Source: an optimization exercise on an open RTL-to-GDS flow (aim: small area and a short achievable clock period). Production flows keep margins and buffers that such runs may drop.
Where RTL was checked, it was by simulation tests only, not by an equivalence proof against the original.
The series may have gaps, and a smaller design here may also do less where the tests do not look.
For run 2, only the layout was checked, not whether the RTL still works.
Power and IR drop assume default switching activity.

===== design/flow/design.v =====
module register_file(output reg [31:0] RD1, RD2,
                     input clk, rst, WE,
                     input [4:0] A1, A2, A3,
                     input [31:0] WD3);
    reg [31*32-1:0] r;    
    reg [31:1] v;
    wire [31:0] wsel = (32'd1 << A3) & {{31{WE}}, 1'b0};
    wire [31:0] s1 = (32'd1 << A1) & {v, 1'b0};
    wire [31:0] s2 = (32'd1 << A2) & {v, 1'b0};
    genvar g;
    generate
        for (g = 1; g < 32; g = g + 1) begin : regs
            always @(posedge clk)
                if (wsel[g])
                    r[(g-1)*32 +: 32] <= WD3;
            always @(posedge clk or posedge rst)
                if (rst)
                    v[g] <= 1'b0;
                else if (wsel[g])
                    v[g] <= 1'b1;
        end
    endgenerate
    integer i;
    always @(*) begin
        RD1 = 32'd0;
        RD2 = 32'd0;
        for (i = 1; i < 32; i = i + 1) begin
            RD1 = RD1 | (r[(i-1)*32 +: 32] & {32{s1[i]}});
            RD2 = RD2 | (r[(i-1)*32 +: 32] & {32{s2[i]}});
        end
    end
endmodule
module alu(input [31:0] A, B,
           input SUB,
           input F_ADD, F_SLL, F_SR, F_ARITH, F_SLT, F_SLTU, F_XOR, F_OR, F_AND, F_COPY,
           output [31:0] Y,
           output [31:0] SUM,
           output zero, over_load);
    wire [31:0] bx = B ^ {32{SUB}};
    wire [32:0] s = {1'b0, A} + {1'b0, bx} + {32'd0, SUB};
    assign SUM = s[31:0];
    wire ltu = ~s[32];
    wire lt  = (A[31] ^ B[31]) ? A[31] : s[31];
    wire [4:0] sh = B[4:0];
    wire [31:0] arev, srev;
    wire [31:0] sin = F_SLL ? arev : A;
    wire [31:0] sr = $signed({F_SR & F_ARITH & A[31], sin}) >>> sh;
    genvar k;
    generate
        for (k = 0; k < 32; k = k + 1) begin : rev
            assign arev[k] = A[31-k];
            assign srev[k] = sr[31-k];
        end
    endgenerate
    assign Y = ({32{F_ADD}}  & s[31:0])
             | ({32{F_SLL}}  & srev)
             | ({32{F_SR}}   & sr)
             | ({32{F_XOR}}  & (A ^ B))
             | ({32{F_OR}}   & (A | B))
             | ({32{F_AND}}  & (A & B))
             | ({32{F_COPY}} & B)
             | {31'd0, (F_SLT & lt) | (F_SLTU & ltu)};
    wire z_add = ~|((A ^ B) ^ {A[30:0] | B[30:0], 1'b0});    
    wire z_eq  = (A == B);                                   
    assign zero = (F_ADD & ~SUB & z_add)
                | ((F_ADD & SUB | F_XOR) & z_eq)
                | (F_SLL & ~|srev)
                | (F_SR & ~|sr)
                | (F_OR & ~|(A | B))
                | (F_AND & ~|(A & B))
                | (F_COPY & ~|B)
                | (F_SLT & ~lt)
                | (F_SLTU & ~ltu);
    assign over_load = F_ADD & (A[31] == bx[31]) & (s[31] != A[31]);
endmodule
module data_memory(output reg [31:0] RD,
                   input clk, rst, WE,
                   input [3:0] LE,
                   input [5:0] WA,
                   input [31:0] WD,
                   input [63:0] RSEL);
    reg [64*32-1:0] m;
    reg [63:0] v;
    wire [63:0] wsel = (64'd1 << WA) & {64{WE}};
    wire [31:0] wd = WD & {{8{LE[3]}}, {8{LE[2]}}, {8{LE[1]}}, {8{LE[0]}}};
    genvar g, l;
    generate
        for (g = 0; g < 64; g = g + 1) begin : words
            for (l = 0; l < 4; l = l + 1) begin : lanes
                always @(posedge clk)
                    if (wsel[g] & (LE[l] | ~v[g]))
                        m[g*32 + l*8 +: 8] <= wd[l*8 +: 8];
            end
            always @(posedge clk or posedge rst)
                if (rst)
                    v[g] <= 1'b0;
                else if (wsel[g])
                    v[g] <= 1'b1;
        end
    endgenerate
    wire [63:0] rs = RSEL & v;
    integer i;
    always @(*) begin
        RD = 32'd0;
        for (i = 0; i < 64; i = i + 1)
            RD = RD | (m[i*32 +: 32] & {32{rs[i]}});
    end
endmodule
module RV32I(output [31:0] Result, output [31:0] Result2, input clk, rst, input test, input [7:0] test_addr,
             output zero, overload,
             input [31:0] instr, output [31:0] pc);
    wire [6:0] op = instr[6:0];
    wire [2:0] f3 = instr[14:12];
    wire f30 = instr[30];
    wire f25 = instr[25];
    wire [4:0] rd  = instr[11:7];
    wire [4:0] ra1 = instr[19:15];
    wire [4:0] ra2 = instr[24:20];
    wire isL   = ~rst & (op == 7'h03);
    wire isI   = ~rst & (op == 7'h13);
    wire isAUI = ~rst & (op == 7'h17);
    wire isS   = ~rst & (op == 7'h23);
    wire isR   = ~rst & (op == 7'h33);
    wire isLUI = ~rst & (op == 7'h37);
    wire isB   = ~rst & (op == 7'h63);
    wire isJR  = ~rst & (op == 7'h67);
    wire isJ   = ~rst & (op == 7'h6f);
    wire wb_alu = isR | isI | isAUI | isLUI;           
    wire wb_pc4 = ~(wb_alu | isL);                     
    wire reg_wr = wb_alu | isL | isJ | isJR;
    reg  [31:0] PC;
    reg  [31:0] hold2;
    assign pc = PC;
    wire [31:0] pc4 = PC + 32'd4;
    wire [31:0] rs1, rs2;
    wire selA_rs1 = isR | isI | isS | isL | isLUI | isJR;
    wire selB_rs2 = ~(isI | isS | isL | isB | isAUI | isLUI | isJ | isJR);
    wire [31:0] immI = {{20{instr[31]}}, instr[31:20]};
    wire [31:0] immS = {{20{instr[31]}}, instr[31:25], instr[11:7]};
    wire [31:0] immB = {{20{instr[31]}}, instr[7], instr[30:25], instr[11:8], 1'b0};
    wire [31:0] immU = {instr[31:12], 12'd0};
    wire [31:0] immJ = {{12{instr[31]}}, instr[19:12], instr[20], instr[30:21], 1'b0};
    wire [31:0] imm = ({32{isI | isL | isJR}} & immI)
                    | ({32{isS}} & immS)
                    | ({32{isB}} & immB)
                    | ({32{isAUI | isLUI}} & immU)
                    | ({32{isJ}} & immJ);
    wire [31:0] A = selA_rs1 ? rs1 : PC;
    wire [31:0] B = selB_rs2 ? rs2 : imm;
    wire f3_000 = (f3 == 3'b000);
    wire f3_101 = (f3 == 3'b101);
    wire use_f3 = isI | (isR & ~f25 & (~f30 | f3_000 | f3_101));
    wire do_sub = isR & ~f25 & f30 & f3_000;
    wire F_SLL  = use_f3 & (f3 == 3'b001);
    wire F_SLT  = use_f3 & (f3 == 3'b010);
    wire F_SLTU = use_f3 & (f3 == 3'b011);
    wire F_XOR  = use_f3 & (f3 == 3'b100);
    wire F_SR   = use_f3 & f3_101;
    wire F_OR   = use_f3 & (f3 == 3'b110);
    wire F_AND  = use_f3 & (f3 == 3'b111);
    wire F_COPY = isLUI;
    wire F_ADD  = ~(F_SLL | F_SLT | F_SLTU | F_XOR | F_SR | F_OR | F_AND | F_COPY);
    wire SUB    = do_sub | F_SLT | F_SLTU;
    wire [31:0] alu_y, sum;
    alu u_alu(.A(A), .B(B), .SUB(SUB),
              .F_ADD(F_ADD), .F_SLL(F_SLL), .F_SR(F_SR), .F_ARITH(f30), .F_SLT(F_SLT), .F_SLTU(F_SLTU),
              .F_XOR(F_XOR), .F_OR(F_OR), .F_AND(F_AND), .F_COPY(F_COPY),
              .Y(alu_y), .SUM(sum), .zero(zero), .over_load(overload));
    wire beq  = (rs1 == rs2);
    wire bltu = (rs1 < rs2);
    wire blt  = ($signed(rs1) < $signed(rs2));
    reg  cond;
    always @(*)
        case (f3)
            3'b000: cond = beq;
            3'b001: cond = ~beq;
            3'b010: cond = 1'b0;
            3'b011: cond = 1'b1;
            3'b100: cond = blt;
            3'b101: cond = ~blt;
            3'b110: cond = bltu;
            default: cond = ~bltu;
        endcase
    wire taken = isJ | isJR | (isB & cond);
    wire [7:0] la = rs1[7:0];
    wire [7:0] lb = instr[27:20];
    wire [7:0] le_ = la ^ lb;
    wire [7:0] lg = la & lb;
    wire [7:0] lp = la | lb;
    wire c2 = lg[1] | (lp[1] & lg[0]);
    wire [1:0] m2 = {~(le_[2] ^ ~c2), ~(le_[2] ^ c2)};
    function [3:0] mt(input e, input g, input p);
        mt = {~(e ^ ~g), ~(e ^ ~p), ~(e ^ g), ~(e ^ p)};    
    endfunction
    wire [3:0] m3 = mt(le_[3], lg[2], lp[2]);
    wire [3:0] m4 = mt(le_[4], lg[3], lp[3]);
    wire [3:0] m5 = mt(le_[5], lg[4], lp[4]);
    wire [3:0] m6 = mt(le_[6], lg[5], lp[5]);
    wire [3:0] m7 = mt(le_[7], lg[6], lp[6]);
    reg [7:0]  ga;
    reg [15:0] gb;
    integer j;
    always @(*) begin
        for (j = 0; j < 8; j = j + 1)
            ga[j] = m2[j & 1] & m3[(j >> 0) & 3] & m4[(j >> 1) & 3];
        for (j = 0; j < 16; j = j + 1)
            gb[j] = m5[(j >> 0) & 3] & m6[(j >> 1) & 3] & m7[(j >> 2) & 3];
    end
    wire [7:0]  ta = 8'd1 << test_addr[4:2];
    wire [7:0]  tb8 = 8'd1 << test_addr[7:5];
    wire [7:0]  sa_ = test ? ta : ga;
    wire [15:0] sb_;
    genvar gj;
    generate
        for (gj = 0; gj < 16; gj = gj + 1) begin : gbt
            assign sb_[gj] = test ? tb8[gj >> 1] : gb[gj];
        end
    endgenerate
    wire [63:0] rsel;
    generate
        for (gj = 0; gj < 64; gj = gj + 1) begin : wls
            assign rsel[gj] = sa_[gj & 7] & sb_[gj >> 2];
        end
    endgenerate
    wire [31:0] word;
    wire [7:0]  sa = rs1[7:0] + immS[7:0];
    wire st = isS & ~test;
    wire [3:0] le = (f3 == 3'b000) ? (4'b0001 << sa[1:0]) :
                    (f3 == 3'b001) ? (sa[1] ? 4'b1100 : 4'b0011) : 4'b1111;
    wire st_we = st & (f3 == 3'b000 | f3 == 3'b001 | f3 == 3'b010);
    wire [31:0] wdata = (f3[1:0] == 2'b00) ? {4{rs2[7:0]}} :
                        (f3[1:0] == 2'b01) ? {2{rs2[15:0]}} : rs2;
    data_memory u_dmem(.RD(word), .clk(clk), .rst(rst), .WE(st_we), .LE(le), .WA(sa[7:2]), .WD(wdata), .RSEL(rsel));
    wire a0 = le_[0];
    wire a1 = le_[1] ^ lg[0];
    wire isw = test | (f3 == 3'b010);
    wire ish = ~test & (f3[1:0] == 2'b01);
    wire isb = ~test & (f3[1:0] == 2'b00);
    wire sgn = ~f3[2];
    wire sel0 = isw | (ish & ~a1) | (isb & ~a1 & ~a0);
    wire sel1 = isb & ~a1 & a0;
    wire sel2 = (ish & a1) | (isb & a1 & ~a0);
    wire sel3 = isb & a1 & a0;
    wire hi1  = isw | (ish & ~a1);                  
    wire hi3  = ish & a1;                           
    wire bsign = (sel0 & word[7]) | (sel1 & word[15]) | (sel2 & word[23]) | (sel3 & word[31]);
    wire hsign = a1 ? word[31] : word[15];
    wire ext8  = isb & sgn & bsign;                 
    wire ext16 = ext8 | (ish & sgn & hsign);        
    wire [31:0] ld;
    assign ld[7:0]   = ({8{sel0}} & word[7:0]) | ({8{sel1}} & word[15:8])
                     | ({8{sel2}} & word[23:16]) | ({8{sel3}} & word[31:24]);
    assign ld[15:8]  = ({8{hi1}} & word[15:8]) | ({8{hi3}} & word[31:24]) | {8{ext8}};
    assign ld[31:16] = ({16{isw}} & word[31:16]) | {16{ext16}};
    assign Result  = isL ? ld : (wb_alu ? alu_y : pc4);
    assign Result2 = (isL & ~test) ? ld : ((wb_alu & ~test) ? alu_y : (test ? word : hold2));
    register_file u_rf(.RD1(rs1), .RD2(rs2), .clk(clk), .rst(rst), .WE(reg_wr & ~test),
                       .A1(ra1), .A2(ra2), .A3(rd), .WD3(Result));
    always @(posedge clk or posedge rst) begin
        if (rst) begin
            PC <= 32'd0;
            hold2 <= 32'd0;
        end else if (~test) begin
            PC <= taken ? sum : pc4;
            if (wb_alu | isL)
                hold2 <= Result;
        end
    end
endmodule

===== design/flow/run.sh =====
#!/bin/bash
# synth_recipe.tcl (not shown) runs the flow's synth.tcl, then flattens the netlist and writes it again
# the make line also repeats each setting of config.mk as NAME=value (left out here)
make -C /OpenROAD-flow-scripts/flow DESIGN_CONFIG=/design/flow/config.mk WORK_HOME=/design/flow/orfs CLKGATE_MAP_FILE= SYNTH_SCRIPT=/design/flow/synth_recipe.tcl finish

===== design/flow/config.mk =====
export PLATFORM = sky130hd
export DESIGN_NAME = RV32I
export DESIGN_NICKNAME = RV32I
export VERILOG_FILES = /design/flow/design.v
export SDC_FILE = /design/flow/constraint.sdc
export NUM_CORES = 8
export LEC_CHECK = 0
export CAP_MARGIN = 20
export CORE_MARGIN = 2
export CORE_UTILIZATION = 40
export CTS_CLUSTER_DIAMETER = 100
export CTS_CLUSTER_SIZE = 25
export SETUP_SLACK_MARGIN = 5
export SLEW_MARGIN = 20

===== design/flow/constraint.sdc =====
create_clock -name core_clock -period 22.0 [get_ports {clk}]
set_input_delay 4.4000 -clock core_clock [delete_from_list [all_inputs] [get_ports {clk}]]
set_output_delay 4.4000 -clock core_clock [all_outputs]
set_load 0.01 [all_outputs]

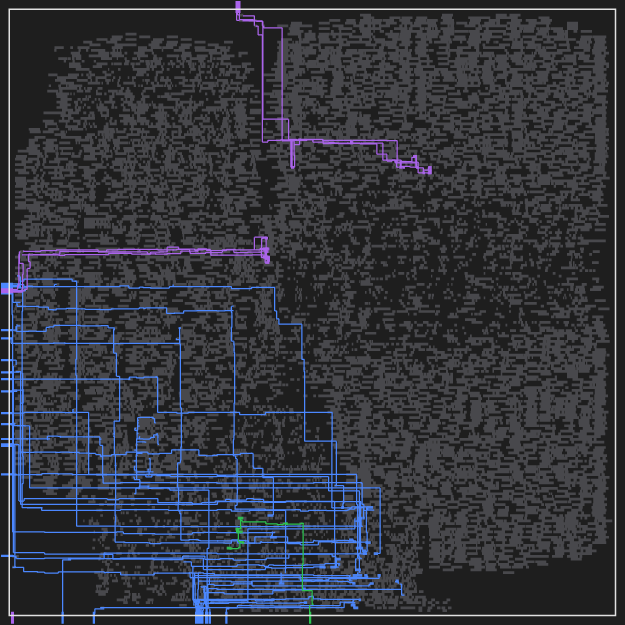
Figure 1: run 1, wires at chosen ports, followed through buffers.
(1 px per µm)
Key: green = rst [bits 1, direction input, edge bottom, end cells 8, buffers 1, wire 232 µm]; blue = Result [bits 32, direction output, edge 18 left, 14 bottom, end cells 32, buffers 45, wire 12900 µm]; purple = test_addr [bits 8, direction input, edge 3 left, 3 top, 2 bottom, end cells 20, buffers 8, wire 2280 µm]
Port Buffer Count: 138
IO Pins: 141

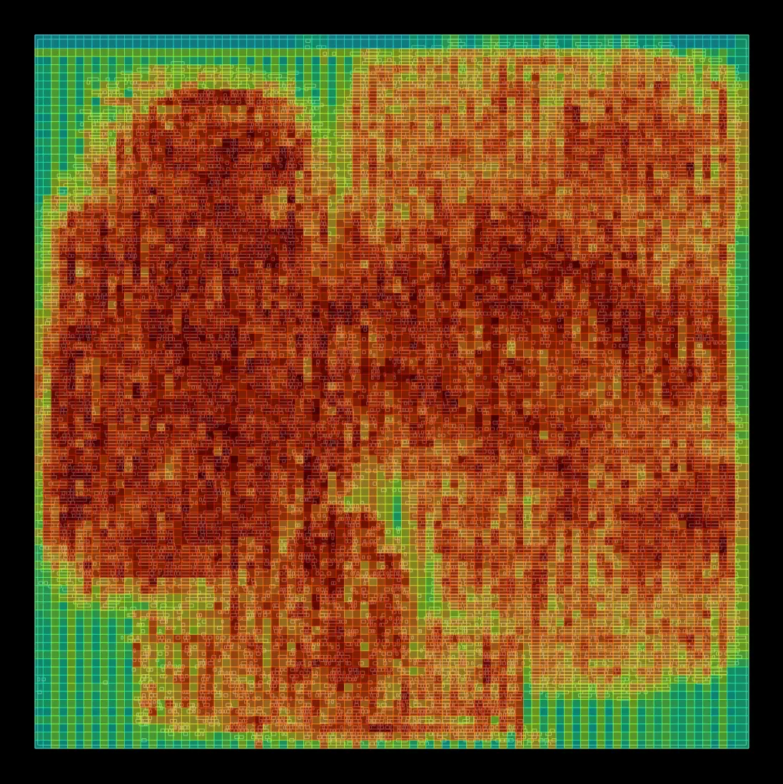
Figure 2: run 1, routing congestion map.
final core utilization: 0.4634
met2 Use GR: 0.6625
GRT Overall Usage: 0.4789
Global Route met3 Usage: 0.2203
most used routing layer in global routing: met2

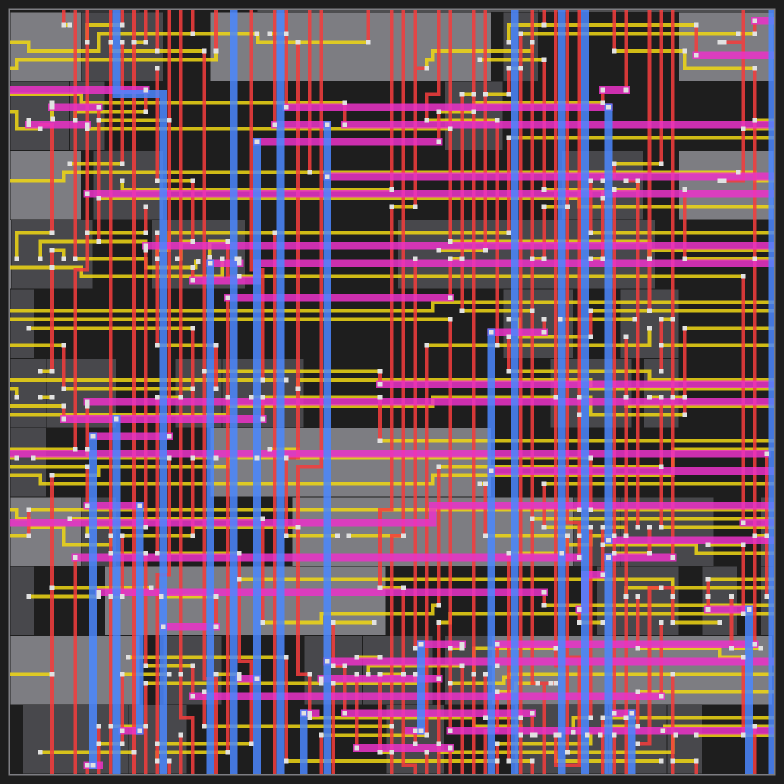
Figure 3: run 1, layout detail.
Window x 287 to 317, y 408 to 438 µm. Cells in gray, sequential cells in the stronger gray; small squares are vias.
Key: magenta = metal 3; blue = metal 4; yellow = metal 1; red = metal 2
Netlist names of flops here include u_dmem.m (5). 39 logic cells have their middle in the window. Most frequent: nand2_1 (5), edfxtp_1 (5). Sequential cells in the window: 5.

==> results.txt, run 1 <==
STA:
- The max-slew violation total from the final report was 0.
- The slew at the pin closest to its max-slew limit is 1326 ps.
- The worst-case hold slack is 481.2 ps.
- Dividing the final minimum period by the clock period gives 0.7891.

Yosys:
- Summing every instance area after synthesis gives approximately 140000 µm².
- The biggest area contributor in the post-synthesis netlist is edfxtp_1.
- The share of synthesized registers carrying an async set or reset is 0.04970.
- edfxtp_1 is the most common cell in the netlist.
- During synthesis, Yosys emitted a total of 3 warnings.
- The proportion of netlist area held by the largest area contributor is 0.6323.

Clocking:
- The CTS sink count is 3199.
- Counting the buffers created by CTS gives ~170.
- The CTS clock-pin slew for the worst setup and hold paths is ~90 ps.
- CTS built an H-tree with a depth of 4.

Critical path:
- Setup slack on the worst reg-to-reg path comes out at 13050 ps.
- The worst setup path is captured at an output pin.
- The number of cells on the worst reg-to-reg path is 29.

Pwr:
- The proportion of total power due to net switching is 0.2909.
- Sequential cells consume a total of around 6.9 mW.
- The fraction of power consumed by combinational cells is 0.140.
- Power attributed to combinational cells is 1.73 mW.

Detailed routing:
- In the routed design, unresolved DRC markers number 0.
- The average wire per cell in the routed design is 55.06 µm.
- For this block, the via count after detailed routing is about 130k.

Die:
- From bottom edge to top edge, the die measures ~600 µm.

Cells and area:
- The finished layout holds 16450 standard cells, fillers aside.

Global route:
- The global-route congestion overflow total is 0.

Hold path:
- In this run the most critical hold path is launched from hold2[4].
- The capture endpoint of the worst hold path is hold2[4].

Outcome:
- The run finished with no timing, DRC or antenna violations.
[run 1: cell usage in the layout, fill, tap and decap left out, types with 231 or more instances in the layout]
master	count
edfxtp_1	3040
a22oi_1	904
buf_4	837
nand2_1	713
nand4_1	373
and3_1	347
nand3_1	306
nor2_1	302
a21oi_1	274
nor3_1	231
[run 1: registers in the layout, summed over array words and instances (netlist names)]
register  flops
u_rf.v       31
u_rf.r      992
PC           32
u_dmem.m   2048
u_dmem.v     64
hold2        32
[run 1: worst max-delay path, cell delays in order]
cell and delay (ps):
buf_6 270, buf_4 380, nor3b_4 170, buf_4 250
and3_1 200, a2111oi_0 830, and3_1 340, and3_4 260
ha_4 240, nand2_1 120, nand2_1 200, nand4_1 380
buf_4 360, nand3_1 420, a21oi_4 180, buf_4 310
a22oi_1 330, nand4_1 220, or4b_1 690, or4_4 710
nor2_1 280, o2111ai_2 330, a21boi_4 280, buf_12 170
clkdlybuf4s50_1 500
[run 1: timing repair]
action,in CTS,in global routing
pin swaps,63,36
buffers inserted,114,55
cloned,2,5
resized for setup,322,162
setup endpoints to repair,66,64
[run 1: how the worst max path moves through the flow]
stage	endpoint	slack (ps)	depth (start not counted)
2_1_floorplan	Result[0]	4820	27
3_3_place_gp	Result[1]	2210	26
3_5_place_dp	Result2[20]	2260	26
4_1_cts	Result2[20]	4900	29
5_1_grt	Result[0]	4870	29
6_report	Result[0]	4640	25
[run 1: cells by family (layout without fill, tap and decap cells)]
logic type	Yosys count	in the layout
XOR/XNOR	146	146
adder cells (fa/ha/maj)	148	148
flip-flops	3199	3199
AND/OR/NAND/NOR	3266	3267
other	0	151
multiplexers	72	72
buffers and inverters	970	1501
AO/OA/AOI/OAI	3189	3190
[run 1: cell type report]
class	count	area, µm²
sequential	3199	95270
tap	4773	5972
inverter	168	635.6
clock inverter	47	681.9
clock buffer	209	4358
timing repair buffer	1077	9361
multi-input combinational	6823	49830
antenna	151	377.9
fill	31900	192700
[run 1: metal layers]
layer	routed length [µm]	share of wire	GRT usage	vias up
met1	299600	0.33	0.5718	64370
met4	93410	0.10	0.3802	95
met5	1233	0.0014	0.01097	-
met2	361900	0.40	0.6625	15100
met3	149400	0.17	0.2203	4325
li1	-	-	-	45720
Figure 4. Placed standard cells (run 1).
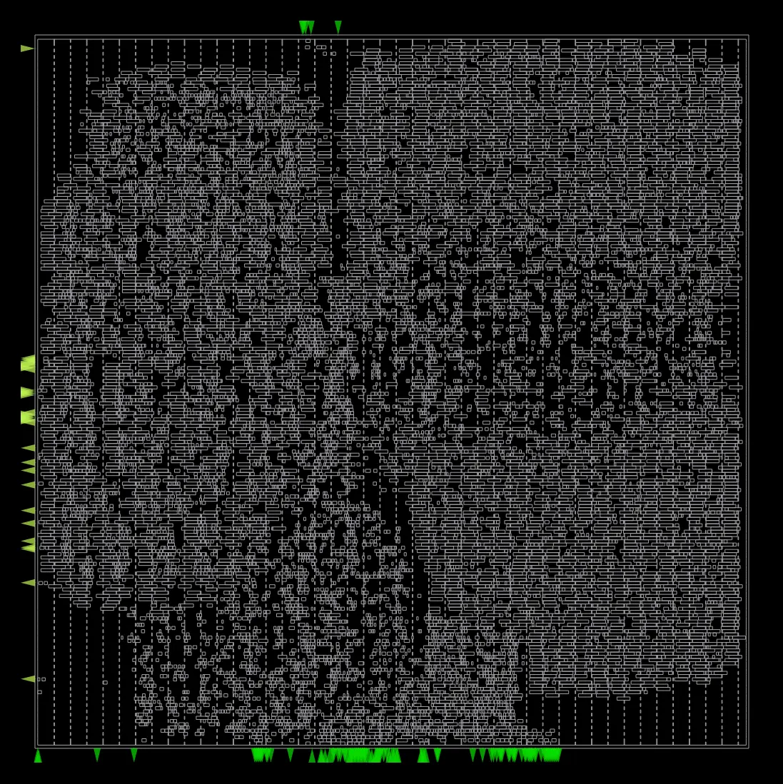

## Run 2: what changed since run 1
--- a/design/flow/design.v
+++ b/design/flow/design.v
@@ -184,44 +184,29 @@
     wire taken = isJ | isJR | (isB & cond);
     wire [7:0] la = rs1[7:0];
     wire [7:0] lb = instr[27:20];
-    wire [7:0] le_ = la ^ lb;
-    wire [7:0] lg = la & lb;
-    wire [7:0] lp = la | lb;
-    wire c2 = lg[1] | (lp[1] & lg[0]);
-    wire [1:0] m2 = {~(le_[2] ^ ~c2), ~(le_[2] ^ c2)};
-    function [3:0] mt(input e, input g, input p);
-        mt = {~(e ^ ~g), ~(e ^ ~p), ~(e ^ g), ~(e ^ p)};    
+    wire c2 = (la[1] & lb[1]) | ((la[1] | lb[1]) & la[0] & lb[0]);
+    wire [1:0] lsum10 = la[1:0] + lb[1:0];
+    function sdec_f(input [7:0] a, input [7:0] b, input c, input [5:0] wa);
+        reg [7:0] k;
+        reg ok;
+        integer i;
+        begin
+            k = {wa, 2'b00};
+            ok = ~(a[2] ^ b[2] ^ k[2] ^ c);
+            for (i = 3; i < 8; i = i + 1)
+                ok = ok & ~(a[i] ^ b[i] ^ k[i] ^ ((a[i-1] & b[i-1]) | ((a[i-1] | b[i-1]) & ~k[i-1])));
+            sdec_f = ok;
+        end
     endfunction
-    wire [3:0] m3 = mt(le_[3], lg[2], lp[2]);
-    wire [3:0] m4 = mt(le_[4], lg[3], lp[3]);
-    wire [3:0] m5 = mt(le_[5], lg[4], lp[4]);
-    wire [3:0] m6 = mt(le_[6], lg[5], lp[5]);
-    wire [3:0] m7 = mt(le_[7], lg[6], lp[6]);
-    reg [7:0]  ga;
-    reg [15:0] gb;
-    integer j;
-    always @(*) begin
-        for (j = 0; j < 8; j = j + 1)
-            ga[j] = m2[j & 1] & m3[(j >> 0) & 3] & m4[(j >> 1) & 3];
-        for (j = 0; j < 16; j = j + 1)
-            gb[j] = m5[(j >> 0) & 3] & m6[(j >> 1) & 3] & m7[(j >> 2) & 3];
-    end
-    wire [7:0]  ta = 8'd1 << test_addr[4:2];
-    wire [7:0]  tb8 = 8'd1 << test_addr[7:5];
-    wire [7:0]  sa_ = test ? ta : ga;
-    wire [15:0] sb_;
-    genvar gj;
-    generate
-        for (gj = 0; gj < 16; gj = gj + 1) begin : gbt
-            assign sb_[gj] = test ? tb8[gj >> 1] : gb[gj];
-        end
-    endgenerate
-    wire [63:0] rsel;
-    generate
-        for (gj = 0; gj < 64; gj = gj + 1) begin : wls
-            assign rsel[gj] = sa_[gj & 7] & sb_[gj >> 2];
-        end
-    endgenerate
+    wire [63:0] sdec;
+    genvar gw;
+    generate
+        for (gw = 0; gw < 64; gw = gw + 1) begin : sdecs
+            assign sdec[gw] = sdec_f(la, lb, c2, gw);
+        end
+    endgenerate
+    wire [63:0] tdec = 64'd1 << test_addr[7:2];
+    wire [63:0] rsel = test ? tdec : sdec;
     wire [31:0] word;
     wire [7:0]  sa = rs1[7:0] + immS[7:0];
     wire st = isS & ~test;
@@ -231,27 +216,24 @@
     wire [31:0] wdata = (f3[1:0] == 2'b00) ? {4{rs2[7:0]}} :
                         (f3[1:0] == 2'b01) ? {2{rs2[15:0]}} : rs2;
     data_memory u_dmem(.RD(word), .clk(clk), .rst(rst), .WE(st_we), .LE(le), .WA(sa[7:2]), .WD(wdata), .RSEL(rsel));
-    wire a0 = le_[0];
-    wire a1 = le_[1] ^ lg[0];
-    wire isw = test | (f3 == 3'b010);
-    wire ish = ~test & (f3[1:0] == 2'b01);
-    wire isb = ~test & (f3[1:0] == 2'b00);
-    wire sgn = ~f3[2];
-    wire sel0 = isw | (ish & ~a1) | (isb & ~a1 & ~a0);
-    wire sel1 = isb & ~a1 & a0;
-    wire sel2 = (ish & a1) | (isb & a1 & ~a0);
-    wire sel3 = isb & a1 & a0;
-    wire hi1  = isw | (ish & ~a1);                  
-    wire hi3  = ish & a1;                           
-    wire bsign = (sel0 & word[7]) | (sel1 & word[15]) | (sel2 & word[23]) | (sel3 & word[31]);
-    wire hsign = a1 ? word[31] : word[15];
-    wire ext8  = isb & sgn & bsign;                 
-    wire ext16 = ext8 | (ish & sgn & hsign);        
-    wire [31:0] ld;
-    assign ld[7:0]   = ({8{sel0}} & word[7:0]) | ({8{sel1}} & word[15:8])
-                     | ({8{sel2}} & word[23:16]) | ({8{sel3}} & word[31:24]);
-    assign ld[15:8]  = ({8{hi1}} & word[15:8]) | ({8{hi3}} & word[31:24]) | {8{ext8}};
-    assign ld[31:16] = ({16{isw}} & word[31:16]) | {16{ext16}};
+    wire [7:0]  byte_ = (lsum10 == 2'd0) ? word[7:0] :
+                        (lsum10 == 2'd1) ? word[15:8] :
+                        (lsum10 == 2'd2) ? word[23:16] : word[31:24];
+    wire [15:0] half = lsum10[1] ? word[31:16] : word[15:0];
+    reg  [31:0] ld;
+    always @(*) begin
+        if (test)
+            ld = word;
+        else
+            case (f3)
+                3'b000: ld = {{24{byte_[7]}}, byte_};
+                3'b001: ld = {{16{half[15]}}, half};
+                3'b010: ld = word;
+                3'b100: ld = {24'd0, byte_};
+                3'b101: ld = {16'd0, half};
+                default: ld = 32'd0;
+            endcase
+    end
     assign Result  = isL ? ld : (wb_alu ? alu_y : pc4);
     assign Result2 = (isL & ~test) ? ld : ((wb_alu & ~test) ? alu_y : (test ? word : hold2));
     register_file u_rf(.RD1(rs1), .RD2(rs2), .clk(clk), .rst(rst), .WE(reg_wr & ~test),
--- a/design/flow/config.mk
+++ b/design/flow/config.mk
@@ -8,7 +8,5 @@
 export CAP_MARGIN = 20
 export CORE_MARGIN = 2
 export CORE_UTILIZATION = 40
-export CTS_CLUSTER_DIAMETER = 100
-export CTS_CLUSTER_SIZE = 25
 export SETUP_SLACK_MARGIN = 5
 export SLEW_MARGIN = 20
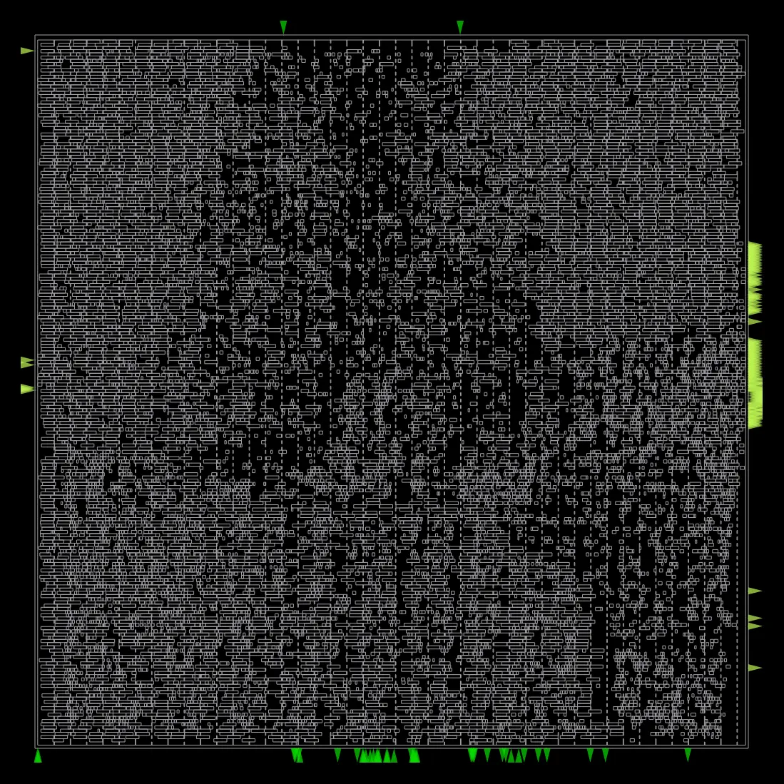
Figure 5: run 2, placed standard cells.
placeable core region: 359500 µm²
flip-flop and latch share of the layout cell area: 0.5467
sequential cell count of the final layout: 3199
final core utilization: 0.4848
final cell count without fillers: 17100

==> run 2 against run 1 <==
Net effect: sequential share of layout area shrank 2.6 points; critical path depth grew 10; global-route usage grew 5.4 points; combinational power grew 12%; register-to-register slack lost 220 ps; sequential power is essentially flat; worst setup slack lost 6.8 ps; largest cell class unchanged; largest power group unchanged.
==> results.txt, run 2 <==
Cells and area:
- The top cell types in the final layout, fill and taps aside, are 3040 x edfxtp_1, 1009 x buf_4, 924 x nand3_1, 712 x nand2_1, 564 x a22oi_1.
- Ranked by flip-flop count, first place goes to u_dmem.m.
- The area occupied by multi-input gates is 49670 µm².
- The library cell used most frequently in the layout, excluding fill and tap cells, is edfxtp_1.
- In the final layout, the registers with the most flip-flops are u_dmem.m (2048), u_rf.r (992), u_dmem.v (64).
- The register with the most flip-flops in the layout has 2048 of them.
- The footprint of the flip-flops and latches is 95270 µm².
- The filler cell count in the final layout is between 30000 and 40000.

STA:
- The max-slew violation total from the final report is 0.
- Dividing the final minimum period by the clock period gives 0.7894.

Critical path:
- Among the stages of the critical path, the cell type that occurs most often is buf_4.
- STA classifies the critical path endpoint as an output pin.
- The worst path buffer plus inverter count is 13.
- The longest individual stage delay on the worst path is between 600 and 700 ps.

Global route:
- Summed over all layers, the global routing overflow is 0.
- The overall global routing resource usage is 0.5330.

Clocking:
- In this run the post-CTS setup repair buffer count came out at 106.
- Buffers inserted during clock tree synthesis total 343.
- The clock tree synthesis step divided the H-tree into 5 levels.
- The total of cells resized after clock tree synthesis is 295.
- Counting every sink on the clock net gives 3199.
- The CTS clock-pin slew for the worst setup and hold paths is 60 ps.

Detailed routing:
- The average wire per cell in the routed design is slightly below 60 µm.
- The total number of vias is approximately 140k.
- The final routed DRC violation total is 0.

Die:
- The die is a little over 600 µm tall.
- The number of I/O pins is between 100 and 150.

Yosys:
- The synthesized area is 144700 µm².
- Yosys printed 3 warnings.
- The largest area contributor in the synthesized netlist is edfxtp_1.
- The share of synthesized area in the top cell type comes to 0.6310.
- The leading cell type by number of instances after synthesis is edfxtp_1.

Outcome:
- The run finished with no timing, DRC or antenna violations.

Pwr:
- The share of total power dissipated in combinational logic is 0.129.

Placement:
- The number of I/O port buffers is roughly 140.
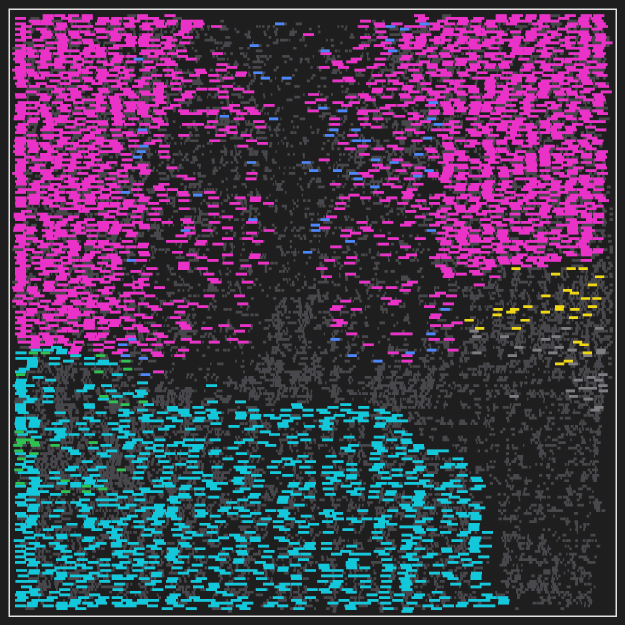
Figure 6: run 2, where the registers sit.
(1 px per µm) Other sequential cells in the stronger gray, the rest of the logic in the fainter gray.
Key: blue = u_dmem.v [placed flops 64]; yellow = hold2 [placed flops 32, where middle right]; green = u_rf.v [placed flops 31]; cyan = u_rf.r [placed flops 992]; magenta = u_dmem.m [placed flops 2048]
Another 32 sequential cells are not colored.

-- run 2: changes by cell type after synthesis, moves of 68 or more --
cell,previous run,this run
a22o_1,182,268
a22oi_1,916,569
and4_1,175,78
o21ai_0,230,162
a32o_1,16,93
nor4_1,92,161
nand3_1,318,941
and3_1,376,179
a2111oi_0,170,45
nor3_1,259,153
-- run 2: area by class of cell --
class                      instances  share of cell area
antenna                          135            0.001938
clock buffer                     427             0.05200
clock inverter                   210             0.01543
inverter                         183            0.003999
multi-input combinational       6914              0.2850
sequential                      3199              0.5467
tap                             4773             0.03427
timing repair buffer            1255             0.06067
-- run 2: metrics by stage --
stage               utilization  hold slack [ps]  setup slack, ps
floorplan                     -            445.4             5302
CTS                      0.4803            486.3             4974
detailed placement       0.4412            470.8             2032
global route             0.4840            520.7             4973
global placement         0.4406            468.4             1386
finish                   0.4848            487.1             4634
-- run 2: cell families (layout without fill, tap and decap cells) --
| logic type | after synthesis | count (layout) | share of synthesized area |
|---|---|---|---|
| DFF | 3199 | 3199 | 0.6585 |
| adders and majority gates | 149 | 149 | 0.01304 |
| xor gates and xnor gates | 147 | 147 | 0.009090 |
| AOI/OAI and AO/OA | 2955 | 2955 | 0.1552 |
| and+or+nand+nor | 3531 | 3533 | 0.1282 |
| muxes | 130 | 130 | 0.009540 |
| other | 0 | 135 | 0 |
| buffers and inverters | 980 | 2075 | 0.02642 |
-- run 2: layer usage --
layer / track usage / wire length, µm
met4: 0.3852 / 91940
met1: 0.6614 / 350800
met3: 0.3176 / 189500
met5: 0.02221 / 2529
met2: 0.6692 / 369400
-- run 2: path summary, 6_finish.rpt --
check	start	end	slack, ps	depth (start not counted)
max in group asynchronous	rst	u_dmem.v[23]	15790	5
min in group asynchronous	rst	hold2[7]	3930	3
hold / removal	hold2[28]	hold2[28]	490	2
setup / recovery	instr[16]	Result[4]	4630	35
hold reg to reg	hold2[28]	hold2[28]	490	2
setup reg to reg	u_rf.v[8]	u_rf.r[740]	12830	32
-- run 2: power groups by stage --
stage / Sequential [mW] / Clock [mW] / Combinational (mW)
floorplan: 7.02 / 0 / 0.691
global placement: 7.04 / 0 / 1.76
detailed placement: 7.04 / 0 / 1.76
CTS: 6.91 / 6.13 / 1.80
global route: 6.92 / 6.35 / 1.91
finish: 6.92 / 6.19 / 1.93
Figure 7. Layout detail (run 2).
Window x 288 to 318, y 409 to 439 µm. Cells in gray, sequential cells in the stronger gray; small squares are vias.
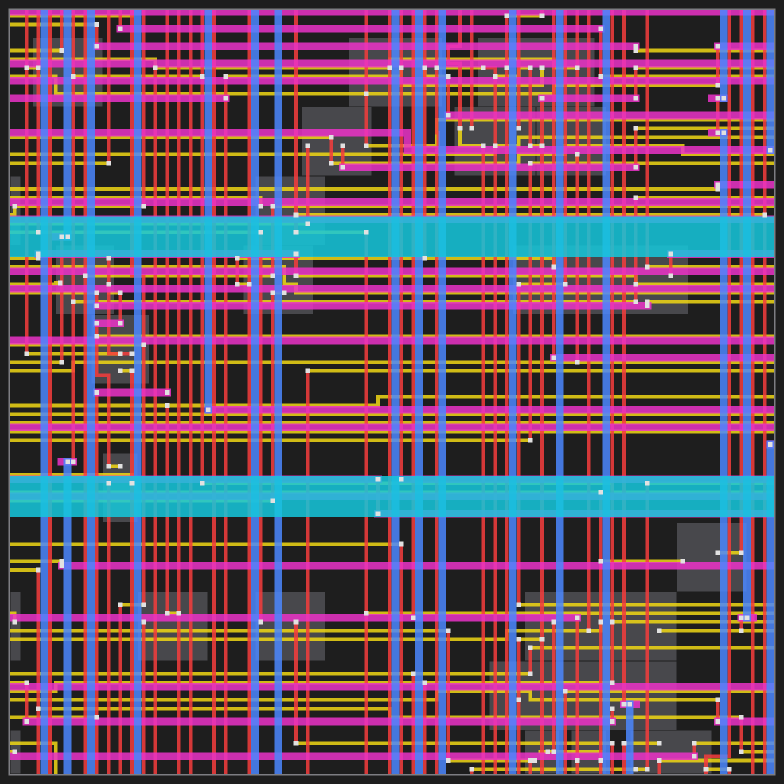

==> run 3: a larger rewrite; changed files in full <==
removed: design/flow/run.sh
==> design/flow/design.v <==
module g_inv(output y, input a);
    assign y = ~a;
endmodule
module g_nand2(output y, input a, b);
    assign y = ~(a & b);
endmodule
module g_nand3(output y, input a, b, c);
    assign y = ~(a & b & c);
endmodule
module g_nand4(output y, input a, b, c, d);
    assign y = ~(a & b & c & d);
endmodule
module g_nor2(output y, input a, b);
    assign y = ~(a | b);
endmodule
module g_nor3(output y, input a, b, c);
    assign y = ~(a | b | c);
endmodule
module g_xor2(output y, input a, b);
    assign y = a ^ b;
endmodule
module g_xnor2(output y, input a, b);
    assign y = ~(a ^ b);
endmodule
module g_mux2i(output y, input a0, a1, s);
    assign y = ~(s ? a1 : a0);
endmodule
module g_a21oi(output y, input a1, a2, b1);
    assign y = ~((a1 & a2) | b1);
endmodule
module g_a22oi(output y, input a1, a2, b1, b2);
    assign y = ~((a1 & a2) | (b1 & b2));
endmodule
module g_aoi222(output y, input a0, b0, a1, b1, a2, b2);
    assign y = ~((a0 & b0) | (a1 & b1) | (a2 & b2));
endmodule
module rd64(output y, input [63:0] s, input [63:0] d);
    wire [21:0] t;       
    genvar k;
    generate
        for (k = 0; k < 21; k = k + 1) begin : l1
            g_aoi222 u(t[k], s[3*k], d[3*k], s[3*k+1], d[3*k+1], s[3*k+2], d[3*k+2]);
        end
    endgenerate
    g_nand2 u63(t[21], s[63], d[63]);
    wire [5:0] u;        
    g_nand4 n0(u[0], t[0], t[1], t[2], t[3]);
    g_nand4 n1(u[1], t[4], t[5], t[6], t[7]);
    g_nand4 n2(u[2], t[8], t[9], t[10], t[11]);
    g_nand4 n3(u[3], t[12], t[13], t[14], t[15]);
    g_nand3 n4(u[4], t[16], t[17], t[18]);
    g_nand3 n5(u[5], t[19], t[20], t[21]);
    wire [2:0] v;        
    g_nor2 o0(v[0], u[0], u[1]);
    g_nor2 o1(v[1], u[2], u[3]);
    g_nor2 o2(v[2], u[4], u[5]);
    g_nand3 f(y, v[0], v[1], v[2]);
endmodule
module rd31n(output yn, input [31:1] s, input [31:1] d);
    wire [10:0] t;       
    genvar k;
    generate
        for (k = 0; k < 10; k = k + 1) begin : l1
            g_aoi222 u(t[k], s[3*k+1], d[3*k+1], s[3*k+2], d[3*k+2], s[3*k+3], d[3*k+3]);
        end
    endgenerate
    g_nand2 u31(t[10], s[31], d[31]);
    wire [2:0] u;        
    g_nand4 n0(u[0], t[0], t[1], t[2], t[3]);
    g_nand4 n1(u[1], t[4], t[5], t[6], t[7]);
    g_nand3 n2(u[2], t[8], t[9], t[10]);
    g_nor3 f(yn, u[0], u[1], u[2]);
endmodule
module sumdec(output [7:0] SA, output [15:0] SB,
              input [7:0] an,           
              input [7:0] b,            
              input test,
              input [7:0] tan,          
              input [7:0] tbn);         
    wire [7:0] bn = ~b;
    wire [7:0] e, en, g, p;
    genvar i, j;
    generate
        for (i = 0; i < 8; i = i + 1) begin : pg
            g_xnor2 ue(e[i], an[i], b[i]);       
            g_xor2  un(en[i], an[i], b[i]);      
            g_nor2  ug(g[i], an[i], bn[i]);      
            g_nand2 up(p[i], an[i], bn[i]);      
        end
    endgenerate
    wire c2n;
    g_a21oi uc(c2n, p[1], g[0], g[1]);
    wire [1:0] m2;
    g_xor2 um20(m2[0], e[2], c2n);
    g_xor2 um21(m2[1], en[2], c2n);
    wire [19:0] mm;    
    generate
        for (i = 3; i < 8; i = i + 1) begin : mt
            g_xnor2 u0(mm[(i-3)*4+0], e[i],  p[i-1]);
            g_xnor2 u1(mm[(i-3)*4+1], e[i],  g[i-1]);
            g_xnor2 u2(mm[(i-3)*4+2], en[i], p[i-1]);
            g_xnor2 u3(mm[(i-3)*4+3], en[i], g[i-1]);
        end
        for (j = 0; j < 8; j = j + 1) begin : ga
            wire gn;
            g_nand3 u(gn, m2[j & 1], mm[0 + (j & 3)], mm[4 + ((j >> 1) & 3)]);
            g_mux2i t(SA[j], gn, tan[j], test);
        end
        for (j = 0; j < 16; j = j + 1) begin : gb
            wire gn;
            g_nand3 u(gn, mm[8 + (j & 3)], mm[12 + ((j >> 1) & 3)], mm[16 + ((j >> 2) & 3)]);
            g_mux2i t(SB[j], gn, tbn[j >> 1], test);
        end
    endgenerate
endmodule
module register_file(output [31:0] RD1n, RD2n,
                     input clk, rst, WE,
                     input [4:0] A1, A2, A3,
                     input [31:0] WD3);
    reg [31*32-1:0] r;    
    reg [31:1] v;
    wire [31:0] wsel = (32'd1 << A3) & {{31{WE}}, 1'b0};
    wire [31:1] s1, s2;
    rdec d1(s1, A1, v);
    rdec d2(s2, A2, v);
    genvar g, b;
    generate
        for (g = 1; g < 32; g = g + 1) begin : regs
            always @(posedge clk)
                if (wsel[g])
                    r[(g-1)*32 +: 32] <= WD3;
            always @(posedge clk or posedge rst)
                if (rst)
                    v[g] <= 1'b0;
                else if (wsel[g])
                    v[g] <= 1'b1;
        end
        for (b = 0; b < 32; b = b + 1) begin : bits
            wire [31:1] col;
            for (g = 1; g < 32; g = g + 1) begin : c
                assign col[g] = r[(g-1)*32 + b];
            end
            rd31n p1(RD1n[b], s1[31:1], col);
            rd31n p2(RD2n[b], s2[31:1], col);
        end
    endgenerate
endmodule
module rdec(output [31:1] s, input [4:0] A, input [31:1] v);
    wire [4:0] An;
    wire [3:0] pa;       
    wire [7:0] pb;       
    genvar i;
    generate
        for (i = 0; i < 5; i = i + 1) begin : iv
            g_inv u(An[i], A[i]);
        end
        for (i = 0; i < 4; i = i + 1) begin : da
            g_nor2 u(pa[i], (i & 1) ? An[0] : A[0], (i & 2) ? An[1] : A[1]);
        end
        for (i = 0; i < 8; i = i + 1) begin : db
            g_nor3 u(pb[i], (i & 1) ? An[2] : A[2], (i & 2) ? An[3] : A[3], (i & 4) ? An[4] : A[4]);
        end
        for (i = 1; i < 32; i = i + 1) begin : w
            wire sn;
            g_nand3 u(sn, pa[i & 3], pb[i >> 2], v[i]);
            g_inv   d(s[i], sn);
        end
    endgenerate
endmodule
module alu(input [31:0] A, B,
           input SUB,
           input F_ADD, F_SLL, F_SR, F_ARITH, F_SLT, F_SLTU, F_XOR, F_OR, F_AND, F_COPY,
           output [31:0] Y,
           output [31:0] SUM,
           output zero, over_load);
    wire [31:0] bx = B ^ {32{SUB}};
    wire [32:0] s = {1'b0, A} + {1'b0, bx} + {32'd0, SUB};
    assign SUM = s[31:0];
    wire ltu = ~s[32];
    wire lt  = (A[31] ^ B[31]) ? A[31] : s[31];
    wire [4:0] sh = B[4:0];
    wire [31:0] arev, srev;
    wire [31:0] sin = F_SLL ? arev : A;
    wire [31:0] sr = $signed({F_SR & F_ARITH & A[31], sin}) >>> sh;
    genvar k;
    generate
        for (k = 0; k < 32; k = k + 1) begin : rev
            assign arev[k] = A[31-k];
            assign srev[k] = sr[31-k];
        end
    endgenerate
    assign Y = ({32{F_ADD}}  & s[31:0])
             | ({32{F_SLL}}  & srev)
             | ({32{F_SR}}   & sr)
             | ({32{F_XOR}}  & (A ^ B))
             | ({32{F_OR}}   & (A | B))
             | ({32{F_AND}}  & (A & B))
             | ({32{F_COPY}} & B)
             | {31'd0, (F_SLT & lt) | (F_SLTU & ltu)};
    wire z_add = ~|((A ^ B) ^ {A[30:0] | B[30:0], 1'b0});    
    wire z_eq  = (A == B);                                   
    assign zero = (F_ADD & ~SUB & z_add)
                | ((F_ADD & SUB | F_XOR) & z_eq)
                | (F_SLL & ~|srev)
                | (F_SR & ~|sr)
                | (F_OR & ~|(A | B))
                | (F_AND & ~|(A & B))
                | (F_COPY & ~|B)
                | (F_SLT & ~lt)
                | (F_SLTU & ~ltu);
    assign over_load = F_ADD & (A[31] == bx[31]) & (s[31] != A[31]);
endmodule
module data_memory(output [31:0] RD,
                   input clk, rst, WE,
                   input [3:0] LE,
                   input [5:0] WA,
                   input [31:0] WD,
                   input [7:0] SA,
                   input [15:0] SB);
    reg [64*32-1:0] m;
    reg [63:0] v;
    wire [63:0] wsel = (64'd1 << WA) & {64{WE}};
    wire [31:0] wd = WD & {{8{LE[3]}}, {8{LE[2]}}, {8{LE[1]}}, {8{LE[0]}}};
    wire [63:0] rs;
    genvar g, l, b;
    generate
        for (g = 0; g < 64; g = g + 1) begin : words
            for (l = 0; l < 4; l = l + 1) begin : lanes
                always @(posedge clk)
                    if (wsel[g] & (LE[l] | ~v[g]))
                        m[g*32 + l*8 +: 8] <= wd[l*8 +: 8];
            end
            always @(posedge clk or posedge rst)
                if (rst)
                    v[g] <= 1'b0;
                else if (wsel[g])
                    v[g] <= 1'b1;
        end
        for (g = 0; g < 64; g = g + 1) begin : sel
            wire rsn;
            g_nand3 u(rsn, SA[g % 8], SB[g / 4], v[g]);
            g_inv   d(rs[g], rsn);
        end
        for (b = 0; b < 32; b = b + 1) begin : bits
            wire [63:0] col;
            for (g = 0; g < 64; g = g + 1) begin : c
                assign col[g] = m[g*32 + b];
            end
            rd64 p(RD[b], rs, col);
        end
    endgenerate
endmodule
module wbmux(output [31:0] Y,
             input [31:0] W, ALU, OTH,
             input L0, L1, L2, L3, H1, H3, LW,
             input Q7, Q15B, Q15, Q23, Q31B, Q31,
             input SA, SO);
    wire x0, x1, x2, x3, ext8, ext16;
    g_a22oi s0(x0, Q7, W[7], Q15B, W[15]);
    g_a22oi s1(x1, Q23, W[23], Q31B, W[31]);
    g_nand2 s2(ext8, x0, x1);
    g_a22oi s3(x2, Q7, W[7], Q15, W[15]);
    g_a22oi s4(x3, Q23, W[23], Q31, W[31]);
    g_nand2 s5(ext16, x2, x3);
    genvar j;
    generate
        for (j = 0; j < 8; j = j + 1) begin : b0
            wire t0, t1;
            g_aoi222 u0(t0, L0, W[j], L1, W[j+8], L2, W[j+16]);
            g_aoi222 u1(t1, L3, W[j+24], SA, ALU[j], SO, OTH[j]);
            g_nand2  u2(Y[j], t0, t1);
        end
        for (j = 8; j < 16; j = j + 1) begin : b1
            wire t0, t1;
            g_aoi222 u0(t0, H1, W[j], H3, W[j+16], SA, ALU[j]);
            g_a21oi  u1(t1, SO, OTH[j], ext8);
            g_nand2  u2(Y[j], t0, t1);
        end
        for (j = 16; j < 32; j = j + 1) begin : b2
            wire t0, t1;
            g_a22oi  u0(t0, LW, W[j], SA, ALU[j]);
            g_a21oi  u1(t1, SO, OTH[j], ext16);
            g_nand2  u2(Y[j], t0, t1);
        end
    endgenerate
endmodule
module RV32I(output [31:0] Result, output [31:0] Result2, input clk, rst, input test, input [7:0] test_addr,
             output zero, overload,
             input [31:0] instr, output [31:0] pc);
    wire [6:0] op = instr[6:0];
    wire [2:0] f3 = instr[14:12];
    wire f30 = instr[30];
    wire f25 = instr[25];
    wire [4:0] rd  = instr[11:7];
    wire [4:0] ra1 = instr[19:15];
    wire [4:0] ra2 = instr[24:20];
    wire isL   = ~rst & (op == 7'h03);
    wire isI   = ~rst & (op == 7'h13);
    wire isAUI = ~rst & (op == 7'h17);
    wire isS   = ~rst & (op == 7'h23);
    wire isR   = ~rst & (op == 7'h33);
    wire isLUI = ~rst & (op == 7'h37);
    wire isB   = ~rst & (op == 7'h63);
    wire isJR  = ~rst & (op == 7'h67);
    wire isJ   = ~rst & (op == 7'h6f);
    wire wb_alu = isR | isI | isAUI | isLUI;           
    wire wb_pc4 = ~(wb_alu | isL);                     
    wire reg_wr = wb_alu | isL | isJ | isJR;
    reg  [31:0] PC;
    reg  [31:0] hold2;
    assign pc = PC;
    wire [31:0] pc4 = PC + 32'd4;
    wire [31:0] rs1n, rs2n;
    wire [31:0] rs1 = ~rs1n;
    wire [31:0] rs2 = ~rs2n;
    wire selA_rs1 = isR | isI | isS | isL | isLUI | isJR;
    wire selB_rs2 = ~(isI | isS | isL | isB | isAUI | isLUI | isJ | isJR);
    wire [31:0] immI = {{20{instr[31]}}, instr[31:20]};
    wire [31:0] immS = {{20{instr[31]}}, instr[31:25], instr[11:7]};
    wire [31:0] immB = {{20{instr[31]}}, instr[7], instr[30:25], instr[11:8], 1'b0};
    wire [31:0] immU = {instr[31:12], 12'd0};
    wire [31:0] immJ = {{12{instr[31]}}, instr[19:12], instr[20], instr[30:21], 1'b0};
    wire [31:0] imm = ({32{isI | isL | isJR}} & immI)
                    | ({32{isS}} & immS)
                    | ({32{isB}} & immB)
                    | ({32{isAUI | isLUI}} & immU)
                    | ({32{isJ}} & immJ);
    wire [31:0] A = selA_rs1 ? rs1 : PC;
    wire [31:0] B = selB_rs2 ? rs2 : imm;
    wire f3_000 = (f3 == 3'b000);
    wire f3_101 = (f3 == 3'b101);
    wire use_f3 = isI | (isR & ~f25 & (~f30 | f3_000 | f3_101));
    wire do_sub = isR & ~f25 & f30 & f3_000;
    wire F_SLL  = use_f3 & (f3 == 3'b001);
    wire F_SLT  = use_f3 & (f3 == 3'b010);
    wire F_SLTU = use_f3 & (f3 == 3'b011);
    wire F_XOR  = use_f3 & (f3 == 3'b100);
    wire F_SR   = use_f3 & f3_101;
    wire F_OR   = use_f3 & (f3 == 3'b110);
    wire F_AND  = use_f3 & (f3 == 3'b111);
    wire F_COPY = isLUI;
    wire F_ADD  = ~(F_SLL | F_SLT | F_SLTU | F_XOR | F_SR | F_OR | F_AND | F_COPY);
    wire SUB    = do_sub | F_SLT | F_SLTU;
    wire [31:0] alu_y, sum;
    alu u_alu(.A(A), .B(B), .SUB(SUB),
              .F_ADD(F_ADD), .F_SLL(F_SLL), .F_SR(F_SR), .F_ARITH(f30), .F_SLT(F_SLT), .F_SLTU(F_SLTU),
              .F_XOR(F_XOR), .F_OR(F_OR), .F_AND(F_AND), .F_COPY(F_COPY),
              .Y(alu_y), .SUM(sum), .zero(zero), .over_load(overload));
    wire beq  = (rs1 == rs2);
    wire bltu = (rs1 < rs2);
    wire blt  = ($signed(rs1) < $signed(rs2));
    reg  cond;
    always @(*)
        case (f3)
            3'b000: cond = beq;
            3'b001: cond = ~beq;
            3'b010: cond = 1'b0;
            3'b011: cond = 1'b1;
            3'b100: cond = blt;
            3'b101: cond = ~blt;
            3'b110: cond = bltu;
            default: cond = ~bltu;
        endcase
    wire taken = isJ | isJR | (isB & cond);
    wire [7:0] lb = instr[27:20];
    wire [7:0] tan = ~(8'd1 << test_addr[4:2]);
    wire [7:0] tbn = ~(8'd1 << test_addr[7:5]);
    wire [7:0]  sa_;
    wire [15:0] sb_;
    sumdec u_sd(.SA(sa_), .SB(sb_), .an(rs1n[7:0]), .b(lb), .test(test), .tan(tan), .tbn(tbn));
    wire [31:0] word;
    wire [7:0]  sa = rs1[7:0] + immS[7:0];
    wire st = isS & ~test;
    wire [3:0] le = (f3 == 3'b000) ? (4'b0001 << sa[1:0]) :
                    (f3 == 3'b001) ? (sa[1] ? 4'b1100 : 4'b0011) : 4'b1111;
    wire st_we = st & (f3 == 3'b000 | f3 == 3'b001 | f3 == 3'b010);
    wire [31:0] wdata = (f3[1:0] == 2'b00) ? {4{rs2[7:0]}} :
                        (f3[1:0] == 2'b01) ? {2{rs2[15:0]}} : rs2;
    data_memory u_dmem(.RD(word), .clk(clk), .rst(rst), .WE(st_we), .LE(le), .WA(sa[7:2]), .WD(wdata), .SA(sa_), .SB(sb_));
    wire a0 = rs1[0] ^ lb[0];
    wire a1 = rs1[1] ^ lb[1] ^ (rs1[0] & lb[0]);
    wire isw = test | (f3 == 3'b010);
    wire ish = ~test & (f3[1:0] == 2'b01);
    wire isb = ~test & (f3[1:0] == 2'b00);
    wire sgn = ~f3[2];
    wire sel0 = isw | (ish & ~a1) | (isb & ~a1 & ~a0);
    wire sel1 = isb & ~a1 & a0;
    wire sel2 = (ish & a1) | (isb & a1 & ~a0);
    wire sel3 = isb & a1 & a0;
    wire hi1  = isw | (ish & ~a1);
    wire hi3  = ish & a1;
    wire q7   = isb & sgn & ~a1 & ~a0;
    wire q15b = isb & sgn & ~a1 & a0;
    wire q23  = isb & sgn & a1 & ~a0;
    wire q31b = isb & sgn & a1 & a0;
    wire q15  = q15b | (ish & sgn & ~a1);
    wire q31  = q31b | (ish & sgn & a1);
    wire r2_ld  = test | isL;
    wire r2_alu = ~test & wb_alu;
    wire r2_hld = ~test & ~isL & ~wb_alu;
    wbmux u_wb1(.Y(Result), .W(word), .ALU(alu_y), .OTH(pc4),
                .L0(isL & sel0), .L1(isL & sel1), .L2(isL & sel2), .L3(isL & sel3),
                .H1(isL & hi1), .H3(isL & hi3), .LW(isL & isw),
                .Q7(isL & q7), .Q15B(isL & q15b), .Q15(isL & q15), .Q23(isL & q23),
                .Q31B(isL & q31b), .Q31(isL & q31),
                .SA(wb_alu), .SO(wb_pc4));
    wbmux u_wb2(.Y(Result2), .W(word), .ALU(alu_y), .OTH(hold2),
                .L0(r2_ld & sel0), .L1(r2_ld & sel1), .L2(r2_ld & sel2), .L3(r2_ld & sel3),
                .H1(r2_ld & hi1), .H3(r2_ld & hi3), .LW(r2_ld & isw),
                .Q7(r2_ld & q7), .Q15B(r2_ld & q15b), .Q15(r2_ld & q15), .Q23(r2_ld & q23),
                .Q31B(r2_ld & q31b), .Q31(r2_ld & q31),
                .SA(r2_alu), .SO(r2_hld));
    register_file u_rf(.RD1n(rs1n), .RD2n(rs2n), .clk(clk), .rst(rst), .WE(reg_wr & ~test),
                       .A1(ra1), .A2(ra2), .A3(rd), .WD3(Result));
    always @(posedge clk or posedge rst) begin
        if (rst) begin
            PC <= 32'd0;
            hold2 <= 32'd0;
        end else if (~test) begin
            PC <= taken ? sum : pc4;
            if (wb_alu | isL)
                hold2 <= Result;
        end
    end
endmodule
==> design/flow/flow/run.sh <==
#!/bin/bash
# Own layout flow: the standard layout (standard.sh, standard synthesis) with
#  - timing repair aiming at 10 ns of setup slack instead of 0 (the clock period and
#    the constraints are unchanged; this only makes repair_timing work harder),
#  - buf_4 port buffers and cell resizing across footprints,
#  - a clock tree without dummy loads.
# Each tool's full output stays in orfs/logs (per step); make's own output goes to make.log.
set -euo pipefail
bash standard.sh \
  SETUP_SLACK_MARGIN=10 \
  MATCH_CELL_FOOTPRINT=0 \
  "BUFFER_PORTS_ARGS=-buffer_cell sky130_fd_sc_hd__buf_4" \
  "CTS_ARGS=-sink_clustering_enable -repair_clock_nets -dont_use_dummy_load -sink_clustering_size 25 -sink_clustering_max_diameter 100" \
  finish > make.log 2>&1
==> design/flow/standard.sh <==
#!/bin/bash
# synth_recipe.tcl (not shown) runs the flow's synth.tcl, then flattens the netlist and writes it again
# the make line also repeats each setting of config.mk as NAME=value (left out here)
make -C /OpenROAD-flow-scripts/flow DESIGN_CONFIG=/design/flow/config.mk WORK_HOME=/design/flow/orfs CLKGATE_MAP_FILE= SYNTH_SCRIPT=/design/flow/synth_recipe.tcl "${@:-finish}"
==> design/flow/config.mk <==
export PLATFORM = sky130hd
export DESIGN_NAME = RV32I
export DESIGN_NICKNAME = RV32I
export VERILOG_FILES = /design/flow/design.v
export SDC_FILE = /design/flow/constraint.sdc
export NUM_CORES = 8
export LEC_CHECK = 0
export CAP_MARGIN = 20
export CORE_MARGIN = 2
export CORE_UTILIZATION = 40
export CTS_CLUSTER_DIAMETER = 100
export CTS_CLUSTER_SIZE = 25
export SLEW_MARGIN = 20
export SYNTH_HIERARCHICAL = 1
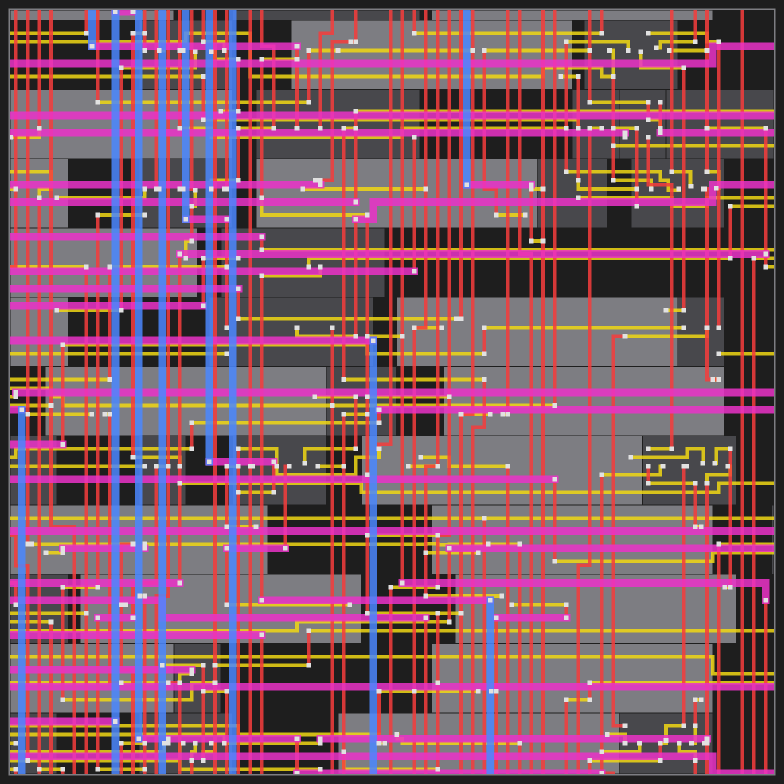
Figure 8: run 3, layout detail.
Window x 276 to 306, y 392 to 422 µm. Cells in gray, sequential cells in the stronger gray; small squares are vias.
Key: red = metal 2; blue = metal 4; yellow = metal 1; magenta = metal 3
Most frequent: edfxtp_1 (15), a222oi_1 (8), nand3_1 (5). 34 logic cells have their middle in the window. Sequential cells in the window: 15. Netlist names of flops here include u_dmem.m (15).

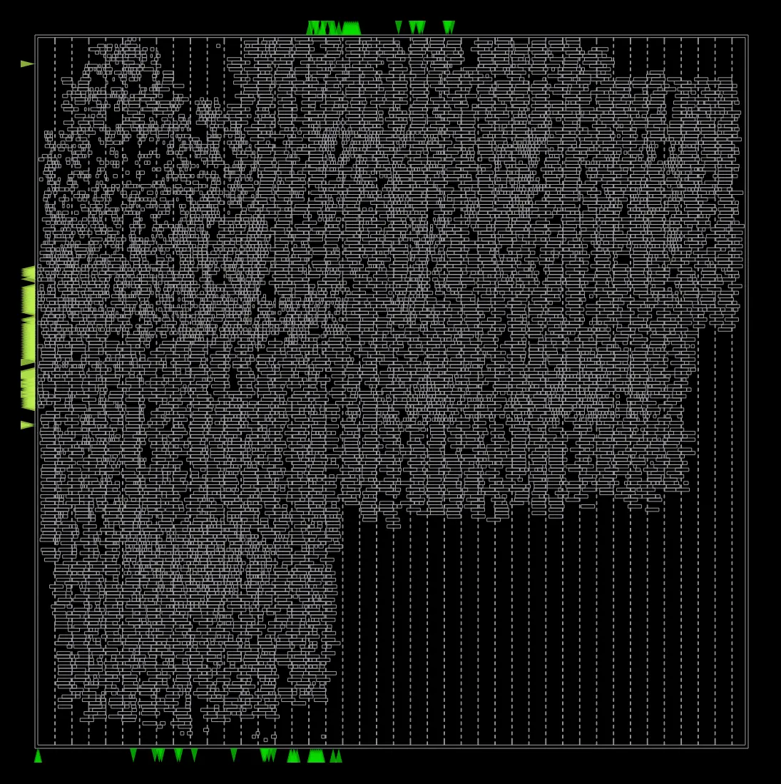
Figure 9: run 3, placed standard cells.
filler cell count in the final layout: 27940
number of well taps: 4387
placeable core region: 332600 µm²
flip-flop and latch share of the layout cell area: 0.5886
placement row count: 212

==> run 3 against run 2 <==
Net effect: flip-flop and latch count unchanged; non-clock buffer count is 163 higher; critical path depth down 6; global-route usage decreased by 21 points; first-iteration DRC count down 34%; cell area down 7.1%; power down 26%; clock power shrank about 50%; largest cell class unchanged; highest routed layer unchanged.
==> results.txt, run 3 <==
Outcome:
- The flow ran to the end and the layout has no timing, DRC or antenna violations.

Pwr:
- Of the total power, the share spent switching nets is 0.2480.
- The internal power of the cells totals approximately 8.4 mW.
- The clock network power share is 0.279.
- The fraction of power consumed by combinational cells is 0.115.
- The power per standard cell area is ~70 nW/µm².
- The analysis attributes to cell leakage a power of 56.45 nW.

Detailed routing:
- Dividing the detail-routed wire length by the instance count gives 39.93 µm.
- The number of search-and-repair iterations in the first detailed-routing pass is 12.
- For this block, the routed nets add up to 566.5 mm of wire.
- The detailed router used layers up to and including met5.
- The met3 wire length is 80.37 mm.
- The detailed route wirelength on metal2 is 245.8 mm.
- For this run, design rule violations remaining after detail routing come to 0.
- The detailed router put a total of 189.8 mm of wire on met1.
- The final route contains about 100k vias.

Clocking:
- The H-tree depth is 4.
- The CTS sink count is 3199.
- The number of CTS-inserted buffers is 155.
- The CTS clock-pin slew for the worst setup and hold paths is 70 ps.

Critical path:
- The most frequent cell on the critical path is buf_12.
- In this design, the stage delay of the slowest critical-path cell is 800 ps.
- For this design, the slowest cell found on the critical path is a222oi_1.
- The critical path contains buffers and inverters numbering 12 combined.
- The endpoint class of the critical path is an output pin.
- The top cell family by delay on the critical path is simple AND/OR/NAND/NOR gates.

Placement:
- The number of I/O port buffers is 138.
- Prior to clock tree synthesis, the placed netlist has a worst setup slack of 4160 ps.

Global route:
- The global-route congestion overflow total is 0.
- In the global route stage, overall resource usage came out at 0.3196.

Yosys:
- The leading cell type by number of instances after synthesis is edfxtp_1.
- Summed over all instances, the cell type with the most area after synthesis is edfxtp_1.
- The synthesized netlist occupies a cell area of 133400 µm².
- The post-synthesis cell type count is 97.
- Of all flip-flops after synthesis, the portion carrying an async set or reset was 0.04970.
- The average instance area after synthesis is 16.01 µm².
- The Yosys warning count is 9.
- Of the post-synthesis cell area, the dominant cell type holds 0.6843.

STA:
- Across all hold checks on the routed design, the worst slack comes to 497.6 ps.
- Dividing the final minimum period by the clock period gives 0.7037.
- The setup slack after layout is 6518 ps.
- The slew at the pin closest to its max-slew limit is about 1200 ps.
- Setup violations remaining at the end of the flow were counted as 0.
- The max-slew violation total from the final report is 0.

Cells and area:
- The cell area after layout is approximately 160000 µm².
- Counting flops per register, the top entry is u_dmem.m.
- The share of the core filled with cells in the final layout is 0.4866.
- Leaving out fill and tap cells, the most frequent cell in the layout is edfxtp_1.
- The number of flip-flops in the largest register is 2048.
- In the layout the commonest cells are 3040 x edfxtp_1, 1363 x a222oi_1, 1035 x buf_4, 332 x nand2_1, 287 x nand4_1.
- The largest registers in the layout are u_dmem.m (2048), u_rf.r (992), u_dmem.v (64).
- Once layout is complete, the cells apart from fillers number 14190.

Die:
- Pin placement for this block handled between 100 and 150 I/O pins.
- The vertical extent of the die is 581.5 µm.

Hold path:
- In this run the worst hold path is classified as register to register.
## run 3: cell count changes after synthesis, sizes merged, moves of 248 or more
cell	change
a22o	-255
a21oi	-377
clkbuf	-482
a222oi	+1237
nand3	-598
nor2b	+248
nand2	-335
a22oi	-505
## run 3: area by class of cell
type	instances	area (µm²)
repair buffers	1418	14350
multi-input cells	4628	40660
repair inverters	79	594.3
fillers	27940	170800
inverters	290	1529
flip-flops and latches	3199	95270
well taps	4387	5489
clock buffers	155	3879
diodes	32	80.08
## run 3: power groups by stage
stage	sequential [mW]	clock [mW]	combinational [mW]
finish	6.78	3.12	1.29
global placement	6.91	0	0.959
CTS	6.77	3.11	1.19
global route	6.78	3.31	1.30
floorplan	6.91	0	0.459
detailed placement	6.91	0	0.981
## run 3: routing by layer
layer / track usage / up-vias
li1: - / 39130
met1: 0.4044 / 50680
met2: 0.4794 / 8618
met3: 0.08311 / 1618
met4: 0.2242 / 5
met5: 0.001843 / -
## run 3: worst paths after layout
check                                 from           end  slack (ps)  depth (start not counted)
min in group asynchronous              rst  u_dmem.v[11]        3520                          2
worst min register to register    hold2[3]      hold2[3]         500                          1
max in group asynchronous              rst        PC[23]       17250                          3
worst min-delay path              hold2[3]      hold2[3]         500                          1
worst max-delay path             instr[16]    Result2[8]        6520                         29
worst max register to register  u_rf.v[13]     hold2[30]       14600                         31
## run 3: cells by family (layout without fill, tap and decap cells)
logic type | Yosys count | in the layout | synth area share
DFF | 3199 | 3199 | 0.7141
buffers and inverters | 524 | 1942 | 0.01639
other | 0 | 32 | 0
and+or+nand+nor | 2085 | 2104 | 0.08572
xor gates and xnor gates | 162 | 162 | 0.01069
adders and majority gates | 138 | 138 | 0.01306
muxes | 206 | 206 | 0.02101
AOI/OAI and AO/OA | 2018 | 2018 | 0.1390
## run 3: modules after synthesis (local to each module, per instance), a selection
module,times used,cell area [µm²]
alu,1,7739
g_xor2,8,8.758
g_nand3,310,5.005
g_nand2,170,3.754
data_memory,1,67620
g_aoi222,1360,10.01
g_mux2i,24,10.01
## run 3: repair_timing
| item | in CTS | in global routing |
|---|---|---|
| setup endpoints to repair | 1059 | 66 |
| gates resized for setup | 809 | 141 |
| hold endpoints to repair | 0 | 0 |
| pin swaps | 434 | 224 |
| setup buffers | 770 | 105 |
| cloned | 113 | 16 |
| hold buffers | 0 | 0 |
Figure 10. Routing congestion map (run 3).
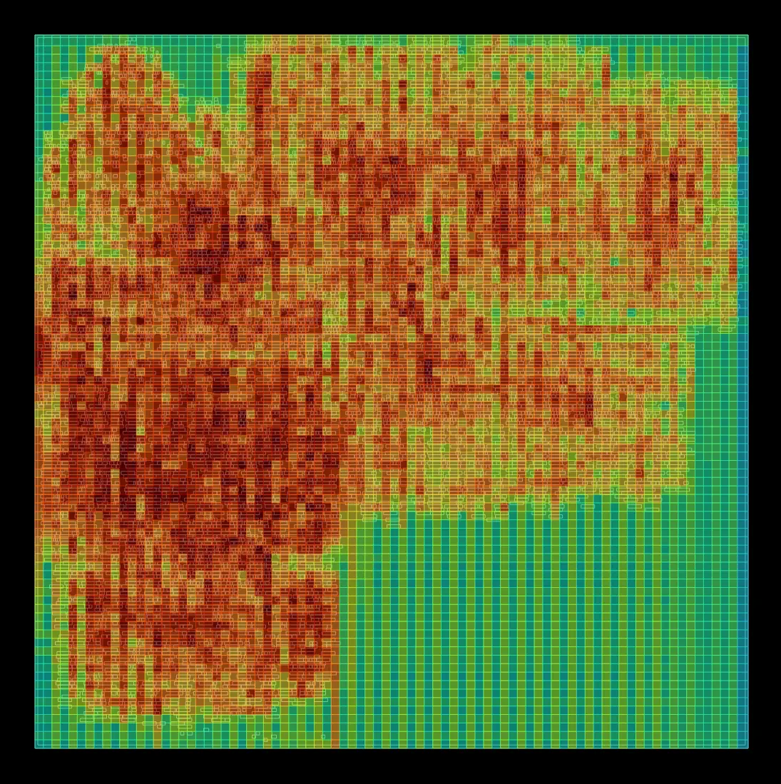

## Run 4: what changed since run 3
--- a/design/flow/design.v
+++ b/design/flow/design.v
@@ -34,6 +34,12 @@
 module g_aoi222(output y, input a0, b0, a1, b1, a2, b2);
     assign y = ~((a0 & b0) | (a1 & b1) | (a2 & b2));
 endmodule
+module g_o21ai(output y, input a1, a2, b1);
+    assign y = ~((a1 | a2) & b1);
+endmodule
+module g_and2(output y, input a, b);
+    assign y = a & b;
+endmodule
 module rd64(output y, input [63:0] s, input [63:0] d);
     wire [21:0] t;       
     genvar k;
@@ -120,9 +126,11 @@
     reg [31*32-1:0] r;    
     reg [31:1] v;
     wire [31:0] wsel = (32'd1 << A3) & {{31{WE}}, 1'b0};
-    wire [31:1] s1, s2;
+    wire [31:1] s1, s2, s1h, s2h;
     rdec d1(s1, A1, v);
     rdec d2(s2, A2, v);
+    rdec d1h(s1h, A1, v);
+    rdec d2h(s2h, A2, v);
     genvar g, b;
     generate
         for (g = 1; g < 32; g = g + 1) begin : regs
@@ -140,8 +148,8 @@
             for (g = 1; g < 32; g = g + 1) begin : c
                 assign col[g] = r[(g-1)*32 + b];
             end
-            rd31n p1(RD1n[b], s1[31:1], col);
-            rd31n p2(RD2n[b], s2[31:1], col);
+            rd31n p1(RD1n[b], (b < 16) ? s1 : s1h, col);
+            rd31n p2(RD2n[b], (b < 16) ? s2 : s2h, col);
         end
     endgenerate
 endmodule
@@ -167,48 +175,148 @@
         end
     endgenerate
 endmodule
-module alu(input [31:0] A, B,
+module alu(input [31:0] RS1N, RS2N, PC, IMM,    
+           input SELA, SELB,                    
            input SUB,
            input F_ADD, F_SLL, F_SR, F_ARITH, F_SLT, F_SLTU, F_XOR, F_OR, F_AND, F_COPY,
            output [31:0] Y,
            output [31:0] SUM,
            output zero, over_load);
-    wire [31:0] bx = B ^ {32{SUB}};
-    wire [32:0] s = {1'b0, A} + {1'b0, bx} + {32'd0, SUB};
-    assign SUM = s[31:0];
-    wire ltu = ~s[32];
-    wire lt  = (A[31] ^ B[31]) ? A[31] : s[31];
-    wire [4:0] sh = B[4:0];
+    wire [31:0] A, bx, xr;
+    wire [31:0] pcn = ~PC;
+    wire [31:0] immxn = ~(IMM ^ {32{SUB}});
+    genvar k;
+    generate
+        for (k = 0; k < 32; k = k + 1) begin : op
+            g_mux2i ua(A[k], pcn[k], RS1N[k], SELA);
+            g_xor2  ux(xr[k], RS2N[k], SUB);
+            g_mux2i ub(bx[k], immxn[k], xr[k], SELB);
+        end
+    endgenerate
+    wire [31:0] p, tn, gn;        
+    wire c31, c32;
+    ksadd u_add(.S(SUM), .P(p), .TN(tn), .GN(gn), .C31(c31), .C32(c32), .A(A), .B(bx), .CIN(SUB));
+    wire ovf = c31 ^ c32;
+    wire lt  = SUM[31] ^ ovf;
+    wire ltu = ~c32;
+    wire [4:0] sh = bx[4:0];
     wire [31:0] arev, srev;
     wire [31:0] sin = F_SLL ? arev : A;
     wire [31:0] sr = $signed({F_SR & F_ARITH & A[31], sin}) >>> sh;
-    genvar k;
     generate
         for (k = 0; k < 32; k = k + 1) begin : rev
             assign arev[k] = A[31-k];
             assign srev[k] = sr[31-k];
         end
     endgenerate
-    assign Y = ({32{F_ADD}}  & s[31:0])
+    assign Y = ({32{F_ADD}}  & SUM)
              | ({32{F_SLL}}  & srev)
              | ({32{F_SR}}   & sr)
-             | ({32{F_XOR}}  & (A ^ B))
-             | ({32{F_OR}}   & (A | B))
-             | ({32{F_AND}}  & (A & B))
-             | ({32{F_COPY}} & B)
+             | ({32{F_XOR}}  & p)
+             | ({32{F_OR}}   & ~tn)
+             | ({32{F_AND}}  & ~gn)
+             | ({32{F_COPY}} & bx)
              | {31'd0, (F_SLT & lt) | (F_SLTU & ltu)};
-    wire z_add = ~|((A ^ B) ^ {A[30:0] | B[30:0], 1'b0});    
-    wire z_eq  = (A == B);                                   
-    assign zero = (F_ADD & ~SUB & z_add)
-                | ((F_ADD & SUB | F_XOR) & z_eq)
-                | (F_SLL & ~|srev)
-                | (F_SR & ~|sr)
-                | (F_OR & ~|(A | B))
-                | (F_AND & ~|(A & B))
-                | (F_COPY & ~|B)
+    wire z_as = ~|(p ^ {~tn[30:0], SUB});
+    reg [31:0] keep;
+    integer i;
+    always @(*)
+        for (i = 0; i < 32; i = i + 1)
+            keep[i] = F_SLL ? (i + sh <= 31) : (i >= sh);
+    wire z_sh = ~|(A & keep);
+    assign zero = (F_ADD & z_as)
+                | (F_XOR & ~|p)
+                | (F_OR & &tn)
+                | (F_AND & &gn)
+                | (F_COPY & ~|bx)
+                | ((F_SLL | F_SR) & z_sh)
                 | (F_SLT & ~lt)
                 | (F_SLTU & ~ltu);
-    assign over_load = F_ADD & (A[31] == bx[31]) & (s[31] != A[31]);
+    assign over_load = F_ADD & ovf;
+endmodule
+module ksadd(output [31:0] S, P, TN, GN, output C31, C32,
+             input [31:0] A, B, input CIN);
+    genvar i;
+    wire cinn;
+    g_inv uci(cinn, CIN);
+    generate
+        for (i = 0; i < 32; i = i + 1) begin : l0
+            g_xor2  up(P[i], A[i], B[i]);
+            g_nor2  ut(TN[i], A[i], B[i]);
+            g_nand2 ug(GN[i], A[i], B[i]);
+        end
+    endgenerate
+    wire [31:0] g1, t1;
+    wire g0cn;      
+    generate
+        for (i = 0; i < 32; i = i + 1) begin : l1
+            if (i == 0) begin : b
+                g_o21ai ug(g1[0], TN[0], cinn, GN[0]);      
+                g_inv   un(g0cn, g1[0]);
+                assign t1[0] = 1'b0;
+            end else if (i == 1) begin : b
+                g_o21ai ug(g1[1], TN[1], g0cn, GN[1]);
+                g_nor2  ut(t1[1], TN[1], TN[0]);
+            end else begin : b
+                g_o21ai ug(g1[i], TN[i], GN[i-1], GN[i]);
+                g_nor2  ut(t1[i], TN[i], TN[i-1]);
+            end
+        end
+    endgenerate
+    wire [31:0] g2n, t2n;
+    generate
+        for (i = 0; i < 32; i = i + 1) begin : l2
+            if (i < 2) begin : b
+                g_inv ug(g2n[i], g1[i]);
+                assign t2n[i] = 1'b1;
+            end else begin : b
+                g_a21oi ug(g2n[i], t1[i], g1[i-2], g1[i]);
+                g_nand2 ut(t2n[i], t1[i], t1[i-2]);
+            end
+        end
+    endgenerate
+    wire [31:0] g3, t3;
+    generate
+        for (i = 0; i < 32; i = i + 1) begin : l3
+            if (i < 4) begin : b
+                g_inv ug(g3[i], g2n[i]);
+                assign t3[i] = 1'b0;
+            end else begin : b
+                g_o21ai ug(g3[i], t2n[i], g2n[i-4], g2n[i]);
+                g_nor2  ut(t3[i], t2n[i], t2n[i-4]);
+            end
+        end
+    endgenerate
+    wire [31:0] g4n, t4n;
+    generate
+        for (i = 0; i < 32; i = i + 1) begin : l4
+            if (i < 8) begin : b
+                g_inv ug(g4n[i], g3[i]);
+                assign t4n[i] = 1'b1;
+            end else begin : b
+                g_a21oi ug(g4n[i], t3[i], g3[i-8], g3[i]);
+                g_nand2 ut(t4n[i], t3[i], t3[i-8]);
+            end
+        end
+    endgenerate
+    wire [31:0] g5;
+    generate
+        for (i = 0; i < 32; i = i + 1) begin : l5
+            if (i < 16) begin : b
+                g_inv ug(g5[i], g4n[i]);
+            end else begin : b
+                g_o21ai ug(g5[i], t4n[i], g4n[i-16], g4n[i]);
+            end
+        end
+    endgenerate
+    wire [31:0] c = {g5[30:0], CIN};
+    generate
+        for (i = 0; i < 32; i = i + 1) begin : sm
+            g_xor2 us(S[i], P[i], c[i]);
+        end
+    endgenerate
+    assign C31 = g5[30];
+    assign C32 = g5[31];
 endmodule
 module data_memory(output [31:0] RD,
                    input clk, rst, WE,
@@ -221,7 +329,7 @@
     reg [63:0] v;
     wire [63:0] wsel = (64'd1 << WA) & {64{WE}};
     wire [31:0] wd = WD & {{8{LE[3]}}, {8{LE[2]}}, {8{LE[1]}}, {8{LE[0]}}};
-    wire [63:0] rs;
+    wire [63:0] rs, rs1;
     genvar g, l, b;
     generate
         for (g = 0; g < 64; g = g + 1) begin : words
@@ -237,16 +345,18 @@
                     v[g] <= 1'b1;
         end
         for (g = 0; g < 64; g = g + 1) begin : sel
-            wire rsn;
-            g_nand3 u(rsn, SA[g % 8], SB[g / 4], v[g]);
-            g_inv   d(rs[g], rsn);
+            wire rsn0, rsn1;
+            g_nand3 u0(rsn0, SA[g % 8], SB[g / 4], v[g]);
+            g_inv   d0(rs[g], rsn0);
+            g_nand3 u1(rsn1, SA[g % 8], SB[g / 4], v[g]);
+            g_inv   d1(rs1[g], rsn1);
         end
         for (b = 0; b < 32; b = b + 1) begin : bits
             wire [63:0] col;
             for (g = 0; g < 64; g = g + 1) begin : c
                 assign col[g] = m[g*32 + b];
             end
-            rd64 p(RD[b], rs, col);
+            rd64 p(RD[b], (b < 16) ? rs : rs1, col);
         end
     endgenerate
 endmodule
@@ -255,32 +365,35 @@
              input L0, L1, L2, L3, H1, H3, LW,
              input Q7, Q15B, Q15, Q23, Q31B, Q31,
              input SA, SO);
-    wire x0, x1, x2, x3, ext8, ext16;
+    wire x0, x1, x2, x3, ext8n, ext16n;
     g_a22oi s0(x0, Q7, W[7], Q15B, W[15]);
     g_a22oi s1(x1, Q23, W[23], Q31B, W[31]);
-    g_nand2 s2(ext8, x0, x1);
+    g_and2  s2(ext8n, x0, x1);
     g_a22oi s3(x2, Q7, W[7], Q15, W[15]);
     g_a22oi s4(x3, Q23, W[23], Q31, W[31]);
-    g_nand2 s5(ext16, x2, x3);
+    g_and2  s5(ext16n, x2, x3);
+    wire [31:0] ta, to;
     genvar j;
     generate
+        for (j = 0; j < 32; j = j + 1) begin : bt
+            g_nand2 ua(ta[j], SA, ALU[j]);         
+            g_nand2 uo(to[j], SO, OTH[j]);
+        end
         for (j = 0; j < 8; j = j + 1) begin : b0
             wire t0, t1;
-            g_aoi222 u0(t0, L0, W[j], L1, W[j+8], L2, W[j+16]);
-            g_aoi222 u1(t1, L3, W[j+24], SA, ALU[j], SO, OTH[j]);
-            g_nand2  u2(Y[j], t0, t1);
+            g_a22oi  u0(t0, L0, W[j], L1, W[j+8]);
+            g_a22oi  u1(t1, L2, W[j+16], L3, W[j+24]);
+            g_nand4  u2(Y[j], t0, t1, to[j], ta[j]);
         end
         for (j = 8; j < 16; j = j + 1) begin : b1
-            wire t0, t1;
-            g_aoi222 u0(t0, H1, W[j], H3, W[j+16], SA, ALU[j]);
-            g_a21oi  u1(t1, SO, OTH[j], ext8);
-            g_nand2  u2(Y[j], t0, t1);
+            wire t0;
+            g_a22oi  u0(t0, H1, W[j], H3, W[j+16]);
+            g_nand4  u2(Y[j], t0, ext8n, to[j], ta[j]);
         end
         for (j = 16; j < 32; j = j + 1) begin : b2
-            wire t0, t1;
-            g_a22oi  u0(t0, LW, W[j], SA, ALU[j]);
-            g_a21oi  u1(t1, SO, OTH[j], ext16);
-            g_nand2  u2(Y[j], t0, t1);
+            wire t0;
+            g_nand2  u0(t0, LW, W[j]);
+            g_nand4  u2(Y[j], t0, ext16n, to[j], ta[j]);
         end
     endgenerate
 endmodule
@@ -325,8 +438,6 @@
                     | ({32{isB}} & immB)
                     | ({32{isAUI | isLUI}} & immU)
                     | ({32{isJ}} & immJ);
-    wire [31:0] A = selA_rs1 ? rs1 : PC;
-    wire [31:0] B = selB_rs2 ? rs2 : imm;
     wire f3_000 = (f3 == 3'b000);
     wire f3_101 = (f3 == 3'b101);
     wire use_f3 = isI | (isR & ~f25 & (~f30 | f3_000 | f3_101));
@@ -342,7 +453,7 @@
     wire F_ADD  = ~(F_SLL | F_SLT | F_SLTU | F_XOR | F_SR | F_OR | F_AND | F_COPY);
     wire SUB    = do_sub | F_SLT | F_SLTU;
     wire [31:0] alu_y, sum;
-    alu u_alu(.A(A), .B(B), .SUB(SUB),
+    alu u_alu(.RS1N(rs1n), .RS2N(rs2n), .PC(PC), .IMM(imm), .SELA(selA_rs1), .SELB(selB_rs2), .SUB(SUB),
               .F_ADD(F_ADD), .F_SLL(F_SLL), .F_SR(F_SR), .F_ARITH(f30), .F_SLT(F_SLT), .F_SLTU(F_SLTU),
               .F_XOR(F_XOR), .F_OR(F_OR), .F_AND(F_AND), .F_COPY(F_COPY),
               .Y(alu_y), .SUM(sum), .zero(zero), .over_load(overload));
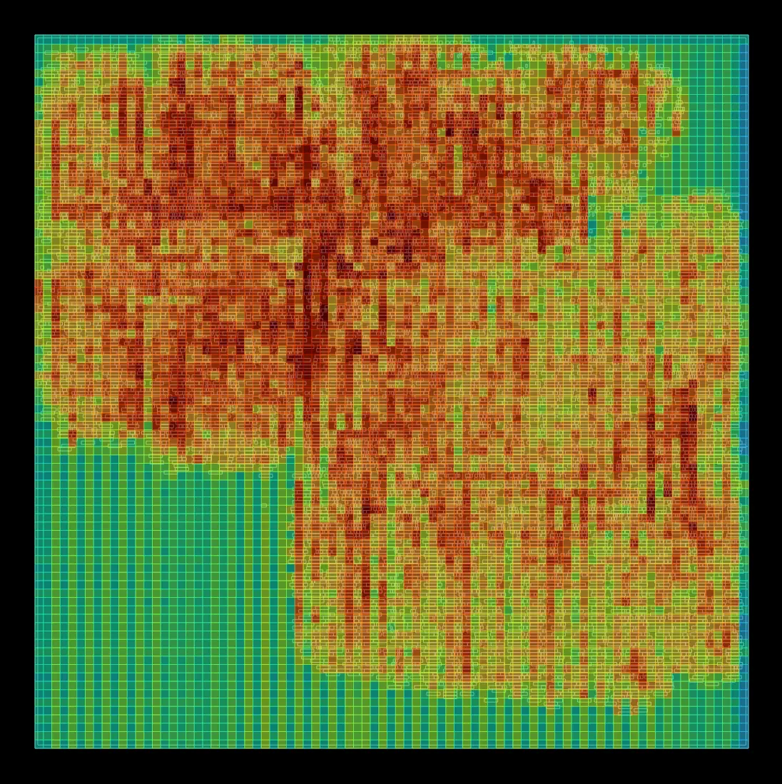
Figure 11: run 4, routing congestion map.
Global Route met3 Usage: 0.09579
met2 Use GR: 0.4658

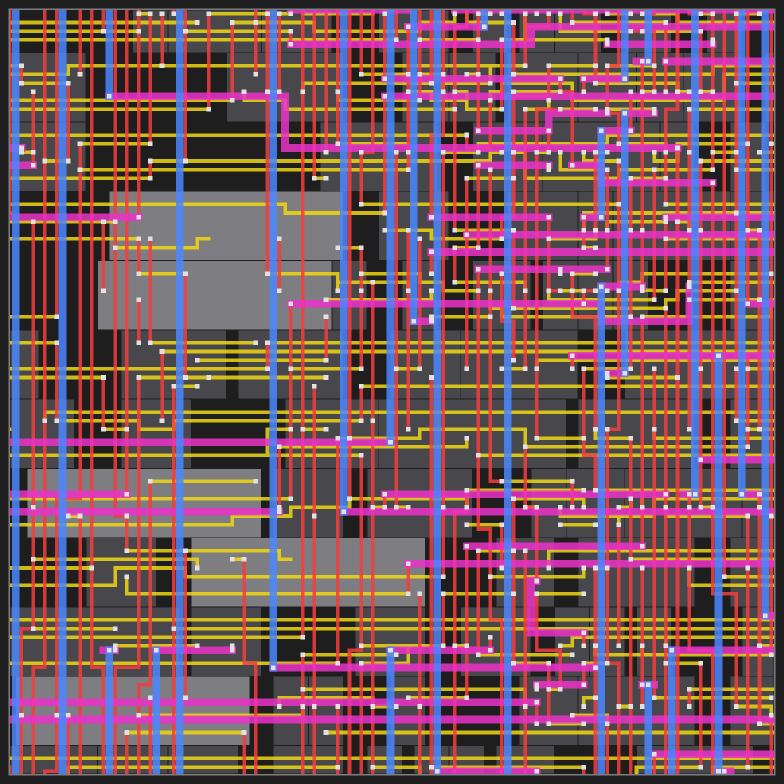
Figure 12: run 4, layout detail.
Window x 279 to 309, y 396 to 426 µm. Cells in gray, sequential cells in the stronger gray; small squares are vias.
Key: yellow = metal 1; red = metal 2; magenta = metal 3; blue = metal 4
Most frequent: buf_4 (16), nand2_1 (13), a22oi_2 (10). Sequential cells in the window: 5. 72 logic cells have their middle in the window. Netlist names of flops here include hold2 (5).

==> run 4 against run 3 <==
Net effect: via count is 0.80% higher; die area is 2.0% higher; clock-buffer cell count increased by 2; hold slack better by 7.0 ps; wire length down 4.5%; flip-flop and latch count unchanged; clock skew shrank 41 ps; sequential power is essentially flat; clock power barely moved.
==> results.txt, run 4 <==
Critical path:
- On the critical path, the stage with the largest delay is an instance of a222oi_1.
- The top cell family by delay on the critical path is simple AND/OR/NAND/NOR gates.
- The minimum setup slack among reg-to-reg paths is 10970 ps.
- The worst setup path is captured at an output pin.
- The endpoint identified for the worst register-to-register timing path is u_rf.r[893].
- The critical path contains buffers and inverters numbering 11 combined.
- The capturing instance or port of the critical path is Result2[1].
- The startpoint identified for the worst register-to-register timing path is u_rf.v[19].

Cells and area:
- The most flop-heavy register is u_dmem.m.
- The area occupied by multi-input gates is 42050 µm².
- Leaving out fill and tap cells, the most frequent cell in the layout is edfxtp_1.
- Counting the fill cells in the layout gives approximately 29000.
- The register with the most flip-flops in the layout has about 2000 of them.

Hold path:
- The startpoint of the lowest-slack hold path is hold2[9].

STA:
- The max-slew violation total from the final report is 0.
- The setup slack after layout is ~7200 ps.
- Hold timing on the final database bottoms out at a slack of 504.6 ps.
- The final number of setup-violating endpoints is 0.

Global route:
- In the global route stage, overall resource usage came out at 0.2987.
- For this run the aggregate overflow at the end of global routing stands at 0.

Clocking:
- The number of hold buffers added after CTS was 0.
- Once the clock tree was built, the setup fixing pass inserted ~600 buffers.
- CTS built an H-tree with a depth of 4.
- After clock tree synthesis, the clock-pin slew on the worst setup and hold paths is 30 ps.
- The tree built by TritonCTS fans out to 3199 sinks.

Detailed routing:
- The detailed route wirelength on metal2 is 242.6 mm.
- Summing over every cut layer, the via total after detailed routing is 100900.
- The first detailed-routing pass took 14 iterations.
- For this block, wires on met1 add up to just under 200 mm.
- The final routed DRC violation total is 0.
- For this block, the routed nets add up to 541.1 mm of wire.
- The uppermost signal routing layer after detailed routing is met5.
- The average wire per cell in the routed design is 36.38 µm.

Yosys:
- The average instance area after synthesis is 15.19 µm².
- Yosys mapped the design onto 93 distinct sky130hd cell types.
- Of the post-synthesis cell area, the part taken by muxes is 0.02625.
- Of the total synthesized cell area, the portion taken by full adders, half adders and majority gates is 0.004470.
- The simple-gate portion of the synthesized area is 0.09954.
- Of the post-synthesis cell area, the dominant cell type holds 0.6710.
- After synthesis, the share of flip-flops with an asynchronous set or reset is 0.04970.
- Of all cell types, the one taking the most synthesized area is edfxtp_1.
- The synthesized area is 136000 µm².
- By area, the combinational part of the netlist is dominated by compound AO/OA/AOI/OAI gates.

Die:
- The standard cell core area is 339200 µm².
- The floorplan has 214 rows.
- The vertical extent of the die is 587.2 µm.

Outcome:
- The run finished with no timing, DRC or antenna violations.

Pwr:
- The cell leakage power is 56.99 nW.
- The power in the clock group is 3.12 mW.
- The power per standard cell area is 69.31 nW/µm².
- The proportion of total power due to net switching is 0.2520.
- Power attributed to sequential cells is around 7 mW.
- The clock network power share is 0.275.
- Per report_power, the top consumer among the power groups is registers.
- The power consumed by combinational cells is 1.44 mW.
- The fraction of power consumed by combinational cells is 0.127.

Placement:
- OpenSTA, run right after detailed placement, puts the worst setup slack at 5006 ps.
- The number of I/O port buffers is 138.
==> run 4: changes by cell type after synthesis, sizes merged, moves of 30 or more <==
cell / delta
a21oi: +33
mux2i: +85
nand3: +128
ha: -89
xnor2: +30
nand4: +69
inv: +172
xor2: +44
nor2: +93
nand2: +94
==> run 4: worst register-to-register path: cells and delay by family, from the launching register on <==
| kind | cells | cell delay, ps |
|---|---|---|
| AO/OA/AOI/OAI | 2 | 1140 |
| AND/OR/NAND/NOR | 11 | 2450 |
| multiplexers | 1 | 80 |
| XOR/XNOR | 1 | 220 |
| buffers and inverters | 56 | 6370 |
| flip-flops | 1 | 510 |
==> run 4: cells by family (layout without fill, tap and decap cells) <==
family,after synthesis,in the layout
flops,3199,3199
simple gates,2515,2515
compound gates,1988,1988
buf+inv,690,2045
mux,283,283
xor+xnor,236,236
fa+ha+maj,48,48
other cells,0,24
==> run 4: per-stage QoR <==
stage            util  cell area (µm²)
6_report       0.4834           164000
5_1_grt        0.4833           163900
4_1_cts        0.4742           160900
3_5_place_dp   0.4312           146300
3_3_place_gp   0.4301           145900
2_1_floorplan       -           136300
==> run 4: Yosys stat by module, one instance, submodules excluded, excerpt <==
module / times used / flops+latches / cells
g_nor3: 96 / 0 / 1
g_xor2: 104 / 0 / 1
g_inv: 304 / 0 / 1
sumdec: 1 / 0 / 7
data_memory: 1 / 2112 / 2848
g_o21ai: 76 / 0 / 1
g_nand3: 436 / 0 / 1
RV32I: 1 / 64 / 710
==> run 4: final cells by class <==
| type | count | share of cell area |
|---|---|---|
| well taps | 4536 | 0.03461 |
| flip-flops and latches | 3199 | 0.5810 |
| multi-input cells | 5070 | 0.2564 |
| inverters | 458 | 0.01391 |
| repair inverters | 3 | 0.0001068 |
| diodes | 24 | 0.0003662 |
| repair buffers | 1427 | 0.08967 |
| clock buffers | 157 | 0.02396 |
==> run 4: metal layers <==
| metal | track usage | vias to the layer above |
|---|---|---|
| met5 | 0 | - |
| met4 | 0.1297 | 32 |
| met3 | 0.09579 | 1398 |
| met2 | 0.4658 | 7355 |
| met1 | 0.3820 | 51360 |
| li1 | - | 40710 |
==> run 4: how the worst min path moves through the flow <==
stage / cells past startpoint / to
after floorplan: 1 / hold2[0]
after global placement: 1 / hold2[29]
after detailed placement: 1 / hold2[9]
after CTS: 1 / hold2[9]
after global routing: 1 / hold2[21]
final: 1 / hold2[9]
Figure 13. Where the registers sit (run 4).
(1 px per µm) Other sequential cells in the stronger gray, the rest of the logic in the fainter gray.
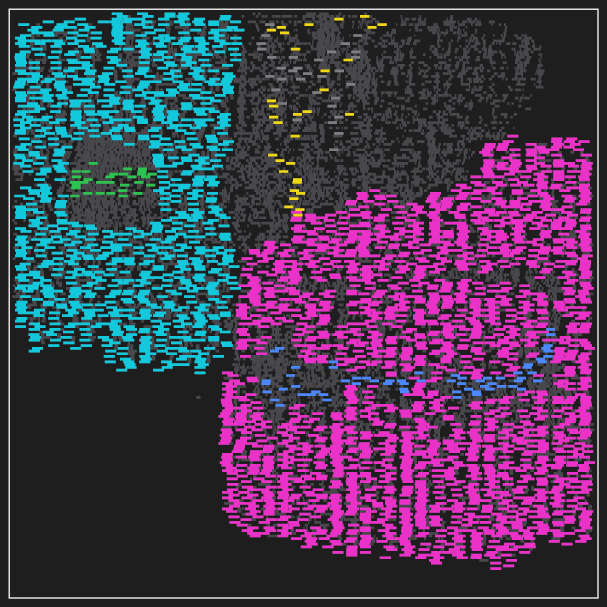

## Run 5: what changed since run 4
--- a/design/flow/design.v
+++ b/design/flow/design.v
@@ -515,6 +515,13 @@
                 .Q7(isL & q7), .Q15B(isL & q15b), .Q15(isL & q15), .Q23(isL & q23),
                 .Q31B(isL & q31b), .Q31(isL & q31),
                 .SA(wb_alu), .SO(wb_pc4));
+    wire [31:0] wb;
+    wbmux u_wb3(.Y(wb), .W(word), .ALU(alu_y), .OTH(pc4),
+                .L0(isL & sel0), .L1(isL & sel1), .L2(isL & sel2), .L3(isL & sel3),
+                .H1(isL & hi1), .H3(isL & hi3), .LW(isL & isw),
+                .Q7(isL & q7), .Q15B(isL & q15b), .Q15(isL & q15), .Q23(isL & q23),
+                .Q31B(isL & q31b), .Q31(isL & q31),
+                .SA(wb_alu), .SO(wb_pc4));
     wbmux u_wb2(.Y(Result2), .W(word), .ALU(alu_y), .OTH(hold2),
                 .L0(r2_ld & sel0), .L1(r2_ld & sel1), .L2(r2_ld & sel2), .L3(r2_ld & sel3),
                 .H1(r2_ld & hi1), .H3(r2_ld & hi3), .LW(r2_ld & isw),
@@ -522,7 +529,7 @@
                 .Q31B(r2_ld & q31b), .Q31(r2_ld & q31),
                 .SA(r2_alu), .SO(r2_hld));
     register_file u_rf(.RD1n(rs1n), .RD2n(rs2n), .clk(clk), .rst(rst), .WE(reg_wr & ~test),
-                       .A1(ra1), .A2(ra2), .A3(rd), .WD3(Result));
+                       .A1(ra1), .A2(ra2), .A3(rd), .WD3(wb));
     always @(posedge clk or posedge rst) begin
         if (rst) begin
             PC <= 32'd0;
@@ -530,7 +537,7 @@
         end else if (~test) begin
             PC <= taken ? sum : pc4;
             if (wb_alu | isL)
-                hold2 <= Result;
+                hold2 <= wb;
         end
     end
 endmodule
==> design/flow/flow/run.sh (replaced) <==
#!/bin/bash
# Own layout flow: the standard layout (standard.sh, standard synthesis) with
#  - timing repair aiming at 10 ns of setup slack instead of 0, on the worst path only (the clock period and
#    the constraints are unchanged; this only makes repair_timing work harder),
#  - buf_4 port buffers and cell resizing across footprints,
#  - a clock tree without dummy loads.
# Each tool's full output stays in orfs/logs (per step); make's own output goes to make.log.
set -euo pipefail
bash standard.sh \
  SETUP_SLACK_MARGIN=10 TNS_END_PERCENT=0 \
  MATCH_CELL_FOOTPRINT=0 \
  "BUFFER_PORTS_ARGS=-buffer_cell sky130_fd_sc_hd__buf_4" \
  "CTS_ARGS=-sink_clustering_enable -repair_clock_nets -dont_use_dummy_load -sink_clustering_size 25 -sink_clustering_max_diameter 100" \
  finish > make.log 2>&1
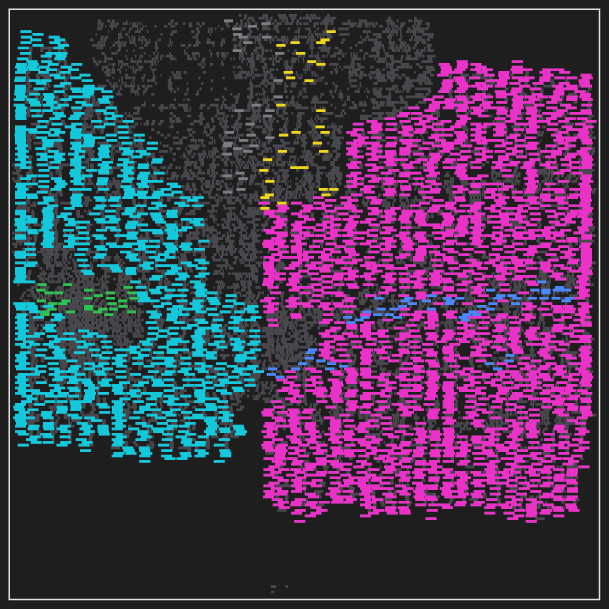
Figure 14: run 5, where the registers sit.
(1 px per µm) Other sequential cells in the stronger gray, the rest of the logic in the fainter gray.
Key: cyan = u_rf.r [placed flops 992]; yellow = hold2 [placed flops 32, where top center]; magenta = u_dmem.m [placed flops 2048]; blue = u_dmem.v [placed flops 64]; green = u_rf.v [placed flops 31, where middle left]
Another 32 sequential cells are not colored.

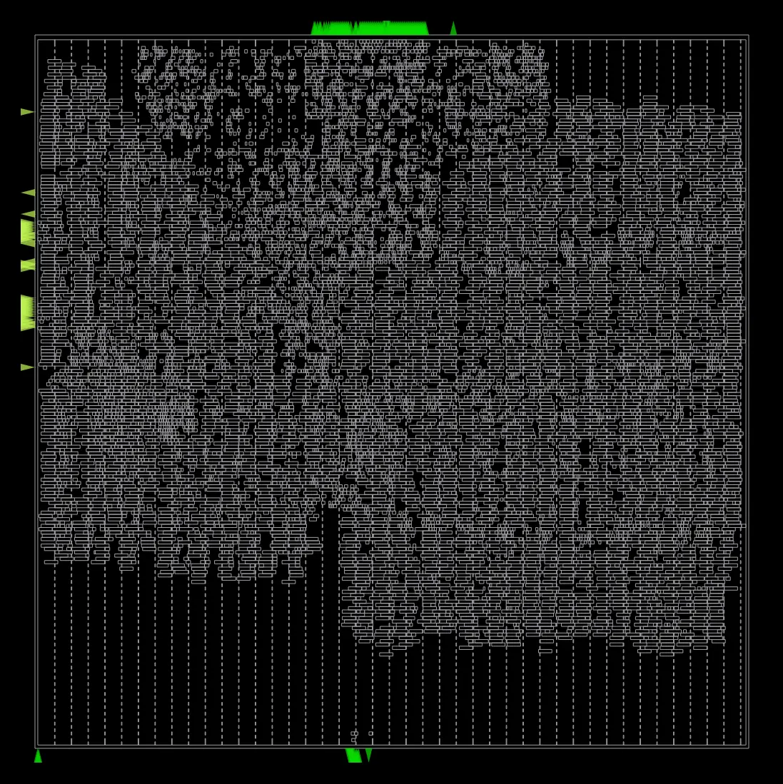
Figure 15: run 5, placed standard cells.
placement row count: 214
number of well taps: 4536
final core utilization: 0.4650
final cell count without fillers: 14550
filler cell count in the final layout: 29430

==> run 5 against run 4 <==
Net effect: maximum frequency is 3.2% lower; clock-buffer cell count is 3 higher; non-clock buffer count is 432 lower; clock power about the same; cell area fell by 3.6%; worst setup slack worse by 480 ps; synthesized area increased by 0.55%; critical path depth is 2 lower; largest cell class unchanged; hold slack improved by 5.8 ps; largest power group unchanged; synthesized cell count grew 1.1%; clock skew shrank 0.61 ps.
==> results.txt, run 5 <==
Outcome:
- The flow ran to the end and the layout has no timing, DRC or antenna violations.

Yosys:
- Of the total synthesized cell area, the portion taken by XOR and XNOR cells is 0.01529.
- The synthesized area is 136800 µm².
- The leading cell type by number of instances after synthesis is edfxtp_1.
- The number of enable-type register cells in the synthesized netlist is 3040.
- A synthesized cell averages 15.10 µm².
- The post-synthesis cell type count is 92.
- The synthesized-area fraction occupied by ao, oa, aoi and oai cells is 0.1357.
- The simple-gate portion of the synthesized area is 0.1017.
- The main combinational cell family by area after synthesis is compound AO/OA/AOI/OAI gates.
- Of the post-synthesis cell area, the dominant cell type holds 0.6673.
- For this run, the number of Yosys warnings is 10.
- The post-synthesis share of cell area spent on full adders, half adders and majority gates is 0.004445.
- The share of synthesized registers carrying an async set or reset is 0.04970.
- The portion of netlist area occupied by mux cells is 0.02695.
- The largest area contributor in the synthesized netlist is edfxtp_1.

Clocking:
- The CTS clock-pin slew for the worst setup and hold paths is 60 ps.
- Clock tree synthesis inserted a total of 160 buffers.
- The H-tree depth is 4.
- The cts-stage hold buffer count is 0.
- Clock tree synthesis found a total of 3199 sinks.

Detailed routing:
- After detailed routing, the average wire length per cell comes to roughly 37 µm.
- The final routed DRC violation total is 0.
- For this block, the routed nets add up to around 530 mm of wire.
- The number of nets with antenna violations after detailed routing is 0.
- The pre-antenna-repair detailed-routing pass consisted of 12 iterations.
- The total number of vias is roughly 99000.

Critical path:
- The worst setup path is captured at an output pin.
- The worst setup path is launched from an input port.
- For flop-to-flop paths, the worst setup slack is between 10000 and 15000 ps.

Cells and area:
- Counting flops per register, the top entry is u_dmem.m.
- The commonest non-fill, non-tap cell in the layout is edfxtp_1.
- Summing all multi-input logic gate instances after layout gives 41900 µm².
- The register with the most flip-flops in the layout has 2048 of them.
- The library cells used most frequently in the layout, excluding fill and tap cells, are 3040 x edfxtp_1, 1312 x a222oi_1, 821 x buf_4, 552 x nand2_1, 406 x nand3_1.
- The footprint of the flip-flops and latches is 95270 µm².
- The fraction of layout instances using a drive strength above 1 is 0.2176.
- In the final layout, the registers with the most flip-flops are u_dmem.m (2048), u_rf.r (992), u_dmem.v (64).

Die:
- Measured along the y axis, the die boundary spans 588.8 µm.
- The core region is 340100 µm².
- The number of I/O pins is 141.

Global route:
- The initial antenna violation count was 38.
- In the global route stage, overall resource usage came out at 0.2952.

Hold path:
- The min-delay analysis places its worst path in the category register to register.

Pwr:
- The cell leakage power is 53.79 nW.
- The power per standard cell area is 70.23 nW/µm².

STA:
- Dividing the final minimum period by the clock period gives 0.6943.
- The worst-case hold slack is slightly above 500 ps.
- The final number of setup-violating endpoints is 0.
- At the pin with the least slew margin, the transition time is 1178 ps.
- The max-slew violation total from the final report came to 0.

Placement:
- The number of I/O port buffers is about 140.
==> run 5: cell type report <==
cell class / instances / share of cell area
timing repair buffer: 995 / 0.05755
inverter: 422 / 0.01324
sequential: 3199 / 0.6025
antenna: 15 / 0.0002374
clock buffer: 160 / 0.02532
multi-input combinational: 5212 / 0.2650
timing repair inverter: 6 / 0.0002374
tap: 4536 / 0.03589
==> run 5: critical path, stage by stage <==
cell and delay [ps]:
buf_16 130, clkinv_8 60, nor2_4 70, nand3_2 100, clkinvlp_4 140, buf_6 150, a222oi_1 480, nand4_1 540
nor3_4 330, buf_6 170, buf_4 120, xnor2_2 130, xnor2_1 170, nand3_1 170, mux2i_4 190, nand3_1 230
clkinvlp_4 230, buf_4 200, a222oi_1 450, nand4_1 330, nor2_1 540, nand3_2 550, a22oi_2 290, nand4_1 360
buf_4 280
==> run 5: repair_timing <==
action	in CTS	in global routing
endpoints found under the hold margin	0	0
pin swaps	181	39
endpoints found under the setup margin	168	66
setup buffers	399	46
gates resized for setup	597	32
gates cloned	15	1
==> run 5: power by group <==
group / switching (mW) / total [mW] / internal, mW
clock network: 1.83 / 3.14 / 1.30
logic: 0.868 / 1.18 / 0.309
registers: 0.0327 / 6.79 / 6.76
total: 2.73 / 11.1 / 8.37
==> run 5: final timing paths <==
kind / from / to / cells past startpoint
worst max-delay path: instr[15] / Result2[11] / 25
worst max register to register: u_rf.v[13] / u_rf.r[793] / 25
worst min register to register: hold2[0] / hold2[0] / 1
min in group asynchronous: rst / u_dmem.v[10] / 2
max in group asynchronous: rst / PC[28] / 3
worst min-delay path: hold2[0] / hold2[0] / 1
==> run 5: through the flow <==
step | total power [mW] | instance area, µm² | worst slack (ps)
CTS | 11.07 | 157200 | 7262
global route | 11.35 | 158100 | 6803
finish | 11.10 | 158100 | 6726
global placement | 7.944 | 146000 | 4761
detailed placement | 7.962 | 146400 | 4821
floorplan | 7.385 | 136900 | 7180
==> run 5: layer usage <==
metal | vias to the layer above | part of all wire | global-route usage | wire length [µm]
li1 | 40320 | - | - | -
met1 | 50590 | 0.37 | 0.3877 | 195900
met2 | 7318 | 0.45 | 0.4543 | 237200
met3 | 1233 | 0.13 | 0.07913 | 67870
met4 | 18 | 0.058 | 0.1430 | 30850
met5 | - | 0.00025 | 0 | 133
Figure 16. Routing congestion map (run 5).
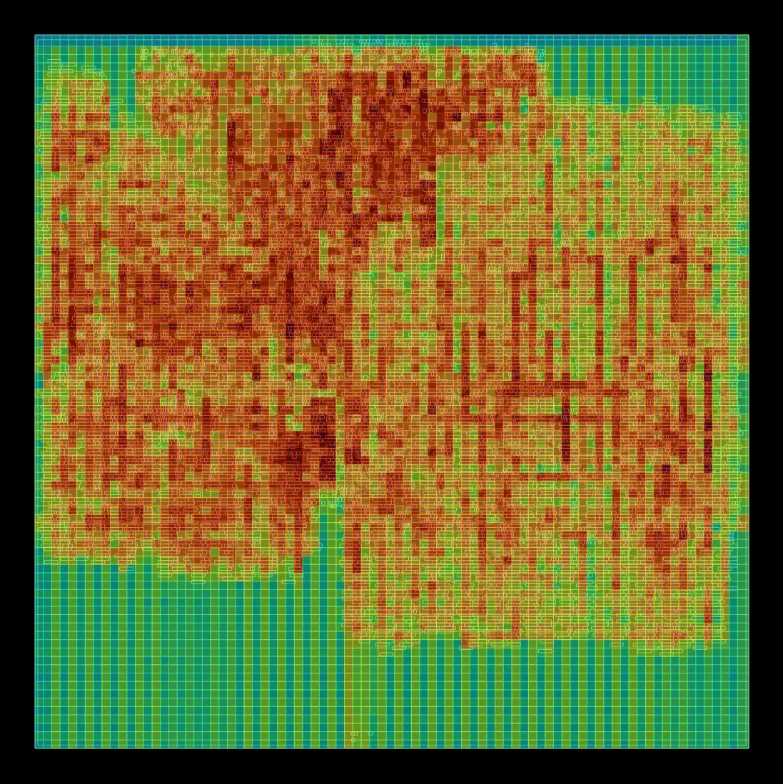

## Run 6: what changed since run 5
--- a/design/flow/design.v
+++ b/design/flow/design.v
@@ -360,18 +360,19 @@
         end
     endgenerate
 endmodule
-module wbmux(output [31:0] Y,
+module wbmux(output [31:0] Y, YI,       
              input [31:0] W, ALU, OTH,
              input L0, L1, L2, L3, H1, H3, LW,
              input Q7, Q15B, Q15, Q23, Q31B, Q31,
              input SA, SO);
-    wire x0, x1, x2, x3, ext8n, ext16n;
+    wire x0, x1, x2, x3, ext8n, ext16n, ext16m;
     g_a22oi s0(x0, Q7, W[7], Q15B, W[15]);
     g_a22oi s1(x1, Q23, W[23], Q31B, W[31]);
     g_and2  s2(ext8n, x0, x1);
     g_a22oi s3(x2, Q7, W[7], Q15, W[15]);
     g_a22oi s4(x3, Q23, W[23], Q31, W[31]);
-    g_and2  s5(ext16n, x2, x3);
+    g_and2  s5(ext16n, x2, x3);           
+    g_and2  s6(ext16m, x2, x3);           
     wire [31:0] ta, to;
     genvar j;
     generate
@@ -384,16 +385,19 @@
             g_a22oi  u0(t0, L0, W[j], L1, W[j+8]);
             g_a22oi  u1(t1, L2, W[j+16], L3, W[j+24]);
             g_nand4  u2(Y[j], t0, t1, to[j], ta[j]);
+            g_nand4  u3(YI[j], t0, t1, to[j], ta[j]);
         end
         for (j = 8; j < 16; j = j + 1) begin : b1
             wire t0;
             g_a22oi  u0(t0, H1, W[j], H3, W[j+16]);
             g_nand4  u2(Y[j], t0, ext8n, to[j], ta[j]);
+            g_nand4  u3(YI[j], t0, ext8n, to[j], ta[j]);
         end
         for (j = 16; j < 32; j = j + 1) begin : b2
             wire t0;
             g_nand2  u0(t0, LW, W[j]);
-            g_nand4  u2(Y[j], t0, ext16n, to[j], ta[j]);
+            g_nand4  u2(Y[j], t0, (j < 24) ? ext16n : ext16m, to[j], ta[j]);
+            g_nand4  u3(YI[j], t0, (j < 24) ? ext16n : ext16m, to[j], ta[j]);
         end
     endgenerate
 endmodule
@@ -509,20 +513,15 @@
     wire r2_ld  = test | isL;
     wire r2_alu = ~test & wb_alu;
     wire r2_hld = ~test & ~isL & ~wb_alu;
-    wbmux u_wb1(.Y(Result), .W(word), .ALU(alu_y), .OTH(pc4),
+    wire [31:0] wb;      
+    wbmux u_wb1(.Y(Result), .YI(wb), .W(word), .ALU(alu_y), .OTH(pc4),
                 .L0(isL & sel0), .L1(isL & sel1), .L2(isL & sel2), .L3(isL & sel3),
                 .H1(isL & hi1), .H3(isL & hi3), .LW(isL & isw),
                 .Q7(isL & q7), .Q15B(isL & q15b), .Q15(isL & q15), .Q23(isL & q23),
                 .Q31B(isL & q31b), .Q31(isL & q31),
                 .SA(wb_alu), .SO(wb_pc4));
-    wire [31:0] wb;
-    wbmux u_wb3(.Y(wb), .W(word), .ALU(alu_y), .OTH(pc4),
-                .L0(isL & sel0), .L1(isL & sel1), .L2(isL & sel2), .L3(isL & sel3),
-                .H1(isL & hi1), .H3(isL & hi3), .LW(isL & isw),
-                .Q7(isL & q7), .Q15B(isL & q15b), .Q15(isL & q15), .Q23(isL & q23),
-                .Q31B(isL & q31b), .Q31(isL & q31),
-                .SA(wb_alu), .SO(wb_pc4));
-    wbmux u_wb2(.Y(Result2), .W(word), .ALU(alu_y), .OTH(hold2),
+    wire [31:0] r2_unused;
+    wbmux u_wb2(.Y(Result2), .YI(r2_unused), .W(word), .ALU(alu_y), .OTH(hold2),
                 .L0(r2_ld & sel0), .L1(r2_ld & sel1), .L2(r2_ld & sel2), .L3(r2_ld & sel3),
                 .H1(r2_ld & hi1), .H3(r2_ld & hi3), .LW(r2_ld & isw),
                 .Q7(r2_ld & q7), .Q15B(r2_ld & q15b), .Q15(r2_ld & q15), .Q23(r2_ld & q23),
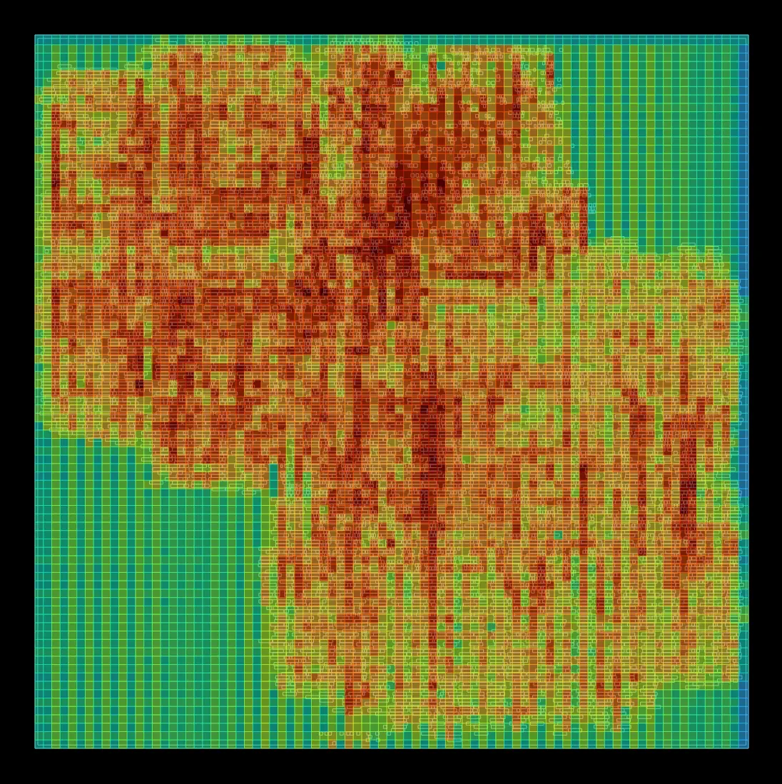
Figure 17: run 6, routing congestion map.
GRT Overall Usage: 0.2870
Global Route met3 Usage: 0.07304
met2 Use GR: 0.4520

==> run 6 against run 5 <==
Net effect: sequential share of layout area fell by 0.27 points; global-route usage is 0.82 points lower; critical path depth grew 3; synthesized cell count fell by 0.74%; cell area grew 0.45%; clock-buffer cell count is 2 lower; non-clock buffer count up 94; sequential power barely moved.
==> results.txt, run 6 <==
Cells and area:
- The register with the most flip-flops in the layout has approximately 2000 of them.
- Of the cells placed in the final design, the portion with a size suffix greater than 1 is 0.2269.
- In the final layout, the registers with the most flip-flops are u_dmem.m (2048), u_rf.r (992), u_dmem.v (64).
- The register with the most flip-flops in the final layout is u_dmem.m.
- The top cell types in the final layout, fill and taps aside, are 3040 x edfxtp_1, 1343 x a222oi_1, 897 x buf_4, 471 x nand2_1, 396 x nand3_1.
- The library cell used most frequently in the layout, excluding fill and tap cells, is edfxtp_1.

Clocking:
- Clock tree synthesis inserted a total of 158 buffers.
- The CTS clock-pin slew for the worst setup and hold paths is 30 ps.
- For this design, the sink count on the clock tree is around 3200.
- The cts-stage hold buffer count is 0.

Detailed routing:
- The average wire per cell in the routed design is 35.62 µm.
- The total number of vias is 98610.
- The first TritonRoute pass finished after 13 iterations.
- Wires add up to 518.5 mm.
- Once detail routing completed, the nets flagged for antenna violations numbered 0.

Outcome:
- The run finished with no timing, DRC or antenna violations.

Placement:
- The number of I/O port buffers is 138.

Critical path:
- The kind of start point of the critical path is an input port.
- The reg-to-reg startpoint is u_rf.v[6].
- The worst setup path is captured at an output pin.
- The critical path starts at instr[15].

STA:
- Setup repair after global routing could not meet its margin everywhere.
- At the pin with the least slew margin, the transition time is 1104 ps.
- The max-slew violation total from the final report is 0.
- The setup TNS is 0 ps.

Pwr:
- The completed layout was analyzed and its total power is 11.02 mW.
- The worst-case IR drop observed on VDD is 77.53 µV.
- For this design the static power due to leakage is 54.40 nW.
- The power per standard cell area is 69.36 nW/µm².

Hold path:
- The worst hold path belongs to the class register to register.
- The startpoint identified for the worst hold timing path is hold2[21].

Die:
- The number of rows created at floorplan is 214.
- In this run the vertical extent of the chip is 587.6 µm.
- 141 I/O pins were placed.
- In this run the standard cell core region covers 339500 µm².

Yosys:
- The synthesized area is 136300 µm².
- A synthesized cell averages ~15 µm².
- Yosys printed 10 warnings.

Global route:
- The initial antenna violation count is 31.
- Global routing finished with a remaining overflow of 0.
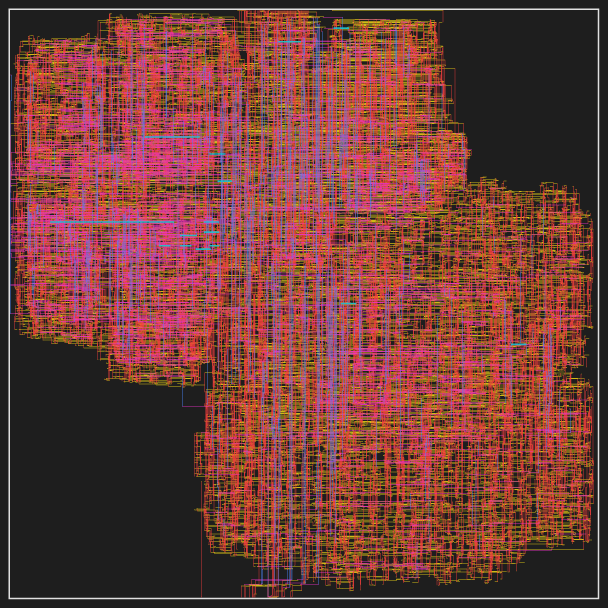
Figure 18: run 6, signal wires by layer.
(1 px per µm)
Key: magenta = metal 3 [wire length 63.4 mm]; cyan = metal 5 [wire length 351 µm]; yellow = metal 1 [wire length 187 mm]; red = metal 2 [wire length 236 mm]; blue = metal 4 [wire length 31.7 mm]

[run 6: layout make-up]
cell class	count	area, µm²
Timing Repair Buffer	1089	10190
Tap cell	4536	5675
Multi-Input combinational cell	5104	41400
Fill cell	29480	180700
Clock buffer	158	3954
Sequential cell	3199	95270
Antenna cell	10	25.02
Inverter	458	2290
Timing Repair inverter	4	27.53
[run 6: worst max-delay path: stages]
cell and delay, ps:
buf_12 130, inv_4 80, nor2_4 70, nand3_1 150, clkinvlp_4 150, buf_12 170
buf_4 150, a222oi_1 330, nand4_1 410, nor3_2 340, buf_6 210, xor2_4 250
xnor2_4 120, nand3_2 110, mux2i_4 170, buf_12 220, nand3_1 110, clkinvlp_4 120
buf_12 150, a222oi_1 380, nand4_1 370, nor2_4 300, nand3_2 130, buf_12 160
a22oi_2 140, and2_4 220, nand4_1 670, buf_4 420
[run 6: through the flow]
step	cells	setup slack, ps	hold slack, ps	area (µm²)	utilization
floorplan	8993	7268	480.6	136300	-
global placement	13840	4692	489.4	145600	0.4289
detailed placement	13850	4532	495.5	145800	0.4295
CTS	14480	7294	505.1	157600	0.4642
global route	14550	7040	522.5	158800	0.4677
finish	14560	6885	513.4	158800	0.4678
[run 6: power by group]
part	leakage [nW]	internal, mW	switching [mW]
logic	20.1	0.288	0.813
clock network	1.95	1.29	1.82
registers	32.3	6.76	0.0487
[run 6: worst paths after layout]
check                               end  slack (ps)  depth (start not counted)
setup / recovery              Result[9]        6890                         28
hold / removal                hold2[21]         510                          1
setup reg to reg              hold2[30]       15230                         25
hold reg to reg               hold2[21]         510                          1
max in group asynchronous  u_dmem.v[40]       17470                          3
min in group asynchronous  u_dmem.v[51]        3440                          2
[run 6: repair_timing]
action                                  4_1_cts  5_1_grt
endpoints found under the setup margin      107       66
setup buffers                               458       60
pin swaps                                   202       84
cloned                                       16        2
resized for setup                           638       80
[run 6: per-layer routing]
layer | global-route usage | routed length [µm] | vias to the layer above
li1 | - | - | 40180
met1 | 0.3677 | 187300 | 50230
met2 | 0.4520 | 235900 | 6946
met3 | 0.07304 | 63380 | 1236
met4 | 0.1454 | 31680 | 30
met5 | 0.001232 | 351 | -

==> notes/layouts.md <==
Pictures saved along the way, in no particular order.

Signal wires by layer.
(1 px per µm)
Plate I
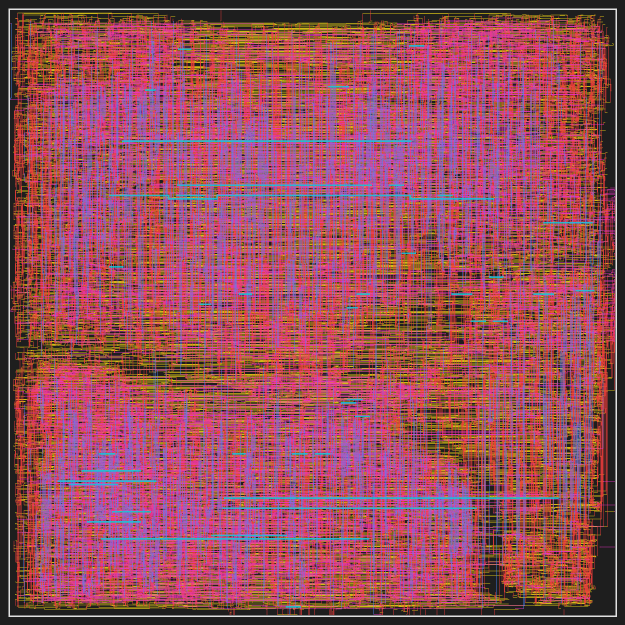
Plate II
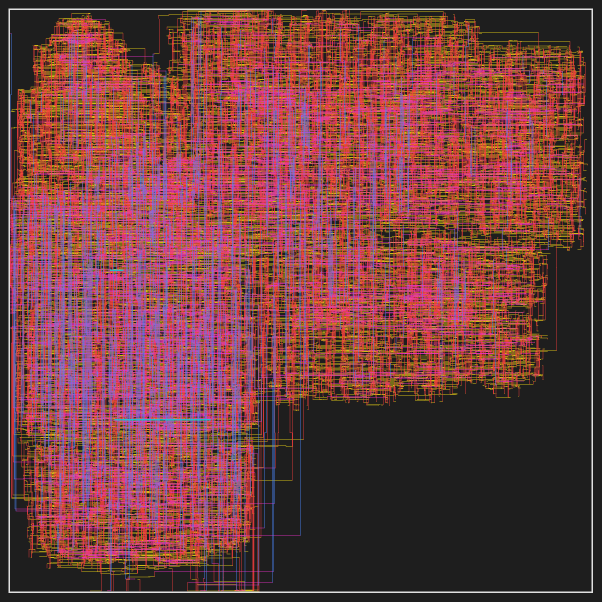
Plate III
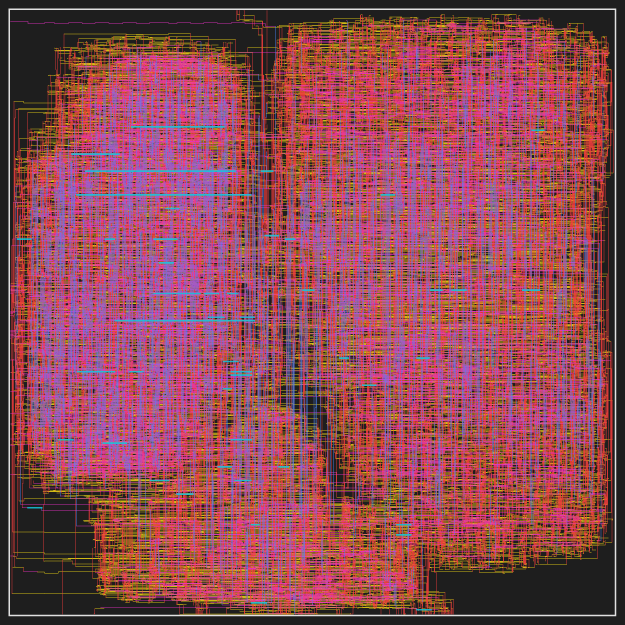
Plate IV
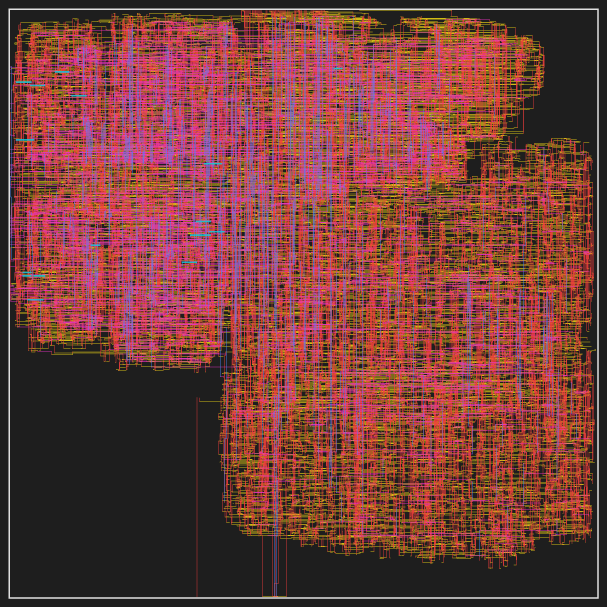
Plate V
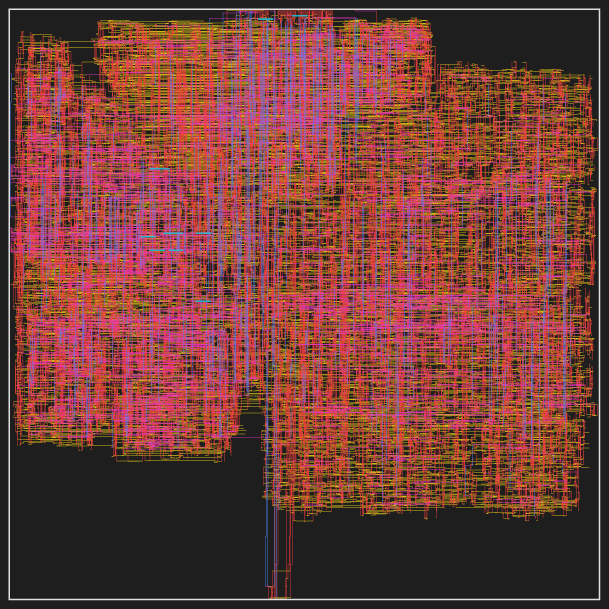
| from | picture |
|---|---|
| run 1 | Plate III |
| run 4 | Plate IV |
| run 2 | Plate I |
| run 5 | Plate V |
| run 3 | Plate II |

Key to Plate I:
Key: yellow = metal 1 [wire length 351 mm]; magenta = metal 3 [wire length 190 mm]; cyan = metal 5 [wire length 2530 µm]; blue = metal 4 [wire length 91.9 mm]; red = metal 2 [wire length 369 mm]


==> notes/layouts.md <==
Pictures saved along the way, in no particular order.

Where the registers sit.
(1 px per µm) Other sequential cells in the stronger gray, the rest of the logic in the fainter gray.
(a)
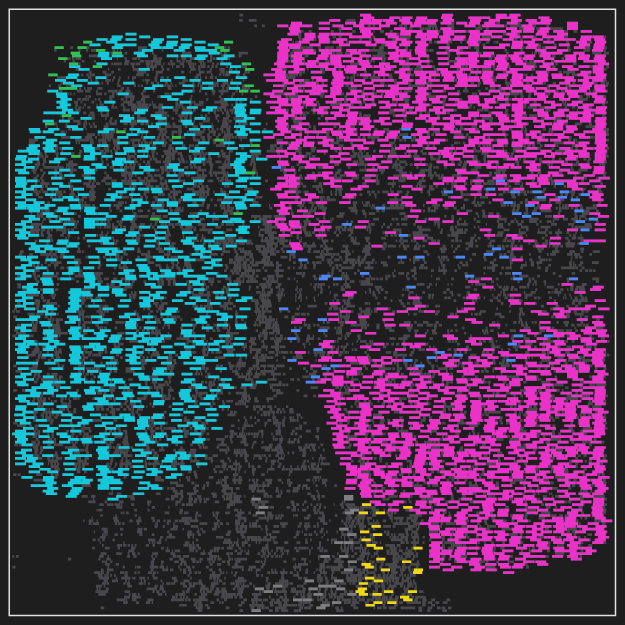
(b)
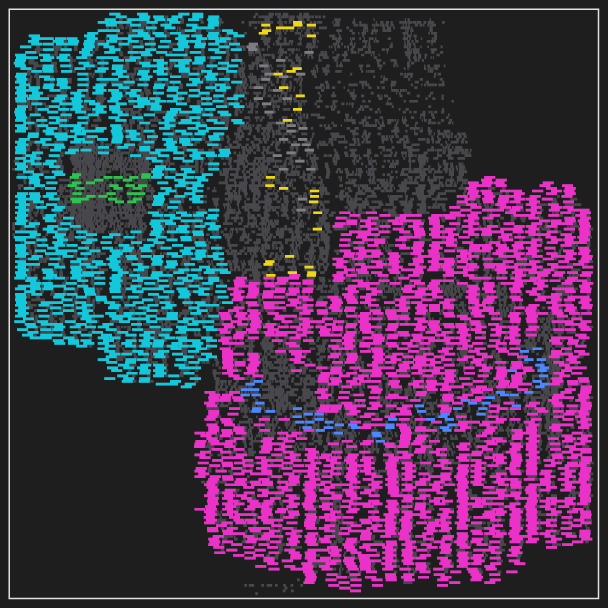
(c)
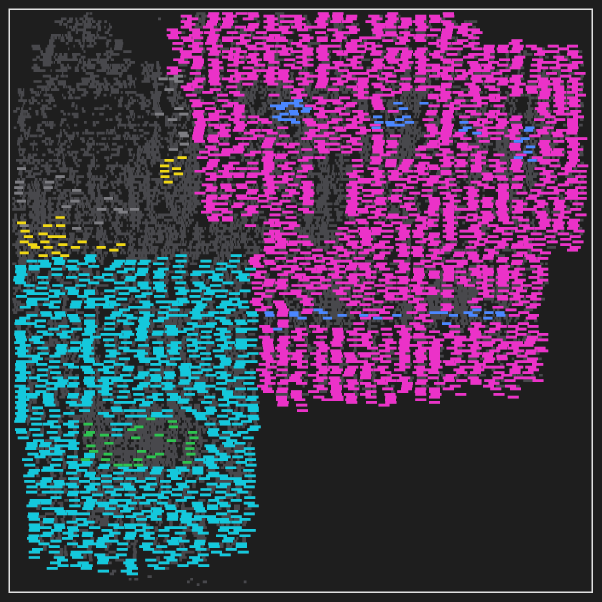
(c): run 3
(a): run 1
(b): run 6

[port drivers added, routing unchanged]
No port has a modelled driver above. Below, the same layouts with a new extraction and two added sets of constraints. Step 1 (the two cells are an assumption about what drives the block):
set clk [get_ports {clk}]
set_driving_cell -lib_cell sky130_fd_sc_hd__clkbuf_16 $clk
set_driving_cell -lib_cell sky130_fd_sc_hd__buf_2 [delete_from_list [all_inputs] $clk]
Step 2, shift: input delay + t, output delay - t, t = (earliest + latest rising clock arrival at the registers) / 2. This alone moves slack from input paths to output paths. Slacks: no drivers / after step 1 / after step 2; pairs: no drivers / after step 1.
run	shift t [ns]	setup slack, ns	worst slew at a driven data input, ns
run 1	1.098	4.641 / 4.589 / 4.589	0.18
run 2	1.121	4.634 / 4.496 / 4.496	0.22
run 3	0.984	6.518 / 6.340 / 6.340	0.31
run 4	0.967	7.208 / 7.077 / 6.802	0.27
run 5	0.952	6.726 / 6.662 / 6.662	0.27
run 6	0.942	6.885 / 6.797 / 6.797	0.28
After both steps every run listed still meets setup and hold. The setup slack of run 4, which loses most, moves by -0.131 ns with the drivers and by -0.406 ns with both steps.
